From an optimization exercise on the open Yosys and OpenROAD flow, aimed at small area; shortcuts taken in it are not production practice. In this exercise RTL edits were held to simulation tests only and were not proved equivalent to the original. Not every run is shown, and edits may drop behaviour that the tests do not exercise.

## flow/design.v in outline (module list and top-level ports)
// module idct_dot_col: 2057 lines
// module idct_dot_row: 1172 lines
// module idct_addsub: 125 lines
// module idct_fa: 6 lines
// module idct_ha: 6 lines
// module myidct_less_lut: 129 lines
module myidct_less_lut(clk, rst, start, dct_2d, idct_2d, rdy);
  // ...
==> flow/run.sh <==
#!/bin/bash
# synth_recipe.tcl (not shown) runs the flow's synth.tcl, then flattens the netlist and writes it again
# the make line also repeats each setting of config.mk as NAME=value (left out here)
make -C /OpenROAD-flow-scripts/flow DESIGN_CONFIG=/design/flow/config.mk WORK_HOME=/design/flow/orfs CLKGATE_MAP_FILE= SYNTH_SCRIPT=/design/flow/synth_recipe.tcl finish
==> flow/config.mk <==
export PLATFORM = sky130hd
export DESIGN_NAME = myidct_less_lut
export DESIGN_NICKNAME = myidct_less_lut
export VERILOG_FILES = /design/flow/design.v
export SDC_FILE = /design/flow/constraint.sdc
export NUM_CORES = 8
export LEC_CHECK = 0
export CAP_MARGIN = 20
export CORE_MARGIN = 2
export CORE_UTILIZATION = 65
export PLACE_DENSITY = 0.72
export SLEW_MARGIN = 20
export SYNTH_HIERARCHICAL = 1
export SYNTH_MINIMUM_KEEP_SIZE = 0
==> flow/constraint.sdc <==
create_clock -name core_clock -period 15.0 [get_ports {clk}]
set_input_delay 3.0000 -clock core_clock [delete_from_list [all_inputs] [get_ports {clk}]]
set_output_delay 3.0000 -clock core_clock [all_outputs]
set_load 0.01 [all_outputs]
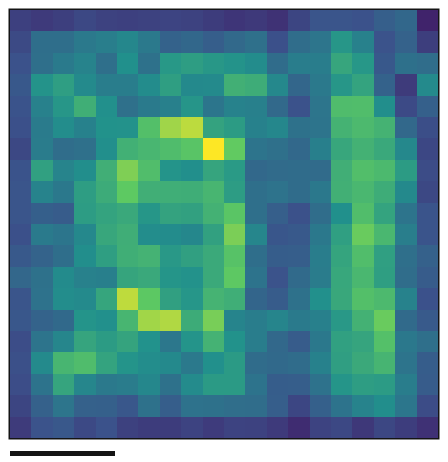
*Wiring heat map, run 1*
Scale bar: 100 um. The die is cut into 20 by 20 equal tiles; dark purple is low, yellow is high, scaled to the fullest tile. Values are wire area over tile area, all layers added.
mean over tiles	0.30
fullest tile	0.67
tiles over half the peak	35%

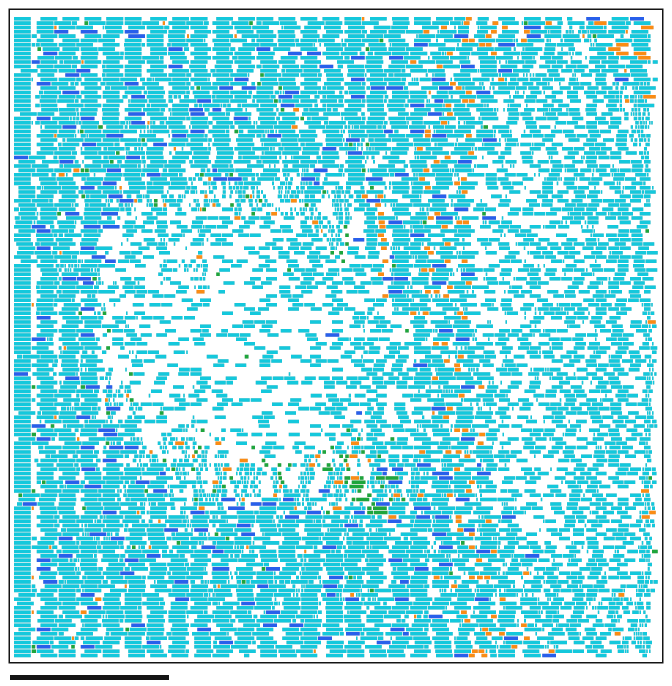
*Cells by drive strength, run 1*
Scale bar: 100 um.
color	size	cells	share
orange	x2	222	3.5%
cyan	x1 and smaller	5,687	90%
blue	x6 and larger	235	3.7%
green	x3 and x4	140	2.2%

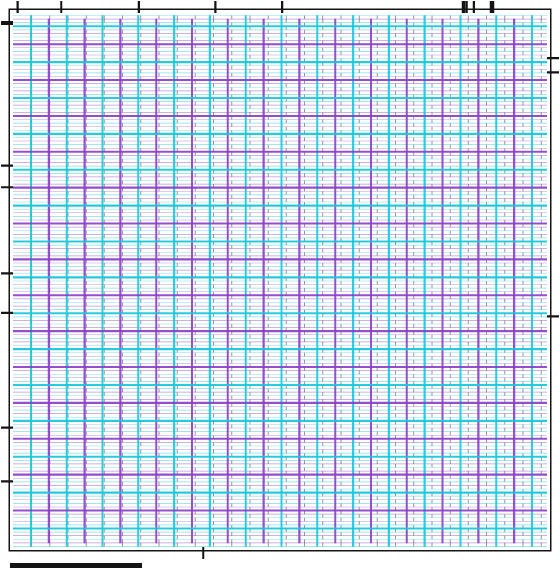
*PDN straps and rails, run 1*
Scale bar: 100 um. Pins as bars on the die edge. Tap cells in gray.
color	net
purple	VDD
cyan	VSS
tap cells	2,175
met5 straps	29
signal pins	24

==> flow_metrics.py, run 1 <==
metrics = {
    "sta": {
        "rsz0062_at_grt": "false",
        "fin_ws_ps": 1130,
        "slew_viol_final": 0,
        "slew-limit-headroom": 0.150,
        "tightest_slew_ps": 1280,
        "post-route-period-util": 0.925,
        "fmax_mhz": 72.1,
        "holdWs_ps": 405,
        "fin_crit_ps": 13870,
        "finalSetupViolCount": 0,
        "finalHoldViolCount": 0,
        "tns_ps": 0,
        "skew_ps": 65.0,
    },
    "synthesis": {
        "yosys_register_bits": 1988,
        "synth_xor_area_frac": 0.00656,
        "synth_top_family_by_area": "adder cells",
        "yosysUniqueCellTypes": 79,
        "synth_compound_area_frac": 0.0669,
        "ys_seq_area_frac": 0.558,
        "syn_inst": 6138,
        "syn_area_um2": 107000,
        "synth.area.mux_share": 0.0177,
        "avgSynthCellArea_um2": 17.4,
        "yosysWarnings": 17,
        "synthAdderAreaFrac": 0.295,
        "synth_edf_count": 1978,
        "ys.flop_type": "edfxtp_1",
        "postSynth.asyncResetShare": 0,
        "synth-simple-area-share": 0.0252,
    },
    "worst_setup_path": {
        "cp-end-kind": "flip-flop",
        "worstPathRequired_ps": 15490,
        "cp_common_cell": "fa_1",
        "slowest_delay_ps": 940,
        "r2r_slack_ps": 1130,
        "crit_fanout": 49,
        "path_class": "flip-flop to flip-flop",
        "critPathTopFamily": "adder cells",
        "cpMaxStageDelayCell": "o32ai_1",
        "start_kind": "flip-flop",
        "r2r_cells": 34,
        "path_buf_inv": 3,
        "cp.depth": 34,
        "arrival_ps": 14360,
    },
    "floorplanning": {
        "die_y_um": 409,
        "rows": 148,
        "die_x_um": 409,
        "boundaryPins": 24,
        "dieArea_um2": 168000,
        "design.core.area_um2": 163000,
        "initial_utilization": 0.656,
    },
    "route": {
        "post-route-drc-count": 0,
        "wl_um": 297000,
        "vias_per_cell": 6.69,
        "avgRoutedWirePerCell_um": 35.1,
        "vias": 56700,
        "ant_nets": 0,
        "dr.pass1.iters": 9,
        "drt-initial-drc-count": 8136,
    },
    "global_route": {
        "grt_max_degree": 215,
        "grt_usage": 0.364,
        "met2_usage": 0.597,
        "grt_overflow": 0,
        "met1_usage": 0.493,
        "busiest_layer": "met2",
        "groute.layer.met3.usage": 0.0583,
        "first_global_vias": 59800,
        "antenna_found_initial": 5,
        "grt_pass1_wl_um": 426000,
    },
    "cells_and_area": {
        "final_common_cell": "edfxtp_1",
        "synthToLayoutAreaGrowth_pct": 7.82,
        "largest_reg_flops": 768,
        "fin_util": 0.707,
        "drive_gt1_frac": 0.0950,
        "fill_cells": 9909,
        "final_cell_mix": "edfxtp_1 (1,978), fa_1 (1,491), inv_1 (367)",
    },
    "clocking": {
        "h-tree-depth": 4,
        "cts_hold_buf": 0,
        "clkSlewWorstSetupHoldPaths_ps": 60,
        "cts_buffer_depth": 3,
        "clkLatencyLatePin_ps": 830,
        "cts_setup_buffers": 0,
        "clock-sinks": 1988,
        "tritoncts": "yes",
        "numCtsBuffers": 186,
    },
    "placement": {
        "hpwl_um": 223000,
        "gp_congestion": 1.05,
        "numPortBuffers": 23,
        "pre_cts_slack_ps": 1380,
    },
    "min_path": {
        "hold_depth": 0,
        "min_path_type": "flip-flop to flip-flop",
    },
    "job": {
        "cap_viol_max_count": 0,
    },
    "outcome": {
        "status": "finished clean",
    },
}
==> run 1: cells by family after synthesis <==
| logic type | after synthesis |
|---|---|
| AOI/OAI and AO/OA | 958 |
| and+or+nand+nor | 603 |
| buffers and inverters | 721 |
| DFF | 1988 |
| adders and majority gates | 1626 |
| xor gates and xnor gates | 80 |
| muxes | 162 |
==> run 1: layout make-up <==
class	instances	area [um2]	share of cell area
clock inverter	128	1230	0.0107
sequential	1988	59600	0.517
inverter	370	1390	0.0121
antenna	5	12.5	0.000109
clock buffer	218	4800	0.0416
timing repair buffer	151	1350	0.0117
multi-input combinational	3429	44100	0.383
tap	2175	2720	0.0236
==> run 1: metal layers <==
| metal | vias up | wire [um] |
|---|---|---|
| met4 | 4 | 15800 |
| li1 | 22400 | - |
| met5 | - | 25 |
| met3 | 715 | 24200 |
| met2 | 3490 | 147000 |
| met1 | 30100 | 111000 |
==> run 1: synth_stat cells, types with 9 or more instances <==
library cell / instances / area, um2
o32a_1: 27 / 270
or2_2: 10 / 62.6
nor2_1: 179 / 672
inv_1: 367 / 1380
o21a_1: 39 / 293
o22ai_1: 15 / 93.8
nand4_1: 17 / 106
and3_1: 17 / 106
nor3_1: 21 / 105
o221a_2: 9 / 101
o2111a_1: 20 / 225
buf_6: 10 / 113
o32ai_1: 35 / 307
clkbuf_1: 109 / 409
buf_1: 19 / 71.3
o211ai_1: 36 / 270
a221o_1: 10 / 100
nor4_1: 9 / 56.3
dfxtp_1: 10 / 200
o2111ai_1: 28 / 245
fa_1: 1491 / 29800
o221ai_1: 15 / 131
a211oi_1: 11 / 82.6
buf_2: 117 / 586
a21oi_1: 103 / 515
xor2_1: 42 / 368
a222oi_1: 96 / 961
a221oi_1: 96 / 841
nand2b_1: 33 / 206
nand2_1: 248 / 931
a22oi_1: 107 / 803
a31oi_1: 86 / 538
edfxtp_1: 1978 / 59400
mux2_2: 135 / 1520
nand3_1: 21 / 105
o21ai_0: 170 / 851
ha_1: 135 / 1690
buf_4: 96 / 721
nor2b_1: 19 / 119
xnor2_1: 38 / 333
mux2i_1: 18 / 180
==> run 1: worst reg2reg max path, delay by kind of cell (launching register included) <==
kind	cells	cell delay, ps
fa+ha+maj	21	8970
compound gates	5	2420
simple gates	4	1160
flops	1	400
buf+inv	3	330
mux	1	280
==> run 1: stage by stage <==
stage / cell area [um2] / cells
2_1_floorplan: 107000 / 6138
3_3_place_gp: 109000 / 8112
3_5_place_dp: 109000 / 8113
4_1_cts: 115000 / 8459
5_1_grt: 115000 / 8462
6_report: 115000 / 8464
## Run 2: what changed since run 1
--- a/flow/config.mk
+++ b/flow/config.mk
@@ -10,2 +10,4 @@
 export CORE_UTILIZATION = 65
+export CTS_CLUSTER_DIAMETER = 100
+export CTS_CLUSTER_SIZE = 32
 export PLACE_DENSITY = 0.72
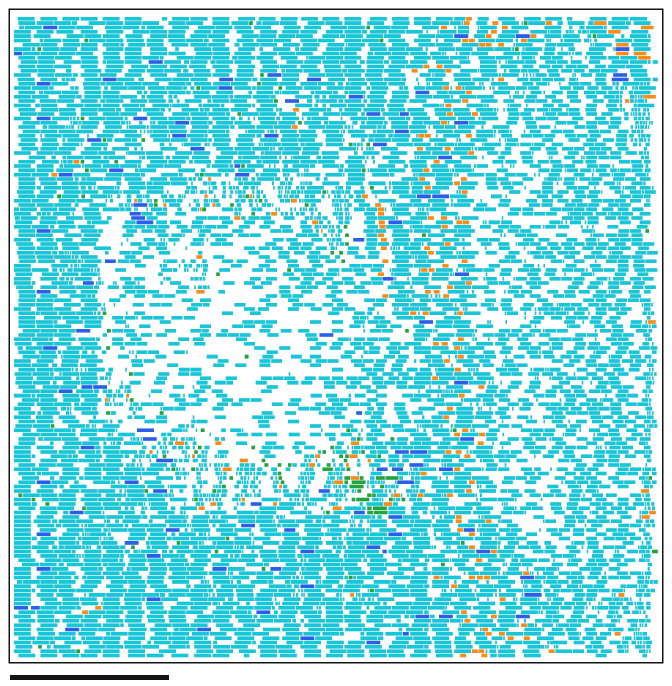
*Cells by drive strength, run 2*
Scale bar: 100 um.
color	size	cells	share
orange	x2	187	3.1%
green	x3 and x4	128	2.1%
cyan	x1 and smaller	5,618	93%
blue	x6 and larger	107	1.8%
Non-CTS buffers: 151
Design Area, Final: 112,000 um2
final worst slack: 1320 ps

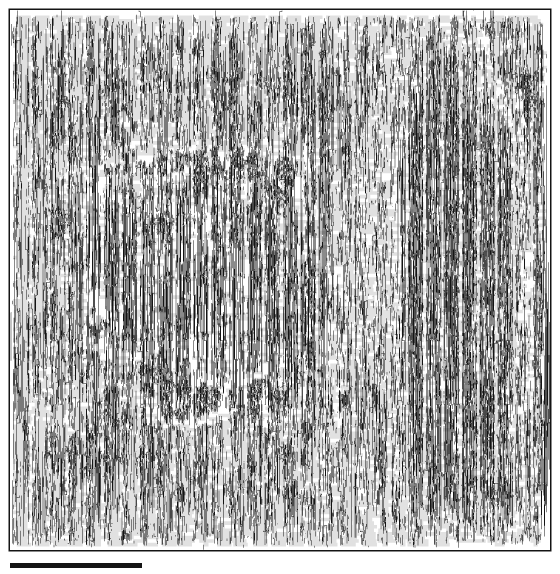
*Signal wires on met2, run 2*
Scale bar: 100 um.
main direction	vertical
longest straight run	258 um
share of all routed wire	49%
wire length on this layer	142 mm
nets with wire on the layer	6,852

==> flow_metrics.py, run 2 <==
metrics = {
    "outcome": {
        "status": "finished clean",
    },
    "synthesis": {
        "yosysUniqueCellTypes": 79,
        "syn_inst": 6138,
        "synth-simple-area-share": 0.0252,
        "syn_area_um2": 107000,
        "avgSynthCellArea_um2": 17.4,
        "netlist.area_leader.share": 0.556,
        "yosysWarnings": 17,
        "synth_xor_area_frac": 0.00656,
        "postSynth.asyncResetShare": 0,
        "synthAdderAreaFrac": 0.295,
        "synth_edf_count": 1978,
        "synth_commonest_cells": "edfxtp_1 (1,978), fa_1 (1,491), inv_1 (367)",
        "yosys_register_bits": 1988,
        "ys.flop_type": "edfxtp_1",
        "synth_compound_area_frac": 0.0669,
        "ys_seq_area_frac": 0.558,
        "synth.area.mux_share": 0.0177,
        "syn-num-nets": 7779,
        "synth_top_area_cell": "edfxtp_1",
        "synth_most_common_cell": "edfxtp_1",
        "synth_area_leaders": "edfxtp_1 (56%), fa_1 (28%), ha_1 (1.6%)",
        "synth_top_family_by_area": "adder cells",
    },
    "clocking": {
        "cts_buffer_depth": 3,
        "cts_hold_buf": 0,
        "clkLatencyLatePin_ps": 760,
        "h-tree-depth": 3,
        "numCtsBuffers": 77,
        "clock-sinks": 1988,
        "ctsResizeCount": 0,
        "cts_setup_buffers": 0,
        "root_buffer": "clkbuf_16",
        "tritoncts": "yes",
        "clkSlewWorstSetupHoldPaths_ps": 120,
    },
    "route": {
        "post-route-drc-count": 0,
        "vias_per_cell": 6.70,
        "wl_um": 287000,
        "vias": 55100,
        "ant_nets": 0,
        "drt-initial-drc-count": 7412,
        "avgRoutedWirePerCell_um": 34.9,
        "dr.pass1.iters": 9,
    },
    "sta": {
        "finalSetupViolCount": 0,
        "skew_ps": 85.9,
        "finalHoldViolCount": 0,
        "rsz0062_at_grt": "false",
        "post-route-period-util": 0.912,
        "fin_crit_ps": 13680,
        "holdWs_ps": 416,
        "tns_ps": 0,
        "slew-limit-headroom": 0.172,
        "fmax_mhz": 73.1,
        "tightest_slew_ps": 1240,
        "slew_viol_final": 0,
    },
    "worst_setup_path": {
        "slowest_delay_ps": 740,
        "cp-end-kind": "flip-flop",
        "arrival_ps": 14130,
        "cpMaxStageDelayCell": "xor2_1",
        "worstPathRequired_ps": 15440,
        "start_kind": "flip-flop",
        "crit_fanout": 44,
        "cp_common_cell": "fa_1",
        "r2r_slack_ps": 1320,
        "r2r_cells": 32,
        "path_class": "flip-flop to flip-flop",
    },
    "cells_and_area": {
        "fin_cells": 8222,
        "final_common_cell": "edfxtp_1",
        "synthToLayoutAreaGrowth_pct": 4.37,
        "fin_nets": 7658,
        "fill_cells": 10500,
        "drive_gt1_frac": 0.0699,
        "final_cell_mix": "edfxtp_1 (1,978), fa_1 (1,491), inv_1 (367)",
        "largest_reg_flops": 768,
        "fin_util": 0.684,
    },
    "global_route": {
        "grt_max_degree": 215,
        "grt_pass1_wl_um": 411000,
        "grt_usage": 0.351,
        "grt_overflow": 0,
        "first_global_vias": 57800,
        "antenna_found_initial": 7,
    },
    "floorplanning": {
        "die_x_um": 409,
        "initial_utilization": 0.656,
        "rows": 148,
        "die_y_um": 409,
        "design.core.area_um2": 163000,
        "dieArea_um2": 168000,
        "boundaryPins": 24,
    },
    "placement": {
        "numPortBuffers": 23,
        "pre_cts_slack_ps": 1380,
        "hpwl_um": 223000,
        "gp_congestion": 1.05,
        "place_inst": 8113,
    },
    "min_path": {
        "hold_depth": 0,
        "min_path_type": "flip-flop to flip-flop",
    },
    "job": {
        "cap_viol_max_count": 0,
    },
}
-- run 2: cell types whose count changed in the layout (fill, tap and decap cells not counted), sizes merged --
cell      change
bufinv       -12
clkbuf      -132
clkinv       -91
clkinvlp      -6
diode         +2
inv           -3
-- run 2: cells by family after synthesis --
kind of cell / Yosys count
adder cells (fa/ha/maj): 1626
AO/OA/AOI/OAI: 958
XOR/XNOR: 80
flip-flops: 1988
multiplexers: 162
AND/OR/NAND/NOR: 603
buffers and inverters: 721
-- run 2: routing by layer --
metal	global-route usage	up-vias	share of wire	routed length (um)
met1	0.482	29500	0.38	109000
met3	0.0473	573	0.076	21800
met5	0	-	0.000021	6
met2	0.577	2978	0.49	142000
li1	-	22000	-	-
met4	0.147	2	0.051	14700
-- run 2: through the flow --
stage | instance area, um2
2_1_floorplan | 107000
3_3_place_gp | 109000
3_5_place_dp | 109000
6_report | 112000
4_1_cts | 111000
5_1_grt | 112000
-- run 2: area by class of cell --
class                      instances  area (um2)  share of cell area
clock inverter                    16         348             0.00312
inverter                         370        1390              0.0125
sequential                      1988       59600               0.535
clock buffer                      86        1980              0.0178
multi-input combinational       3429       44100               0.395
antenna                            7        17.5            0.000157
timing repair buffer             151        1350              0.0121
tap                             2175        2720              0.0244
-- run 2: worst max-delay path, delay by kind of cell, from the launching register on --
kind                       cells  cell delay [ps]
xor gates and xnor gates       1              740
AOI/OAI and AO/OA              4              820
adders and majority gates     22            10100
and+or+nand+nor                2              130
buffers and inverters          2              800
muxes                          1              280
DFF                            1              520
## Run 3: what changed since run 2
--- a/flow/config.mk
+++ b/flow/config.mk
@@ -11,3 +11,3 @@
 export CTS_CLUSTER_DIAMETER = 100
-export CTS_CLUSTER_SIZE = 32
+export CTS_CLUSTER_SIZE = 24
 export PLACE_DENSITY = 0.72
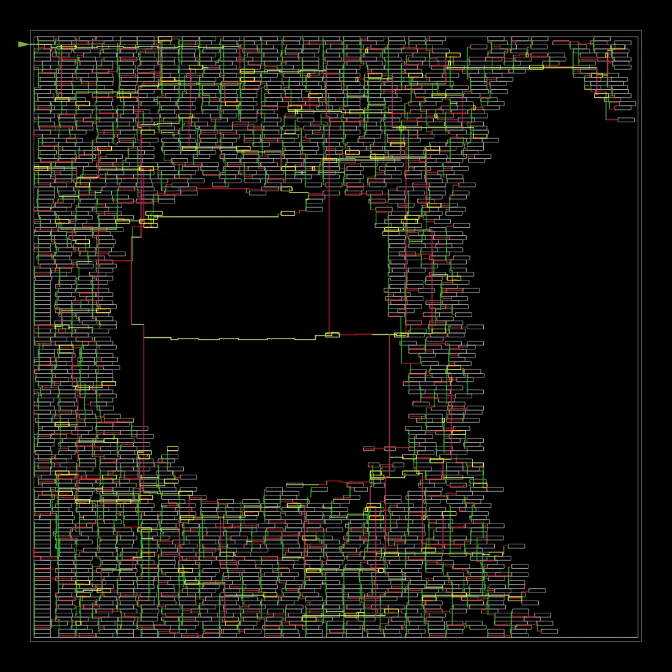
*Clock nets, run 3*
clock tree sinks: 1,988
Clk Latency, worst-skew pair: 780 ps
total CTS buffers: 97
clock skew: 82.1 ps

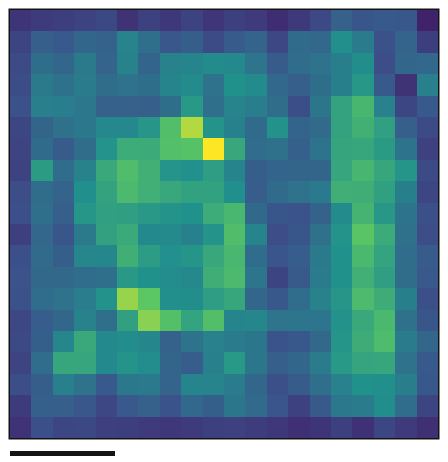
*Wiring heat map, run 3*
Scale bar: 100 um. The die is cut into 20 by 20 equal tiles; dark purple is low, yellow is high, scaled to the fullest tile. Values are wire area over tile area, all layers added.
tiles over half the peak	25%
fullest tile	0.72
mean over tiles	0.29
wire length per cell: 35.0 um
final WL: 288,000 um
overall routing resource usage: 0.353
vias: 55,300

==> flow_metrics.py, run 3 <==
metrics = {
    "outcome": {
        "status": "finished clean",
    },
    "cells_and_area": {
        "synthToLayoutAreaGrowth_pct": 4.74,
        "drive_gt1_frac": 0.0723,
        "fin_util": 0.687,
        "largest_reg_flops": 768,
        "final_cell_mix": "edfxtp_1 (1,978), fa_1 (1,491), inv_1 (367)",
        "fin_nets": 7678,
        "final_common_cell": "edfxtp_1",
        "design_area_um2": 112000,
    },
    "worst_setup_path": {
        "worstPathRequired_ps": 15440,
        "critPathTopFamily": "adder cells",
        "path_buf_inv": 3,
        "cp_common_cell": "fa_1",
        "start_kind": "flip-flop",
        "r2r_slack_ps": 1240,
        "path_class": "flip-flop to flip-flop",
        "slowest_delay_ps": 950,
        "cpMaxStageDelayCell": "o32ai_1",
        "crit_fanout": 46,
        "cp.depth": 35,
        "r2r_cells": 35,
        "arrival_ps": 14210,
        "cp-end-kind": "flip-flop",
    },
    "synthesis": {
        "synth_top_area_cell": "edfxtp_1",
        "ys.flop_type": "edfxtp_1",
        "avgSynthCellArea_um2": 17.4,
        "netlist.area_leader.share": 0.556,
        "yosysUniqueCellTypes": 79,
        "yosys_register_bits": 1988,
        "yosysWarnings": 17,
        "syn_inst": 6138,
        "syn_area_um2": 107000,
        "synth_edf_count": 1978,
        "postSynth.asyncResetShare": 0,
        "ys_seq_area_frac": 0.558,
        "synth_commonest_cells": "edfxtp_1 (1,978), fa_1 (1,491), inv_1 (367)",
        "synth_most_common_cell": "edfxtp_1",
        "synth_area_leaders": "edfxtp_1 (56%), fa_1 (28%), ha_1 (1.6%)",
        "syn-num-nets": 7779,
    },
    "clocking": {
        "cts_buffer_depth": 3,
        "root_buffer": "clkbuf_16",
        "cts_hold_buf": 0,
        "h-tree-depth": 3,
        "ctsResizeCount": 0,
        "cts_setup_buffers": 0,
        "clkSlewWorstSetupHoldPaths_ps": 90,
        "tritoncts": "yes",
    },
    "sta": {
        "slew-limit-headroom": 0.190,
        "finalSetupViolCount": 0,
        "holdWs_ps": 404,
        "fmax_mhz": 72.7,
        "post-route-period-util": 0.918,
        "rsz0062_at_grt": "false",
        "tightest_slew_ps": 1220,
        "fin_crit_ps": 13760,
        "slew_viol_final": 0,
        "tns_ps": 0,
        "finalHoldViolCount": 0,
    },
    "global_route": {
        "grt_pass1_wl_um": 413000,
        "grt_overflow": 0,
        "antenna_found_initial": 6,
        "grt_max_degree": 215,
        "first_global_vias": 58100,
    },
    "min_path": {
        "min_path_type": "flip-flop to flip-flop",
        "hold_depth": 0,
    },
    "route": {
        "dr.pass1.iters": 8,
        "vias_per_cell": 6.71,
        "post-route-drc-count": 0,
        "drt-initial-drc-count": 7673,
        "ant_nets": 0,
    },
    "placement": {
        "gp_congestion": 1.05,
        "numPortBuffers": 23,
        "dpl-instance-area_um2": 109000,
        "hpwl_um": 223000,
    },
    "floorplanning": {
        "design.core.area_um2": 163000,
        "rows": 148,
        "dieArea_um2": 168000,
        "initial_utilization": 0.656,
        "die_x_um": 409,
        "boundaryPins": 24,
        "die_y_um": 409,
    },
    "job": {
        "cap_viol_max_count": 0,
    },
}
run 3: changes by cell type in the layout (fill, tap and decap cells not counted):
cell,previous run,this run
inv_6,1,3
inv_12,1,0
clkinvlp_4,2,0
inv_8,1,0
clkinv_16,8,3
diode_2,7,5
inv_16,2,6
clkbuf_16,78,97
clkbuf_1,8,14
run 3: layout make-up:
cell class,instances,area [um2]
antenna,5,12.5
clock buffer,111,2480
clock inverter,13,253
fill,10400,51000
inverter,370,1390
multi-input combinational,3429,44100
sequential,1988,59600
tap,2175,2720
timing repair buffer,151,1350
run 3: routing by layer:
layer / global-route usage / share of wire / vias up
li1: - / - / 22100
met2: 0.579 / 0.49 / 3118
met3: 0.0451 / 0.077 / 651
met4: 0.154 / 0.054 / 2
met1: 0.485 / 0.38 / 29400
met5: 0 / 0.000038 / -
run 3: through the flow:
step                cells  worst slack [ps]
finish               8242              1240
global route         8240               809
CTS                  8237              1380
detailed placement   8113              1380
global placement     8112              1520
floorplan            6138             -7020
run 3: cell families (layout without fill, tap and decap cells):
family | Yosys count | in the layout | synth area share
compound gates | 958 | 958 | 0.0669
other cells | 0 | 5 | 0
flops | 1988 | 1988 | 0.558
simple gates | 603 | 603 | 0.0252
mux | 162 | 162 | 0.0177
fa+ha+maj | 1626 | 1626 | 0.295
xor+xnor | 80 | 80 | 0.00656
buf+inv | 721 | 645 | 0.0308
run 3: worst register-to-register path, delay by kind of cell (launching register included):
kind | cells | cell delay, ps
AOI/OAI and AO/OA | 6 | 2140
muxes | 1 | 280
and+or+nand+nor | 3 | 340
buffers and inverters | 3 | 590
DFF | 1 | 530
adders and majority gates | 22 | 9580
## Run 4: what changed since run 3
--- a/flow/config.mk
+++ b/flow/config.mk
@@ -7,3 +7,3 @@
 export LEC_CHECK = 0
-export CAP_MARGIN = 20
+export CAP_MARGIN = 0
 export CORE_MARGIN = 2
@@ -11,5 +11,5 @@
 export CTS_CLUSTER_DIAMETER = 100
-export CTS_CLUSTER_SIZE = 24
+export CTS_CLUSTER_SIZE = 28
 export PLACE_DENSITY = 0.72
-export SLEW_MARGIN = 20
+export SLEW_MARGIN = 0
 export SYNTH_HIERARCHICAL = 1
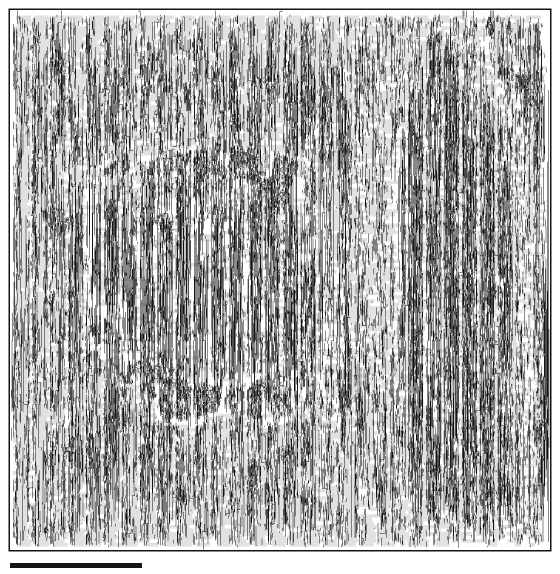
*Signal wires on met2, run 4*
Scale bar: 100 um.
longest straight run	254 um
share of all routed wire	49%
final WL: 288,000 um
met2 usage: 0.573

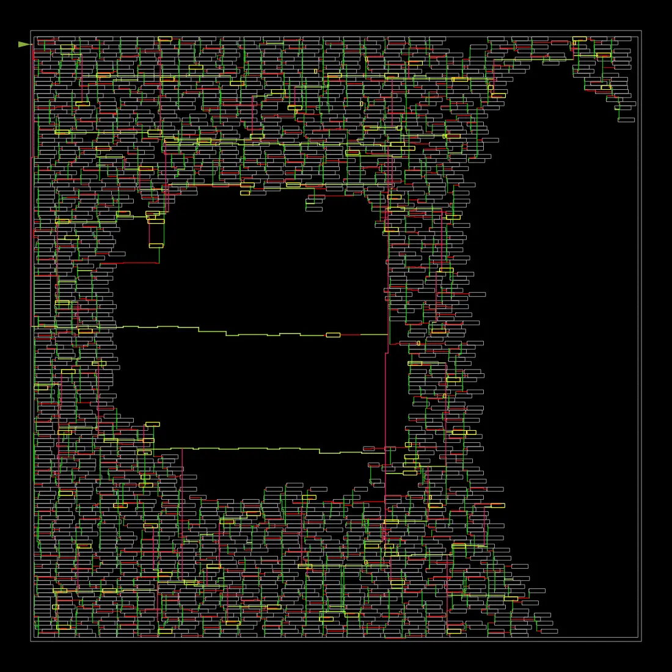
*Clock nets, run 4*
FFs & Latches: 1,988
clock skew: 39.7 ps
# clk buffers: 95
Clk Latency, worst-skew pair: 760 ps
total CTS buffers: 84

==> flow_metrics.py, run 4 <==
metrics = {
    "synthesis": {
        "yosysUniqueCellTypes": 79,
        "synth_top_family_by_area": "adder cells",
        "yosys_register_bits": 1988,
        "netlist.area_leader.share": 0.556,
        "synth.area.mux_share": 0.0177,
        "syn-num-nets": 7779,
        "synth_xor_area_frac": 0.00656,
        "synth_commonest_cells": "edfxtp_1 (1,978), fa_1 (1,491), inv_1 (367)",
        "synth_most_common_cell": "edfxtp_1",
        "syn_inst": 6138,
        "postSynth.asyncResetShare": 0,
        "synth-simple-area-share": 0.0252,
        "synth_area_leaders": "edfxtp_1 (56%), fa_1 (28%), ha_1 (1.6%)",
        "syn_area_um2": 107000,
        "synth_top_area_cell": "edfxtp_1",
        "synthAdderAreaFrac": 0.295,
        "ys.flop_type": "edfxtp_1",
        "synth_compound_area_frac": 0.0669,
        "ys_seq_area_frac": 0.558,
        "yosysWarnings": 17,
        "avgSynthCellArea_um2": 17.4,
        "synth_edf_count": 1978,
    },
    "route": {
        "vias": 55300,
        "ant_nets": 0,
        "post-route-drc-count": 0,
        "drt-initial-drc-count": 7589,
        "avgRoutedWirePerCell_um": 35.0,
        "vias_per_cell": 6.72,
        "dr.pass1.iters": 10,
    },
    "sta": {
        "rsz0062_at_grt": "false",
        "holdWs_ps": 424,
        "finalHoldViolCount": 0,
        "slew-limit-headroom": 0.159,
        "fin_crit_ps": 13880,
        "fmax_mhz": 72.1,
        "tightest_slew_ps": 1260,
        "post-route-period-util": 0.925,
        "finalSetupViolCount": 0,
        "slew_viol_final": 0,
    },
    "worst_setup_path": {
        "path_class": "flip-flop to flip-flop",
        "critPathTopFamily": "adder cells",
        "start_kind": "flip-flop",
        "worstPathRequired_ps": 15460,
        "arrival_ps": 14340,
        "cp-end-kind": "flip-flop",
        "slowest_delay_ps": 1060,
        "cp.depth": 33,
        "path_buf_inv": 3,
        "r2r_slack_ps": 1120,
        "cp_common_cell": "fa_1",
        "r2r_cells": 33,
        "crit_fanout": 35,
        "cpMaxStageDelayCell": "a41oi_1",
    },
    "placement": {
        "numPortBuffers": 23,
        "dpl-instance-area_um2": 109000,
        "hpwl_um": 223000,
        "gp_congestion": 1.05,
    },
    "clocking": {
        "ctsResizeCount": 0,
        "tritoncts": "yes",
        "clock-sinks": 1988,
        "h-tree-depth": 3,
        "clkSlewWorstSetupHoldPaths_ps": 100,
        "cts_buffer_depth": 3,
        "root_buffer": "clkbuf_16",
        "cts_hold_buf": 0,
        "cts_setup_buffers": 0,
    },
    "global_route": {
        "grt_usage": 0.351,
        "grt_max_degree": 215,
        "first_global_vias": 57800,
        "grt_overflow": 0,
        "grt_pass1_wl_um": 410000,
        "antenna_found_initial": 3,
    },
    "job": {
        "cap_viol_max_count": 0,
    },
    "floorplanning": {
        "initial_utilization": 0.656,
        "rows": 148,
        "dieArea_um2": 168000,
        "die_y_um": 409,
        "die_x_um": 409,
        "boundaryPins": 24,
        "design.core.area_um2": 163000,
    },
    "min_path": {
        "min_path_type": "flip-flop to flip-flop",
        "hold_depth": 0,
    },
    "cells_and_area": {
        "final_common_cell": "edfxtp_1",
        "synthToLayoutAreaGrowth_pct": 4.40,
        "design_area_um2": 112000,
        "drive_gt1_frac": 0.0700,
        "largest_reg_flops": 768,
        "fin_nets": 7664,
        "final_cell_mix": "edfxtp_1 (1,978), fa_1 (1,491), inv_1 (367)",
    },
    "outcome": {
        "status": "finished clean",
    },
}
-- run 4: cell counts after synthesis --
Identical to the previous run, type by type.
-- run 4: per-layer routing --
metal	global-route usage	share of wire
met1	0.480	0.38
met2	0.573	0.49
met3	0.0502	0.077
met4	0.157	0.054
met5	0	0.000038
-- run 4: cell type report --
class,count,area [um2]
sequential,1988,59600
multi-input combinational,3429,44100
inverter,370,1390
tap,2175,2720
clock inverter,14,248
fill,10500,51400
antenna,7,17.5
clock buffer,95,2140
timing repair buffer,150,1340
-- run 4: metrics by stage --
stage	util	cells	setup WS (ps)	setup TNS [ps]
final	0.685	8228	1120	0
after global routing	0.684	8226	823	0
after CTS	0.684	8221	1340	0
after detailed placement	0.670	8112	1310	0
after global placement	0.670	8112	1520	0
after floorplan	-	6138	-7020	-5393630
-- run 4: kinds of logic after synthesis --
kind of cell    count (synthesis)
flops                        1988
fa+ha+maj                    1626
compound gates                958
buf+inv                       721
simple gates                  603
mux                           162
xor+xnor                       80
## Run 5: what changed since run 4
--- a/flow/design.v
+++ b/flow/design.v
@@ -3388,7 +3388,7 @@
 wire [2:0] ph = pos[2:0];
-reg [11:0] xin [0:62];
+reg [11:0] xin [0:55];
 always @(posedge clk) begin
-    if (start) begin
+    if (start && pos[5:3] != 3'd7) begin
         xin[0] <= dct_2d;
-        for (n = 1; n < 63; n = n + 1) xin[n] <= xin[n-1];
+        for (n = 1; n < 56; n = n + 1) xin[n] <= xin[n-1];
     end
@@ -3397,6 +3397,6 @@
 always @(posedge clk) begin
-    if (en && pos == 6'd63) begin
-        for (n = 0; n < 63; n = n + 1) xs[n] <= xin[62-n];
-        xs[63] <= dct_2d;
+    if (start && pos == 6'd63) begin
+        for (n = 0; n < 56; n = n + 1) xs[n] <= xin[55-n];
     end
+    if (start && pos[5:3] == 3'd7) xs[{3'd7, pos[2:0]}] <= dct_2d;
 end
@@ -3406,3 +3406,3 @@
     for (g = 0; g < 8; g = g + 1) begin : rowsel
-        assign xr[g] = xs[{ph, g[2:0]}];
+        assign xr[g] = xs[{ph - 3'd1, g[2:0]}];
     end
@@ -3420,3 +3420,3 @@
 wire [28:0] splus, sminus;
-idct_addsub sadd(.a(ysr[6]), .b(ysr[2]), .sum(splus), .dif(sminus));
+idct_addsub sadd(.a(ysr[5]), .b(ysr[1]), .sum(splus), .dif(sminus));
 reg [28:0] sa, sb;
@@ -3429,8 +3429,8 @@
             sb <= sminus;
-            pa <= ysr[4];
-            pb <= ysr[0];
-            o[0] <= ysr[5];
-            o[1] <= ysr[3];
-            o[2] <= ysr[1];
-            o[3] <= y;
+            pa <= ysr[3];
+            pb <= y;
+            o[0] <= ysr[4];
+            o[1] <= ysr[2];
+            o[2] <= ysr[0];
+            o[3] <= ysr[6];
         end else begin
--- a/flow/config.mk
+++ b/flow/config.mk
@@ -9,6 +9,6 @@
 export CORE_MARGIN = 2
-export CORE_UTILIZATION = 65
+export CORE_UTILIZATION = 55
 export CTS_CLUSTER_DIAMETER = 100
 export CTS_CLUSTER_SIZE = 28
-export PLACE_DENSITY = 0.72
+export PLACE_DENSITY = 0.62
 export SLEW_MARGIN = 0
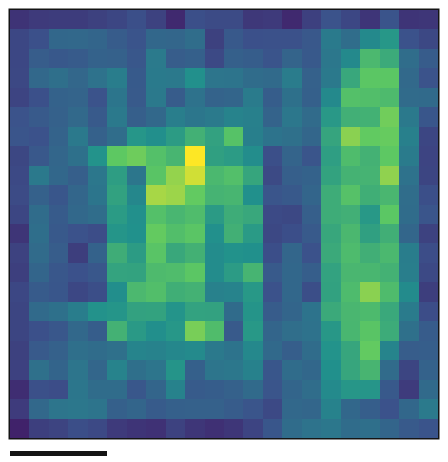
*Wiring heat map, run 5*
Scale bar: 100 um. The die is cut into 22 by 22 equal tiles; dark purple is low, yellow is high, scaled to the fullest tile. Values are wire area over tile area, all layers added.
densest ninth of the die	center
fullest tile	0.56
mean over tiles	0.23

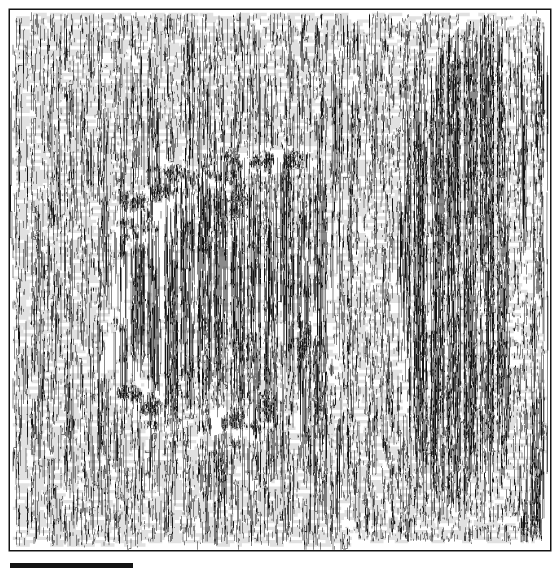
*Signal wires on met2, run 5*
Scale bar: 100 um.
wire length on this layer	136 mm
longest straight run	242 um
nets with wire on the layer	6,409
share of all routed wire	49%

==> flow_metrics.py, run 5 <==
metrics = {
    "global_route": {
        "grt_overflow": 0,
        "antenna_found_initial": 2,
        "grt_usage": 0.292,
        "first_global_vias": 52900,
    },
    "synthesis": {
        "netlist.area_leader.share": 0.543,
        "synth_xor_area_frac": 0.00678,
        "syn-num-nets": 7203,
        "yosysUniqueCellTypes": 59,
        "synthAdderAreaFrac": 0.301,
        "avgSynthCellArea_um2": 18.8,
        "synth_compound_area_frac": 0.0326,
        "yosysWarnings": 15,
        "synth-simple-area-share": 0.0166,
        "synth_top_family_by_area": "adder cells",
        "synth_commonest_cells": "edfxtp_1 (1,894), fa_1 (1,491), inv_1 (396)",
    },
    "sta": {
        "slew_viol_final": 0,
        "finalHoldViolCount": 0,
        "tightest_slew_ps": 1140,
        "rsz0062_at_grt": "false",
        "finalSetupViolCount": 0,
    },
    "worst_setup_path": {
        "arrival_ps": 13980,
        "cp_common_cell": "fa_1",
        "slowest_delay_ps": 950,
        "worstPathRequired_ps": 15480,
        "start_kind": "flip-flop",
    },
    "placement": {
        "numPortBuffers": 23,
        "pre_cts_slack_ps": 1530,
    },
    "floorplanning": {
        "design.core.area_um2": 190000,
        "dieArea_um2": 194000,
        "rows": 160,
    },
    "route": {
        "wl_met3_um": 13300,
        "top_layer": "met4",
        "drt-initial-drc-count": 5594,
        "vias": 49200,
    },
    "cells_and_area": {
        "final_common_cell": "edfxtp_1",
        "drive_gt1_frac": 0.118,
        "synthToLayoutAreaGrowth_pct": 4.91,
        "fin_cells": 8025,
        "fin_util": 0.579,
        "n_antenna_cell": 0,
    },
    "clocking": {
        "cts_buffer_depth": 3,
        "root_buffer": "clkbuf_16",
    },
    "min_path": {
        "hold_depth": 0,
    },
    "outcome": {
        "status": "finished clean",
    },
}
==> run 5: cell types whose count changed in the layout (fill, tap and decap cells not counted), moves of 43 or more <==
| cell | change |
|---|---|
| a31oi_1 | -85 |
| mux2_2 | +90 |
| mux4_2 | +192 |
| edfxtp_1 | -84 |
| a222oi_1 | -73 |
| a22o_1 | +43 |
| a221oi_1 | -95 |
| a21oi_1 | -73 |
| buf_4 | -43 |
| nor2_1 | -150 |
==> run 5: cell type report <==
cell class / instances / share of cell area
clock inverters: 13 / 0.00243
clock buffers: 92 / 0.0188
multi-input cells: 2996 / 0.407
well taps: 2511 / 0.0286
repair buffers: 109 / 0.00962
inverters: 400 / 0.0137
flip-flops and latches: 1904 / 0.520
==> run 5: logic make-up after synthesis <==
| group | after synthesis |
|---|---|
| flip-flops | 1904 |
| adder cells (fa/ha/maj) | 1623 |
| buffers and inverters | 665 |
| AO/OA/AOI/OAI | 467 |
| multiplexers | 441 |
| AND/OR/NAND/NOR | 384 |
| XOR/XNOR | 81 |
==> run 5: per-stage QoR <==
step	hold slack (ps)	area (um2)
floorplan	400	105000
global placement	401	107000
global route	434	110000
CTS	406	110000
detailed placement	405	107000
finish	424	110000
==> run 5: critical path: cells and delay by family (launching register included) <==
kind	cells	cell delay (ps)
muxes	4	1240
buffers and inverters	3	750
and+or+nand+nor	2	220
adders and majority gates	20	9430
DFF	1	580
AOI/OAI and AO/OA	1	950
==> run 5: per-layer routing <==
layer,up-vias,track usage
met3,408,0.0328
met4,0,0.113
met1,27300,0.405
met5,-,0
li1,19800,-
met2,1733,0.482
## Run 6: what changed since run 5
--- a/flow/config.mk
+++ b/flow/config.mk
@@ -9,6 +9,6 @@
 export CORE_MARGIN = 2
-export CORE_UTILIZATION = 55
+export CORE_UTILIZATION = 65
 export CTS_CLUSTER_DIAMETER = 100
 export CTS_CLUSTER_SIZE = 28
-export PLACE_DENSITY = 0.62
+export PLACE_DENSITY = 0.72
 export SLEW_MARGIN = 0
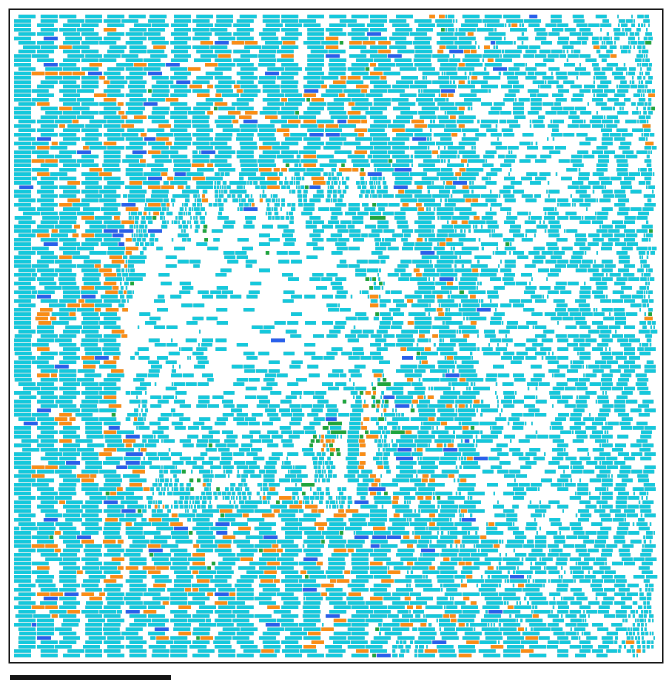
*Cells by drive strength, run 6*
Scale bar: 100 um.
color	size	cells	share
green	x3 and x4	85	1.5%
cyan	x1 and smaller	4,865	88%
orange	x2	460	8.3%
blue	x6 and larger	102	1.9%

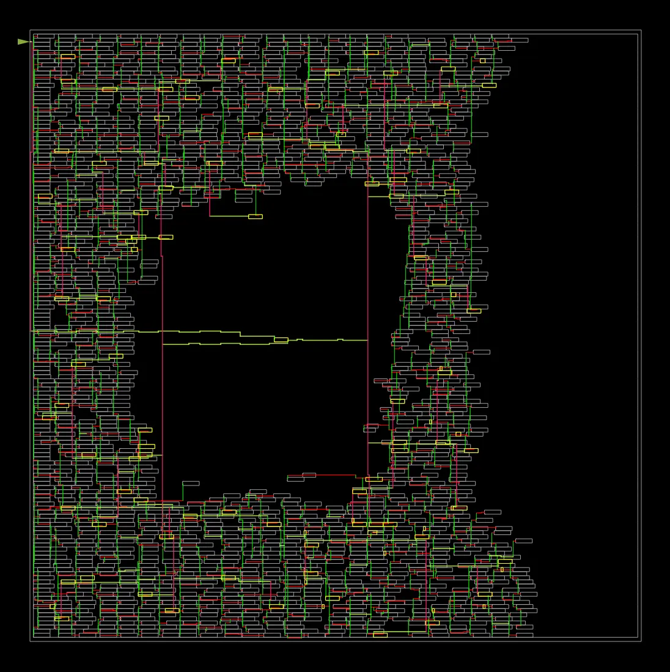
*Clock nets, run 6*
clock tree sinks: 1,904
FFs & Latches: 1,904
Clk Latency, worst-skew pair: 740 ps
total CTS buffers: 80

==> flow_metrics.py, run 6 <==
metrics = {
    "route": {
        "vias_per_cell": 6.60,
        "dr.pass1.iters": 9,
        "wl_um": 276000,
        "avgRoutedWirePerCell_um": 36.0,
        "vias": 50600,
        "drt-initial-drc-count": 6711,
    },
    "sta": {
        "slew-limit-headroom": 0.198,
        "post-route-period-util": 0.913,
        "rsz0062_at_grt": "false",
        "fmax_mhz": 73.1,
        "finalSetupViolCount": 0,
        "skew_ps": 42.9,
    },
    "placement": {
        "dpl-instance-area_um2": 107000,
        "place_inst": 7565,
        "gp_congestion": 1.03,
        "numPortBuffers": 23,
    },
    "synthesis": {
        "synth_area_leaders": "edfxtp_1 (54%), fa_1 (29%), mux4_2 (4.3%)",
        "synth_commonest_cells": "edfxtp_1 (1,894), fa_1 (1,491), inv_1 (396)",
        "netlist.area_leader.share": 0.543,
        "yosysWarnings": 15,
        "syn_area_um2": 105000,
        "syn_inst": 5565,
        "ys.flop_type": "edfxtp_1",
        "syn-num-nets": 7203,
    },
    "clocking": {
        "cts_setup_buffers": 0,
        "cts_buffer_depth": 3,
        "tritoncts": "yes",
        "clkSlewWorstSetupHoldPaths_ps": 100,
        "h-tree-depth": 3,
    },
    "worst_setup_path": {
        "arrival_ps": 14160,
        "r2r_slack_ps": 1310,
        "worstPathRequired_ps": 15470,
        "slowest_delay_ps": 830,
        "crit_fanout": 36,
        "r2r_cells": 32,
        "cpMaxStageDelayCell": "a22oi_1",
    },
    "cells_and_area": {
        "final_common_cell": "edfxtp_1",
        "design_area_um2": 109000,
        "synthToLayoutAreaGrowth_pct": 4.36,
        "fin_cells": 7672,
        "largest_reg_flops": 768,
    },
    "min_path": {
        "hold_depth": 0,
    },
    "floorplanning": {
        "die_x_um": 405,
    },
    "global_route": {
        "grt_usage": 0.348,
        "grt_max_degree": 189,
        "antenna_found_initial": 3,
        "groute.layer.met3.usage": 0.0476,
        "grt_pass1_wl_um": 391000,
    },
    "job": {
        "cap_viol_max_count": 0,
    },
    "outcome": {
        "status": "finished clean",
    },
}
## run 6: cell types whose count changed in the layout (fill, tap and decap cells not counted), moves of 2 or more
cell / before / now
clkinv_16: 6 / 4
clkbuf_1: 11 / 13
nor2_4: 5 / 2
buf_12: 14 / 8
nor2_2: 4 / 7
buf_4: 72 / 74
## run 6: area by class of cell
type,count,area (um2),area share
Sequential cell,1904,57100,0.523
Multi-Input combinational cell,2996,44700,0.409
Tap cell,2160,2700,0.0247
Clock buffer,94,2080,0.0190
Inverter,400,1500,0.0137
Timing Repair Buffer,105,951,0.00871
Clock inverter,13,239,0.00219
## run 6: per-layer routing
| layer | part of all wire | wire length, um |
|---|---|---|
| met1 | 0.38 | 104000 |
| met2 | 0.50 | 138000 |
| met3 | 0.073 | 20200 |
| met4 | 0.054 | 15000 |
| met5 | 0.000069 | 19 |
## run 6: per-stage QoR
step                setup WS, ps  hold slack, ps  utilization
floorplan                   1010             400            -
global placement            1410             401        0.667
detailed placement          1370             405        0.667
CTS                         1310             423        0.682
global route                 896             432        0.682
finish                      1310             428        0.682
## run 6: cell families (layout without fill, tap and decap cells)
family,after synthesis,after routing,share of synthesized area
AND/OR/NAND/NOR,384,384,0.0166
XOR/XNOR,81,81,0.00678
flip-flops,1904,1904,0.545
multiplexers,441,441,0.0688
buffers and inverters,665,612,0.0289
adder cells (fa/ha/maj),1623,1623,0.301
AO/OA/AOI/OAI,467,467,0.0326
## run 6: critical path: cells and delay by family (launching register included)
kind | cells | cell delay, ps
compound gates | 3 | 1390
fa+ha+maj | 21 | 9220
buf+inv | 4 | 800
flops | 1 | 720
mux | 4 | 1250
## Run 7: large edit since run 6, in outline
flow/design.v: 3495 -> 3516 lines; modules unchanged: 2
  myidct_less_lut: edited, 129 -> 3504 lines
  removed: idct_dot_col, idct_dot_row, idct_addsub
--- a/flow/config.mk
+++ b/flow/config.mk
@@ -9,6 +9,6 @@
 export CORE_MARGIN = 2
 export CORE_UTILIZATION = 65
-export CTS_CLUSTER_DIAMETER = 100
-export CTS_CLUSTER_SIZE = 28
+export CTS_CLUSTER_DIAMETER = 70
+export CTS_CLUSTER_SIZE = 30
 export PLACE_DENSITY = 0.72
 export SLEW_MARGIN = 0
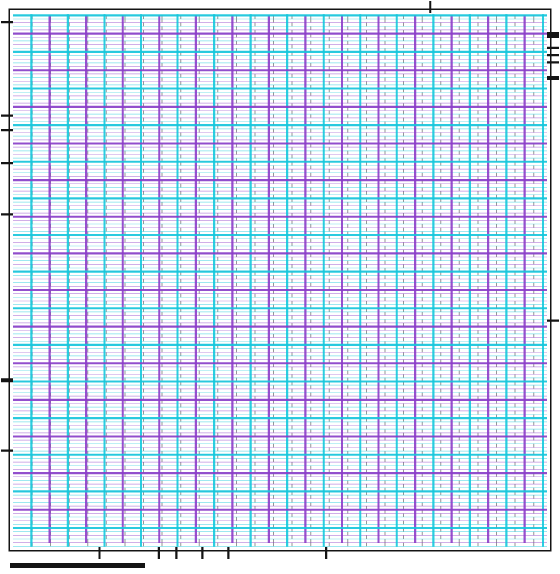
*PDN straps and rails, run 7*
Scale bar: 100 um. Pins as bars on the die edge. Tap cells in gray.
color	net
purple	VDD
cyan	VSS
met5 straps	29
met1 rails	146
signal pins	24
tap cells	2,058

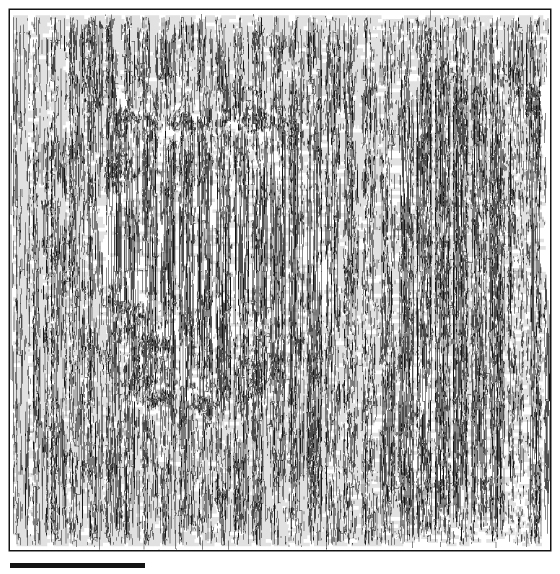
*Signal wires on met2, run 7*
Scale bar: 100 um.
share of all routed wire	48%
nets with wire on the layer	6,659
longest straight run	173 um

==> flow_metrics.py, run 7 <==
metrics = {
    "floorplanning": {
        "boundaryPins": 24,
        "design.core.area_um2": 156000,
        "initial_utilization": 0.655,
        "die_x_um": 401,
        "rows": 145,
        "dieArea_um2": 161000,
        "die_y_um": 401,
    },
    "sta": {
        "slew_viol_final": 0,
        "finalSetupViolCount": 0,
        "slew-limit-headroom": 0.157,
        "post-route-period-util": 0.925,
        "tns_ps": 0,
        "tightest_slew_ps": 1250,
        "fin_crit_ps": 13870,
        "fmax_mhz": 72.1,
        "finalHoldViolCount": 0,
        "rsz0062_at_grt": "false",
        "skew_ps": 51.6,
    },
    "synthesis": {
        "syn_inst": 5801,
        "syn_area_um2": 102000,
        "yosysUniqueCellTypes": 71,
        "synth_top_area_cell": "edfxtp_1",
        "avgSynthCellArea_um2": 17.7,
        "postSynth.asyncResetShare": 0,
        "yosysWarnings": 11,
        "ys.flop_type": "edfxtp_1",
        "syn-num-nets": 7431,
        "yosys_register_bits": 1902,
        "synth_commonest_cells": "edfxtp_1 (1,894), fa_1 (1,491), nand2_1 (361)",
        "netlist.area_leader.share": 0.555,
        "synth_most_common_cell": "edfxtp_1",
        "synth_edf_count": 1894,
        "ys_seq_area_frac": 0.557,
        "synth_area_leaders": "edfxtp_1 (56%), fa_1 (29%), a222oi_1 (1.9%)",
    },
    "global_route": {
        "grt_max_degree": 196,
        "grt_pass1_wl_um": 408000,
        "met2_usage": 0.574,
        "groute.layer.met3.usage": 0.0629,
        "met1_usage": 0.513,
        "first_global_vias": 56200,
        "busiest_layer": "met2",
        "antenna_found_initial": 6,
        "grt_overflow": 0,
        "grt_usage": 0.365,
    },
    "cells_and_area": {
        "fin_nets": 7436,
        "drive_gt1_frac": 0.0642,
        "final_common_cell": "edfxtp_1",
        "multi_input_area_um2": 43300,
        "fill_cells": 9781,
        "synthToLayoutAreaGrowth_pct": 5.95,
        "seq_area_um2": 57000,
        "final_cell_mix": "edfxtp_1 (1,894), fa_1 (1,491), nand2_1 (361)",
        "largest_reg_flops": 768,
    },
    "clocking": {
        "cts_setup_buffers": 0,
        "tritoncts": "yes",
        "numCtsBuffers": 87,
        "ctsResizeCount": 0,
        "clock-sinks": 1902,
        "clkSlewWorstSetupHoldPaths_ps": 100,
        "cts_buffer_depth": 3,
        "clkLatencyLatePin_ps": 770,
        "cts_hold_buf": 0,
        "root_buffer": "clkbuf_16",
        "h-tree-depth": 3,
    },
    "worst_setup_path": {
        "path_class": "flip-flop to flip-flop",
        "start_kind": "flip-flop",
        "cpMaxStageDelayCell": "a222oi_1",
        "arrival_ps": 14330,
        "path_buf_inv": 4,
        "cp-end-kind": "flip-flop",
        "worstPathRequired_ps": 15460,
        "cp.depth": 34,
        "slowest_delay_ps": 1010,
        "r2r_cells": 34,
        "critPathTopFamily": "adder cells",
        "r2r_slack_ps": 1130,
        "cp_common_cell": "fa_1",
        "crit_fanout": 45,
    },
    "placement": {
        "numPortBuffers": 23,
        "gp_congestion": 1.05,
        "hpwl_um": 223000,
    },
    "job": {
        "cap_viol_max_count": 0,
    },
    "outcome": {
        "status": "finished clean",
    },
    "route": {
        "vias": 54000,
        "vias_per_cell": 6.83,
        "post-route-drc-count": 0,
        "ant_nets": 0,
        "drt-initial-drc-count": 8640,
        "wl_um": 287000,
        "avgRoutedWirePerCell_um": 36.3,
        "dr.pass1.iters": 10,
    },
    "min_path": {
        "hold_depth": 0,
        "min_path_type": "flip-flop to flip-flop",
    },
}
## run 7: cell count changes after synthesis, moves of 46 or more
cell / change
nand2_1: +140
clkbuf_1: +91
o21ai_0: +115
mux4_2: -191
inv_1: -46
a221o_1: +77
buf_4: -89
a222oi_1: +175
mux2_2: -172
mux2i_1: +68
## run 7: kinds of logic (layout without fill, tap and decap cells)
family / count (synthesis) / after routing / synth area share
multiplexers: 145 / 145 / 0.0159
XOR/XNOR: 79 / 79 / 0.00675
buffers and inverters: 590 / 644 / 0.0222
flip-flops: 1902 / 1902 / 0.557
AO/OA/AOI/OAI: 914 / 914 / 0.0692
adder cells (fa/ha/maj): 1615 / 1615 / 0.306
AND/OR/NAND/NOR: 556 / 556 / 0.0229
other: 0 / 4 / 0
## run 7: cell type report
| type | count | area share |
|---|---|---|
| Clock inverter | 48 | 0.00652 |
| Inverter | 353 | 0.0123 |
| Tap cell | 2058 | 0.0237 |
| Timing Repair Buffer | 153 | 0.0128 |
| Multi-Input combinational cell | 3309 | 0.399 |
| Sequential cell | 1902 | 0.525 |
| Antenna cell | 4 | 0.0000922 |
| Clock buffer | 90 | 0.0202 |
## run 7: per-layer routing
layer  up-vias  wire length [um]
met5         -                23
met4         4             15600
met3       583             26300
met2      3451            137000
met1     28700            109000
li1      21300                 -
## run 7: per-stage QoR
stage	hold WS, ps	cells	utilization	setup WS [ps]	instance area (um2)
2_1_floorplan	400	5801	-	1030	102000
6_report	425	7917	0.694	1130	109000
3_3_place_gp	401	7775	0.676	1550	106000
4_1_cts	429	7913	0.694	1330	109000
3_5_place_dp	405	7775	0.676	1400	106000
5_1_grt	434	7913	0.694	637	109000
## Run 8: what changed since run 7
--- a/flow/config.mk
+++ b/flow/config.mk
@@ -10,4 +10,5 @@
 export CORE_UTILIZATION = 65
-export CTS_CLUSTER_DIAMETER = 70
-export CTS_CLUSTER_SIZE = 30
+export CTS_BUF_LIST = sky130_fd_sc_hd__clkbuf_8
+export CTS_CLUSTER_DIAMETER = 60
+export CTS_CLUSTER_SIZE = 16
 export PLACE_DENSITY = 0.72
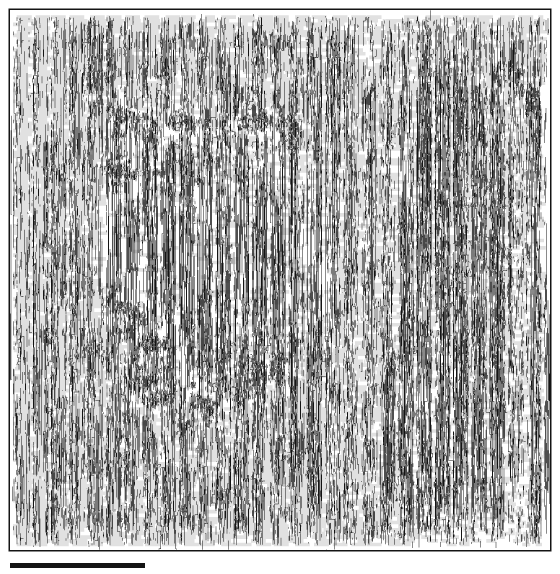
*Signal wires on met2, run 8*
Scale bar: 100 um.
wire length on this layer	135 mm
nets with wire on the layer	6,702
main direction	vertical

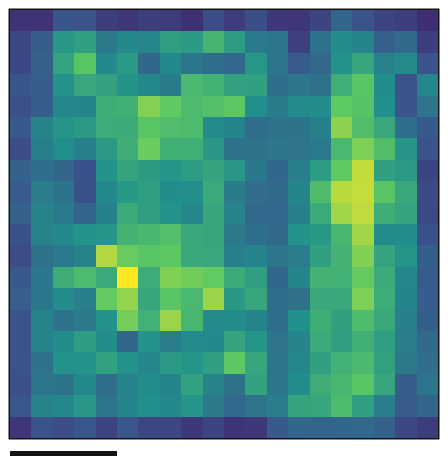
*Wiring heat map, run 8*
Scale bar: 100 um. The die is cut into 20 by 20 equal tiles; dark purple is low, yellow is high, scaled to the fullest tile. Values are wire area over tile area, all layers added.
tiles over half the peak	43%
fullest tile	0.63
mean over tiles	0.30
densest ninth of the die	east

==> flow_metrics.py, run 8 <==
metrics = {
    "cells_and_area": {
        "final_common_cell": "edfxtp_1",
        "fin_nets": 7496,
        "drive_gt1_frac": 0.0718,
        "design_area_um2": 108000,
    },
    "clocking": {
        "clkLatencyLatePin_ps": 950,
        "tritoncts": "yes",
        "root_buffer": "clkbuf_8",
        "numCtsBuffers": 147,
        "cts_hold_buf": 0,
        "h-tree-depth": 4,
    },
    "floorplanning": {
        "dieArea_um2": 161000,
        "boundaryPins": 24,
        "design.core.area_um2": 156000,
    },
    "sta": {
        "finalHoldViolCount": 0,
        "tns_ps": 0,
        "fmax_mhz": 72.6,
        "slew_viol_final": 0,
        "fin_ws_ps": 1220,
        "fin_crit_ps": 13780,
        "finalSetupViolCount": 0,
        "slew-limit-headroom": 0.146,
    },
    "worst_setup_path": {
        "path_class": "flip-flop to flip-flop",
        "r2r_cells": 34,
        "slowest_delay_ps": 1010,
        "cpMaxStageDelayCell": "a222oi_1",
    },
    "synthesis": {
        "synth_top_area_cell": "edfxtp_1",
        "ys_seq_area_frac": 0.557,
        "synth_most_common_cell": "edfxtp_1",
        "avgSynthCellArea_um2": 17.7,
        "syn_area_um2": 102000,
        "yosysUniqueCellTypes": 71,
    },
    "global_route": {
        "first_global_vias": 56500,
        "grt_max_degree": 196,
        "antenna_found_initial": 7,
    },
    "route": {
        "drt-initial-drc-count": 8542,
        "vias": 54000,
        "dr.pass1.iters": 10,
        "ant_nets": 0,
        "avgRoutedWirePerCell_um": 35.9,
    },
    "placement": {
        "place_inst": 7775,
        "numPortBuffers": 23,
        "pre_cts_slack_ps": 1400,
    },
    "outcome": {
        "status": "finished clean",
    },
}
[run 8: cell types whose count changed in the layout (fill, tap and decap cells not counted), sizes merged]
cell / previous run / this run
clkinv: 20 / 13
clkbuf: 90 / 147
clkinvlp: 2 / 0
bufinv: 4 / 3
diode: 4 / 2
inv: 375 / 377
[run 8: layout make-up]
| class | instances | area [um2] |
|---|---|---|
| Clock inverter | 40 | 557 |
| Sequential cell | 1902 | 57000 |
| Inverter | 353 | 1330 |
| Tap cell | 2058 | 2570 |
| Multi-Input combinational cell | 3309 | 43300 |
| Fill cell | 9860 | 48100 |
| Clock buffer | 147 | 2020 |
| Antenna cell | 2 | 5.00 |
| Timing Repair Buffer | 153 | 1390 |
[run 8: critical path, delay by kind of cell, from the launching register on]
kind | cells | cell delay [ps]
and+or+nand+nor | 2 | 180
buffers and inverters | 4 | 720
DFF | 1 | 670
adders and majority gates | 21 | 8770
AOI/OAI and AO/OA | 6 | 2710
muxes | 1 | 300
[run 8: kinds of logic after synthesis]
group | share of synthesized area
DFF | 0.557
adders and majority gates | 0.306
AOI/OAI and AO/OA | 0.0692
buffers and inverters | 0.0222
and+or+nand+nor | 0.0229
muxes | 0.0159
xor gates and xnor gates | 0.00675
[run 8: metal layers]
metal	routed length, um	GRT usage	part of all wire
met1	109000	0.515	0.38
met2	135000	0.565	0.47
met5	19	0	0.000067
met4	15900	0.165	0.056
met3	26100	0.0620	0.091
[run 8: stage by stage]
step                       util
after floorplan               -
after global placement    0.676
after detailed placement  0.676
after CTS                 0.692
after global routing      0.692
final                     0.692
## Run 9: what changed since run 8
--- a/flow/config.mk
+++ b/flow/config.mk
@@ -10,5 +10,5 @@
 export CORE_UTILIZATION = 65
-export CTS_BUF_LIST = sky130_fd_sc_hd__clkbuf_8
-export CTS_CLUSTER_DIAMETER = 60
-export CTS_CLUSTER_SIZE = 16
+export CTS_BUF_LIST = sky130_fd_sc_hd__clkbuf_8 sky130_fd_sc_hd__clkbuf_16
+export CTS_CLUSTER_DIAMETER = 80
+export CTS_CLUSTER_SIZE = 20
 export PLACE_DENSITY = 0.72
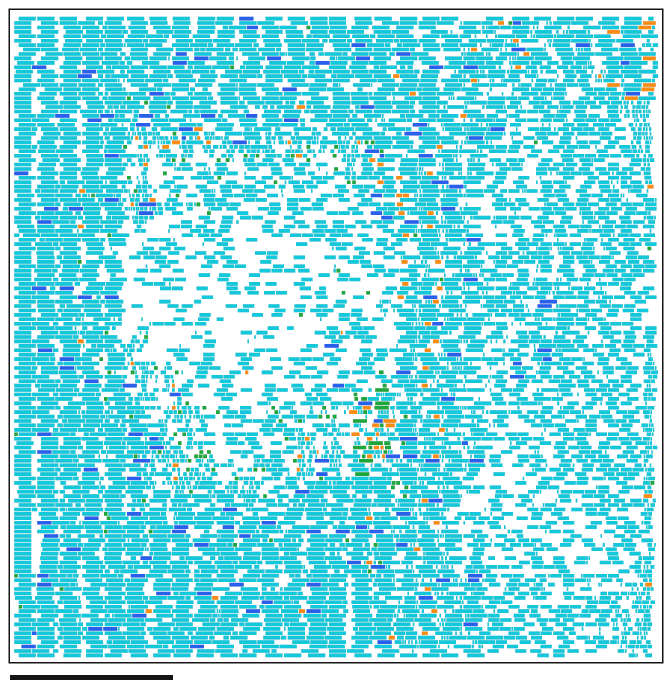
*Cells by drive strength, run 9*
Scale bar: 100 um.
color	size	cells	share
cyan	x1 and smaller	5,477	94%
blue	x6 and larger	145	2.5%
green	x3 and x4	129	2.2%
orange	x2	100	1.7%

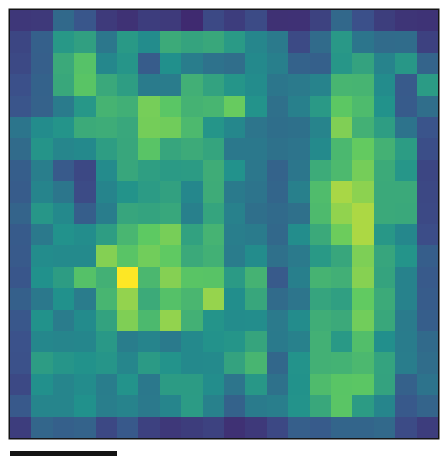
*Wiring heat map, run 9*
Scale bar: 100 um. The die is cut into 20 by 20 equal tiles; dark purple is low, yellow is high, scaled to the fullest tile. Values are wire area over tile area, all layers added.
densest ninth of the die	east
mean over tiles	0.31
tiles over half the peak	46%
fullest tile	0.64
final WL: 290,000 um
vias: 54,600
overall routing resource usage: 0.369
wire length per cell: 36.7 um

==> flow_metrics.py, run 9 <==
metrics = {
    "synthesis": {
        "postSynth.asyncResetShare": 0,
        "syn-num-nets": 7431,
        "avgSynthCellArea_um2": 17.7,
        "ys.flop_type": "edfxtp_1",
        "synth_commonest_cells": "edfxtp_1 (1,894), fa_1 (1,491), nand2_1 (361)",
        "yosysUniqueCellTypes": 71,
        "yosys_register_bits": 1902,
        "synth_area_leaders": "edfxtp_1 (56%), fa_1 (29%), a222oi_1 (1.9%)",
        "syn_inst": 5801,
        "synth_most_common_cell": "edfxtp_1",
        "syn_area_um2": 102000,
        "synth_top_area_cell": "edfxtp_1",
        "netlist.area_leader.share": 0.555,
        "synth_edf_count": 1894,
        "ys_seq_area_frac": 0.557,
        "yosysWarnings": 11,
    },
    "worst_setup_path": {
        "path_class": "flip-flop to flip-flop",
        "arrival_ps": 14310,
        "cpMaxStageDelayCell": "a222oi_1",
        "crit_fanout": 45,
        "start_kind": "flip-flop",
        "cp-end-kind": "flip-flop",
        "worstPathRequired_ps": 15450,
        "r2r_cells": 34,
        "slowest_delay_ps": 1020,
        "cp_common_cell": "fa_1",
        "r2r_slack_ps": 1140,
    },
    "sta": {
        "holdWs_ps": 412,
        "post-route-period-util": 0.924,
        "fin_crit_ps": 13860,
        "tns_ps": 0,
        "fmax_mhz": 72.2,
        "rsz0062_at_grt": "false",
        "finalSetupViolCount": 0,
        "finalHoldViolCount": 0,
        "slew_viol_final": 0,
        "fin_ws_ps": 1140,
        "slew-limit-headroom": 0.144,
        "tightest_slew_ps": 1280,
        "skew_ps": 71.8,
    },
    "job": {
        "cap_viol_max_count": 0,
    },
    "min_path": {
        "min_path_type": "flip-flop to flip-flop",
        "hold_depth": 0,
    },
    "cells_and_area": {
        "fin_util": 0.696,
        "synthToLayoutAreaGrowth_pct": 6.21,
        "fin_cells": 7911,
        "drive_gt1_frac": 0.0639,
        "final_cell_mix": "edfxtp_1 (1,894), fa_1 (1,491), nand2_1 (361)",
        "final_common_cell": "edfxtp_1",
        "largest_reg_flops": 768,
        "fin_nets": 7460,
        "seq_area_um2": 57000,
        "multi_input_area_um2": 43300,
        "fill_cells": 9727,
    },
    "clocking": {
        "root_buffer": "clkbuf_16",
        "ctsResizeCount": 0,
        "numCtsBuffers": 111,
        "cts_buffer_depth": 3,
        "tritoncts": "yes",
        "clkLatencyLatePin_ps": 800,
        "h-tree-depth": 3,
        "clock-sinks": 1902,
        "clkSlewWorstSetupHoldPaths_ps": 80,
        "cts_hold_buf": 0,
        "cts_setup_buffers": 0,
    },
    "placement": {
        "place_inst": 7775,
        "numPortBuffers": 23,
        "gp_congestion": 1.05,
        "hpwl_um": 223000,
        "pre_cts_slack_ps": 1400,
    },
    "route": {
        "top_layer": "met5",
        "ant_nets": 0,
        "post-route-drc-count": 0,
        "vias_per_cell": 6.90,
        "routed-wl-met2_um": 138000,
        "wl_met1_um": 108000,
        "wl_met3_um": 27300,
        "drt-initial-drc-count": 9278,
        "dr.pass1.iters": 9,
    },
    "global_route": {
        "grt_max_degree": 196,
        "antenna_found_initial": 7,
        "grt_pass1_wl_um": 412000,
        "first_global_vias": 56600,
        "grt_overflow": 0,
    },
    "floorplanning": {
        "rows": 145,
        "dieArea_um2": 161000,
        "die_x_um": 401,
        "design.core.area_um2": 156000,
        "initial_utilization": 0.655,
        "die_y_um": 401,
        "boundaryPins": 24,
    },
    "outcome": {
        "status": "finished clean",
    },
}
-- run 9: cell type report --
type	count	area share
flip-flops and latches	1902	0.524
multi-input cells	3309	0.398
clock buffers	111	0.0255
well taps	2058	0.0237
repair buffers	153	0.0127
inverters	353	0.0122
clock inverters	23	0.00361
diodes	2	0.0000460
-- run 9: logic make-up (layout without fill, tap and decap cells) --
group / count (synthesis) / in the layout / synth area share
flops: 1902 / 1902 / 0.557
compound gates: 914 / 914 / 0.0692
buf+inv: 590 / 640 / 0.0222
fa+ha+maj: 1615 / 1615 / 0.306
mux: 145 / 145 / 0.0159
xor+xnor: 79 / 79 / 0.00675
other cells: 0 / 2 / 0
simple gates: 556 / 556 / 0.0229
-- run 9: per-stage QoR --
stage               instance area (um2)
CTS                              109000
global route                     109000
finish                           109000
floorplan                        102000
global placement                 106000
detailed placement               106000
-- run 9: critical path, delay by kind of cell (launching register included) --
| kind | cells | cell delay (ps) |
|---|---|---|
| flops | 1 | 670 |
| buf+inv | 4 | 720 |
| compound gates | 6 | 2820 |
| mux | 1 | 300 |
| simple gates | 2 | 180 |
| fa+ha+maj | 21 | 8790 |
-- run 9: routing by layer --
layer / up-vias / track usage
met2: 3720 / 0.580
met5: - / 0
met4: 8 / 0.171
li1: 21300 / -
met3: 631 / 0.0602
met1: 28900 / 0.518
## Run 10: what changed since run 9
--- a/flow/config.mk
+++ b/flow/config.mk
@@ -10,6 +10,5 @@
 export CORE_UTILIZATION = 65
-export CTS_BUF_LIST = sky130_fd_sc_hd__clkbuf_8 sky130_fd_sc_hd__clkbuf_16
-export CTS_CLUSTER_DIAMETER = 80
-export CTS_CLUSTER_SIZE = 20
-export PLACE_DENSITY = 0.72
+export CTS_CLUSTER_DIAMETER = 100
+export CTS_CLUSTER_SIZE = 28
+export PLACE_DENSITY = 0.65
 export SLEW_MARGIN = 0
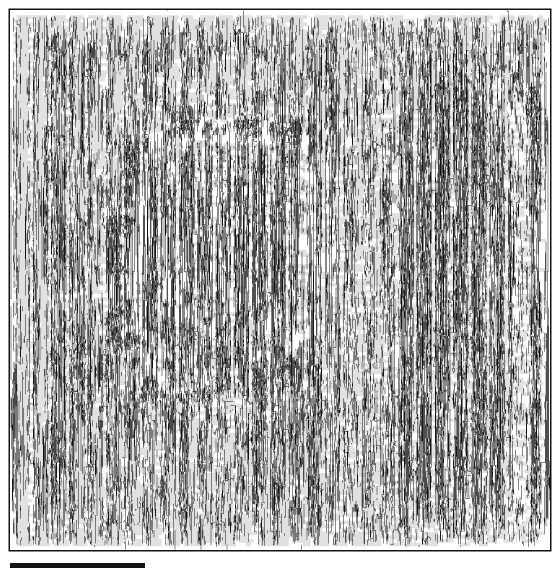
*Signal wires on met2, run 10*
Scale bar: 100 um.
wire length on this layer	135 mm
nets with wire on the layer	6,636
longest straight run	200 um
vias: 53,600
met2 usage: 0.569
final WL: 282,000 um

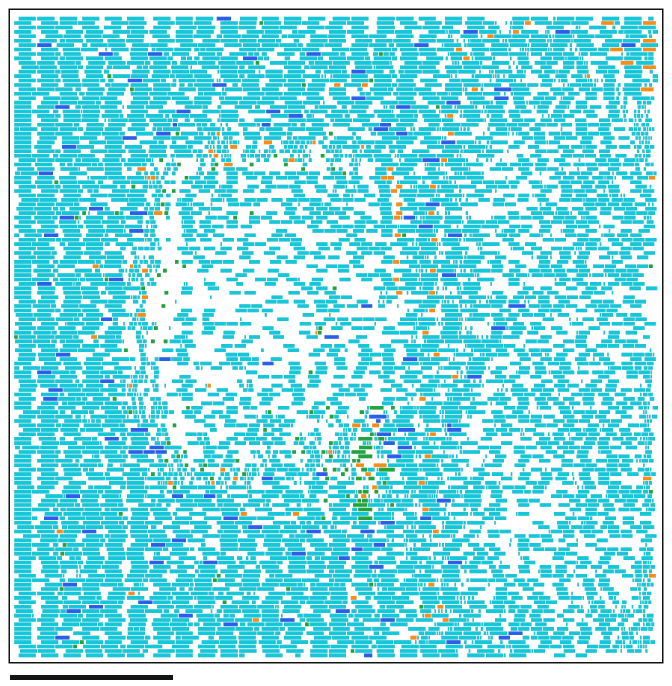
*Cells by drive strength, run 10*
Scale bar: 100 um.
color	size	cells	share
orange	x2	96	1.7%
blue	x6 and larger	112	1.9%
cyan	x1 and smaller	5,479	94%
green	x3 and x4	127	2.2%
Non-CTS buffers: 149
Design Area, Final: 108,000 um2
P&R area growth vs syn: 5.45%
final worst slack: 1170 ps

==> flow_metrics.py, run 10 <==
metrics = {
    "clocking": {
        "root_buffer": "clkbuf_16",
        "ctsResizeCount": 0,
        "cts_setup_buffers": 0,
        "cts_hold_buf": 0,
        "clock-sinks": 1902,
        "tritoncts": "yes",
        "cts_buffer_depth": 3,
        "h-tree-depth": 3,
        "numCtsBuffers": 81,
        "clkSlewWorstSetupHoldPaths_ps": 120,
        "clkLatencyLatePin_ps": 780,
    },
    "global_route": {
        "grt_overflow": 0,
        "first_global_vias": 55500,
        "antenna_found_initial": 5,
        "grt_pass1_wl_um": 401000,
        "grt_max_degree": 241,
        "grt_usage": 0.357,
    },
    "synthesis": {
        "synth_area_leaders": "edfxtp_1 (56%), fa_1 (29%), a222oi_1 (1.9%)",
        "ys_seq_area_frac": 0.557,
        "postSynth.asyncResetShare": 0,
        "yosys_register_bits": 1902,
        "netlist.area_leader.share": 0.555,
        "syn_area_um2": 102000,
        "synth_commonest_cells": "edfxtp_1 (1,894), fa_1 (1,491), nand2_1 (361)",
        "avgSynthCellArea_um2": 17.7,
        "syn-num-nets": 7431,
        "yosysWarnings": 11,
        "synth_most_common_cell": "edfxtp_1",
        "synth_edf_count": 1894,
        "ys.flop_type": "edfxtp_1",
        "syn_inst": 5801,
        "yosysUniqueCellTypes": 71,
        "synth_top_area_cell": "edfxtp_1",
    },
    "sta": {
        "skew_ps": 66.4,
        "fmax_mhz": 72.3,
        "post-route-period-util": 0.922,
        "fin_crit_ps": 13830,
        "finalHoldViolCount": 0,
        "slew-limit-headroom": 0.0630,
        "holdWs_ps": 425,
        "tns_ps": 0,
        "tightest_slew_ps": 1410,
        "finalSetupViolCount": 0,
        "slew_viol_final": 0,
        "rsz0062_at_grt": "false",
    },
    "route": {
        "avgRoutedWirePerCell_um": 35.8,
        "ant_nets": 0,
        "drt-initial-drc-count": 7953,
        "vias_per_cell": 6.81,
        "post-route-drc-count": 0,
        "dr.pass1.iters": 10,
    },
    "worst_setup_path": {
        "r2r_slack_ps": 1170,
        "cpMaxStageDelayCell": "a21boi_0",
        "start_kind": "flip-flop",
        "worstPathRequired_ps": 15440,
        "cp-end-kind": "flip-flop",
        "crit_fanout": 47,
        "r2r_cells": 31,
        "arrival_ps": 14280,
        "path_class": "flip-flop to flip-flop",
        "cp_common_cell": "fa_1",
        "slowest_delay_ps": 910,
    },
    "cells_and_area": {
        "multi_input_area_um2": 43400,
        "final_common_cell": "edfxtp_1",
        "final_cell_mix": "edfxtp_1 (1,894), fa_1 (1,491), nand2_1 (361)",
        "fill_cells": 9938,
        "largest_reg_flops": 768,
        "drive_gt1_frac": 0.0576,
        "seq_area_um2": 57000,
        "fin_nets": 7426,
    },
    "floorplanning": {
        "rows": 145,
        "design.core.area_um2": 156000,
        "initial_utilization": 0.655,
        "die_y_um": 401,
        "dieArea_um2": 161000,
        "die_x_um": 401,
        "boundaryPins": 24,
    },
    "placement": {
        "gp_congestion": 1.05,
        "hpwl_um": 218000,
        "numPortBuffers": 23,
    },
    "outcome": {
        "status": "finished clean",
    },
    "min_path": {
        "min_path_type": "flip-flop to flip-flop",
        "hold_depth": 0,
    },
    "job": {
        "cap_viol_max_count": 0,
    },
}
[run 10: cell count changes in the layout (fill, tap and decap cells not counted), sizes merged]
cell,delta
diode,+1
clkbuf,-25
clkinvlp,-1
inv,-5
clkinv,-2
buf,-4
[run 10: worst max-delay path, delay by kind of cell, from the launching register on]
family / cells / cell delay (ps)
fa+ha+maj: 21 / 8990
compound gates: 5 / 2190
simple gates: 3 / 1020
flops: 1 / 720
buf+inv: 1 / 310
mux: 1 / 290
[run 10: stage by stage]
stage	setup slack (ps)	instances	utilization	cell area, um2
global route	730	7872	0.691	108000
CTS	1170	7872	0.691	108000
global placement	1370	7771	0.676	106000
finish	1170	7875	0.691	108000
floorplan	1030	5801	-	102000
detailed placement	1230	7771	0.676	106000
[run 10: cell type report]
class / count / area share
Antenna cell: 3 / 0.0000695
Clock buffer: 86 / 0.0189
Clock inverter: 15 / 0.00303
Inverter: 353 / 0.0123
Multi-Input combinational cell: 3309 / 0.401
Sequential cell: 1902 / 0.528
Tap cell: 2058 / 0.0238
Timing Repair Buffer: 149 / 0.0127
[run 10: kinds of logic after synthesis]
logic type,count (synthesis),synth area share
adder cells (fa/ha/maj),1615,0.306
AO/OA/AOI/OAI,914,0.0692
buffers and inverters,590,0.0222
AND/OR/NAND/NOR,556,0.0229
multiplexers,145,0.0159
flip-flops,1902,0.557
XOR/XNOR,79,0.00675
[run 10: metal layers]
layer  vias up  global-route usage  wire (um)  part of all wire
li1      21200                   -          -                 -
met1     28600               0.506     108000              0.38
met2      3195               0.569     135000              0.48
met3       556              0.0484      23100             0.082
met4         4               0.159      15000             0.053
met5         -                   0         21          0.000075
## Run 11: what changed since run 10
--- a/flow/config.mk
+++ b/flow/config.mk
@@ -12,3 +12,3 @@
 export CTS_CLUSTER_SIZE = 28
-export PLACE_DENSITY = 0.65
+export PLACE_DENSITY = 0.8
 export SLEW_MARGIN = 0
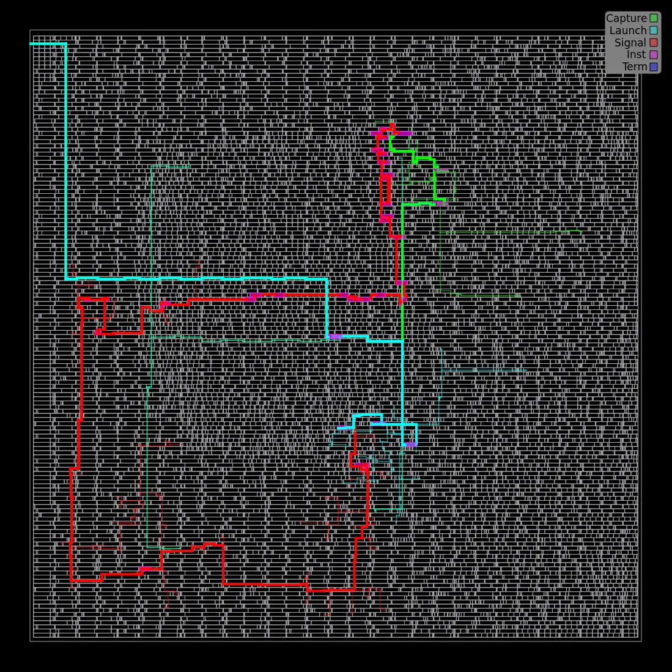
*Worst path highlighted, run 11*
Finished Layout Cells: 7,885
setup TNS: 0 ps
final worst slack: 1130 ps

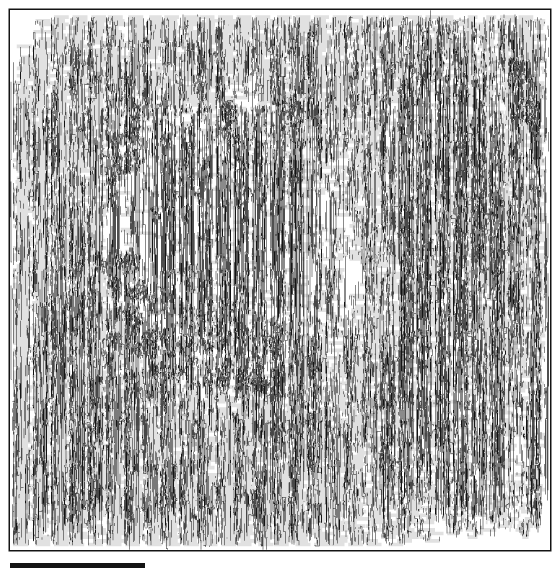
*Signal wires on met2, run 11*
Scale bar: 100 um.
longest straight run	183 um
nets with wire on the layer	6,695
wire length on this layer	142 mm
share of all routed wire	48%
final WL: 294,000 um
vias: 54,900
met2 usage: 0.601

==> flow_metrics.py, run 11 <==
metrics = {
    "synthesis": {
        "yosysWarnings": 11,
        "postSynth.asyncResetShare": 0,
        "synth_area_leaders": "edfxtp_1 (56%), fa_1 (29%), a222oi_1 (1.9%)",
        "synth_most_common_cell": "edfxtp_1",
        "ys_seq_area_frac": 0.557,
        "synth_top_area_cell": "edfxtp_1",
        "avgSynthCellArea_um2": 17.7,
        "ys.flop_type": "edfxtp_1",
        "syn-num-nets": 7431,
        "netlist.area_leader.share": 0.555,
    },
    "sta": {
        "fin_crit_ps": 13870,
        "slew-limit-headroom": 0.0525,
        "post-route-period-util": 0.925,
        "holdWs_ps": 430,
        "tightest_slew_ps": 1410,
        "slew_viol_final": 0,
        "rsz0062_at_grt": "false",
        "finalHoldViolCount": 0,
    },
    "worst_setup_path": {
        "arrival_ps": 14310,
        "critPathTopFamily": "adder cells",
        "slowest_delay_ps": 1030,
        "worstPathRequired_ps": 15440,
        "path_class": "flip-flop to flip-flop",
        "cp_common_cell": "fa_1",
        "r2r_cells": 34,
        "start_kind": "flip-flop",
    },
    "outcome": {
        "status": "finished clean",
    },
    "clocking": {
        "clkLatencyLatePin_ps": 770,
        "cts_setup_buffers": 0,
        "cts_hold_buf": 0,
        "cts_buffer_depth": 3,
        "root_buffer": "clkbuf_16",
        "numCtsBuffers": 80,
        "ctsResizeCount": 0,
    },
    "floorplanning": {
        "die_x_um": 401,
        "initial_utilization": 0.655,
        "die_y_um": 401,
    },
    "cells_and_area": {
        "final_common_cell": "edfxtp_1",
        "synthToLayoutAreaGrowth_pct": 5.39,
        "largest_reg_flops": 768,
        "design_area_um2": 108000,
    },
    "placement": {
        "numPortBuffers": 23,
        "gp_congestion": 1.08,
    },
    "job": {
        "cap_viol_max_count": 0,
    },
    "global_route": {
        "first_global_vias": 57100,
        "grt_overflow": 0,
        "antenna_found_initial": 4,
        "grt_usage": 0.372,
    },
    "route": {
        "drt-initial-drc-count": 9186,
        "ant_nets": 0,
        "vias_per_cell": 6.97,
        "post-route-drc-count": 0,
    },
    "min_path": {
        "min_path_type": "flip-flop to flip-flop",
        "hold_depth": 0,
    },
}
==> run 11: cell counts after synthesis <==
Identical to the previous run, type by type.
==> run 11: cell type report <==
class / instances / area (um2) / share of cell area
clock inverter: 17 / 338 / 0.00313
clock buffer: 84 / 2020 / 0.0187
antenna: 4 / 10.0 / 0.0000927
timing repair buffer: 158 / 1360 / 0.0126
tap: 2058 / 2570 / 0.0238
inverter: 353 / 1330 / 0.0123
multi-input combinational: 3309 / 43300 / 0.401
sequential: 1902 / 57000 / 0.528
==> run 11: per-layer routing <==
layer  share of wire  global-route usage  vias up
met5               0                   0        -
met4           0.053               0.162        0
met3           0.093              0.0516      664
met2            0.48               0.601     3980
met1            0.37               0.518    29100
li1                -                   -    21200
==> run 11: worst reg2reg max path, delay by kind of cell (launching register included) <==
kind                     cells  cell delay, ps
AO/OA/AOI/OAI                6            2680
adder cells (fa/ha/maj)     21            8970
buffers and inverters        4             770
flip-flops                   1             700
multiplexers                 1             280
AND/OR/NAND/NOR              2             210
==> run 11: cells by family after synthesis <==
logic type / synth area share
mux: 0.0159
flops: 0.557
buf+inv: 0.0222
simple gates: 0.0229
xor+xnor: 0.00675
compound gates: 0.0692
fa+ha+maj: 0.306
==> run 11: metrics by stage <==
step / util / std cells
finish: 0.691 / 7885
global route: 0.691 / 7882
CTS: 0.691 / 7881
detailed placement: 0.675 / 7780
global placement: 0.675 / 7780
floorplan: - / 5801
## Run 12: what changed since run 11
--- a/flow/config.mk
+++ b/flow/config.mk
@@ -12,3 +12,3 @@
 export CTS_CLUSTER_SIZE = 28
-export PLACE_DENSITY = 0.8
+export PLACE_DENSITY = 0.72
 export SLEW_MARGIN = 0
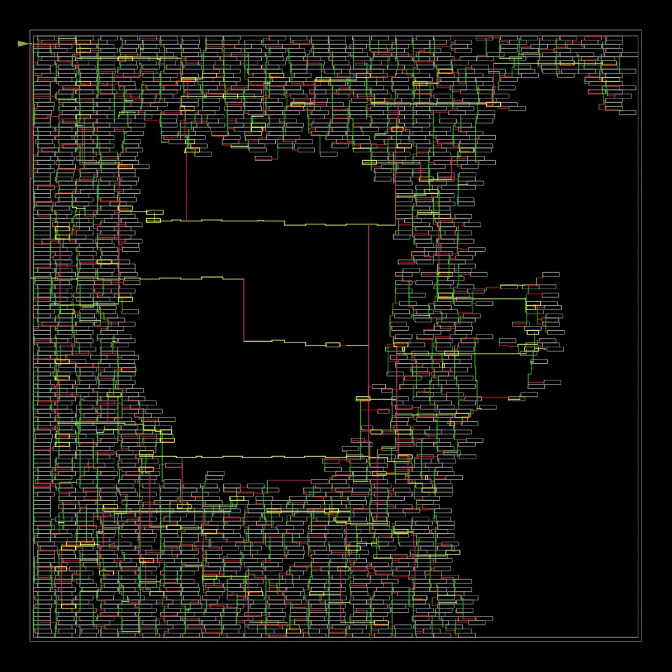
*Clock nets, run 12*
clock tree sinks: 1,902
total CTS buffers: 81
clock skew: 45.2 ps
Clk Latency, worst-skew pair: 760 ps

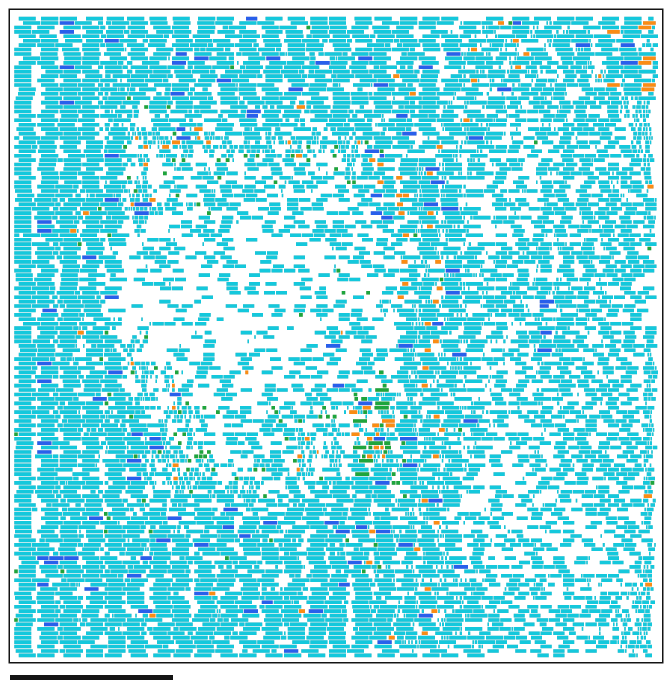
*Cells by drive strength, run 12*
Scale bar: 100 um.
color	size	cells	share
orange	x2	100	1.7%
green	x3 and x4	129	2.2%
cyan	x1 and smaller	5,476	94%
blue	x6 and larger	111	1.9%

==> flow_metrics.py, run 12 <==
metrics = {
    "outcome": {
        "status": "finished clean",
    },
    "synthesis": {
        "yosys_register_bits": 1902,
        "yosysUniqueCellTypes": 71,
        "postSynth.asyncResetShare": 0,
        "syn-num-nets": 7431,
        "synth_edf_count": 1894,
        "synth_commonest_cells": "edfxtp_1 (1,894), fa_1 (1,491), nand2_1 (361)",
        "avgSynthCellArea_um2": 17.7,
        "yosysWarnings": 11,
        "syn_area_um2": 102000,
        "ys.flop_type": "edfxtp_1",
        "syn_inst": 5801,
        "ys_seq_area_frac": 0.557,
        "synth_top_area_cell": "edfxtp_1",
        "netlist.area_leader.share": 0.555,
        "synth_area_leaders": "edfxtp_1 (56%), fa_1 (29%), a222oi_1 (1.9%)",
        "synth_most_common_cell": "edfxtp_1",
    },
    "worst_setup_path": {
        "r2r_cells": 34,
        "arrival_ps": 14260,
        "cp-end-kind": "flip-flop",
        "path_class": "flip-flop to flip-flop",
        "slowest_delay_ps": 1020,
        "cpMaxStageDelayCell": "a222oi_1",
        "worstPathRequired_ps": 15450,
        "start_kind": "flip-flop",
        "cp_common_cell": "fa_1",
        "crit_fanout": 45,
        "r2r_slack_ps": 1190,
    },
    "route": {
        "post-route-drc-count": 0,
        "vias": 54000,
        "dr.pass1.iters": 9,
        "avgRoutedWirePerCell_um": 36.5,
        "drt-initial-drc-count": 8765,
        "ant_nets": 0,
        "wl_um": 288000,
        "vias_per_cell": 6.86,
    },
    "clocking": {
        "ctsResizeCount": 0,
        "tritoncts": "yes",
        "h-tree-depth": 3,
        "cts_setup_buffers": 0,
        "cts_hold_buf": 0,
        "cts_buffer_depth": 3,
        "clkSlewWorstSetupHoldPaths_ps": 110,
        "root_buffer": "clkbuf_16",
    },
    "cells_and_area": {
        "fin_util": 0.691,
        "fin_cells": 7875,
        "drive_gt1_frac": 0.0585,
        "fill_cells": 9856,
        "seq_area_um2": 57000,
        "final_common_cell": "edfxtp_1",
        "final_cell_mix": "edfxtp_1 (1,894), fa_1 (1,491), nand2_1 (361)",
        "multi_input_area_um2": 43300,
        "synthToLayoutAreaGrowth_pct": 5.42,
        "fin_nets": 7430,
        "largest_reg_flops": 768,
    },
    "job": {
        "cap_viol_max_count": 0,
    },
    "min_path": {
        "hold_depth": 0,
        "min_path_type": "flip-flop to flip-flop",
    },
    "floorplanning": {
        "boundaryPins": 24,
        "die_x_um": 401,
        "design.core.area_um2": 156000,
        "rows": 145,
        "dieArea_um2": 161000,
        "initial_utilization": 0.655,
        "die_y_um": 401,
    },
    "sta": {
        "fin_ws_ps": 1190,
        "tns_ps": 0,
        "finalHoldViolCount": 0,
        "slew_viol_final": 0,
        "finalSetupViolCount": 0,
        "slew-limit-headroom": 0.144,
        "rsz0062_at_grt": "false",
        "holdWs_ps": 426,
        "tightest_slew_ps": 1280,
        "fmax_mhz": 72.4,
        "fin_crit_ps": 13810,
        "post-route-period-util": 0.921,
    },
    "placement": {
        "hpwl_um": 223000,
        "numPortBuffers": 23,
        "place_inst": 7775,
        "gp_congestion": 1.05,
        "pre_cts_slack_ps": 1400,
    },
    "global_route": {
        "grt_overflow": 0,
        "grt_max_degree": 196,
        "first_global_vias": 56200,
        "antenna_found_initial": 8,
        "grt_pass1_wl_um": 408000,
        "grt_usage": 0.365,
    },
}
## run 12: cell counts after synthesis
Identical to the previous run, type by type.
## run 12: kinds of logic after synthesis
family	share of synthesized area
flops	0.557
buf+inv	0.0222
mux	0.0159
simple gates	0.0229
fa+ha+maj	0.306
xor+xnor	0.00675
compound gates	0.0692
## run 12: cell type report
type / count / share of cell area
clock buffer: 84 / 0.0189
inverter: 353 / 0.0123
multi-input combinational: 3309 / 0.401
antenna: 1 / 0.0000232
timing repair buffer: 153 / 0.0128
sequential: 1902 / 0.528
clock inverter: 15 / 0.00297
tap: 2058 / 0.0238
## run 12: per-stage QoR
stage               cell area [um2]
global placement             106000
global route                 108000
detailed placement           106000
floorplan                    102000
finish                       108000
CTS                          108000
## run 12: worst max-delay path, delay by kind of cell (launching register included)
family                   cells  cell delay, ps
AO/OA/AOI/OAI                6            2780
adder cells (fa/ha/maj)     21            8780
buffers and inverters        4             710
flip-flops                   1             680
multiplexers                 1             300
AND/OR/NAND/NOR              2             180
## run 12: metal layers
| layer | track usage | wire length (um) | vias to the layer above |
|---|---|---|---|
| met4 | 0.163 | 15400 | 6 |
| met5 | 0 | 45 | - |
| met3 | 0.0579 | 25800 | 576 |
| met2 | 0.574 | 137000 | 3477 |
| li1 | - | - | 21200 |
| met1 | 0.516 | 110000 | 28800 |

-- static timing again, ports no longer ideal --
How much do the figures lean on ideal ports? The routed layouts below were timed once more, with nothing changed but the port constraints. Step 1: set_driving_cell puts a clkbuf_16 on clk and a buf_2 on each other input, an assumption about the parent block. Step 2 times the ports against the registers' clock, not the clock port: input delays grow and output delays shrink by t, the midpoint of the rising clock arrivals with the driver on. Three values: no drivers, after step 1, after step 2; two values: the first two.
run	t (ns)	setup slack, ns	cell pins on the clock port's net
run 1	0.891	1.127 / 1.127 / 1.127	1
run 2	0.812	1.318 / 1.318 / 1.318	1
run 3	0.830	1.237 / 1.237 / 1.237	1
run 4	0.819	1.123 / 1.123 / 1.123	1
run 5	0.798	1.498 / 1.498 / 1.498	1
run 6	0.795	1.312 / 1.312 / 1.312	1
run 7	0.831	1.129 / 1.129 / 1.129	1
run 8	0.988	1.223 / 1.223 / 1.223	1
run 9	0.847	1.143 / 1.143 / 1.143	1
run 10	0.831	1.166 / 1.166 / 1.166	1
run 11	0.826	1.131 / 1.131 / 1.131	1
run 12	0.823	1.191 / 1.191 / 1.191	1
After both steps every run listed still meets setup and hold.
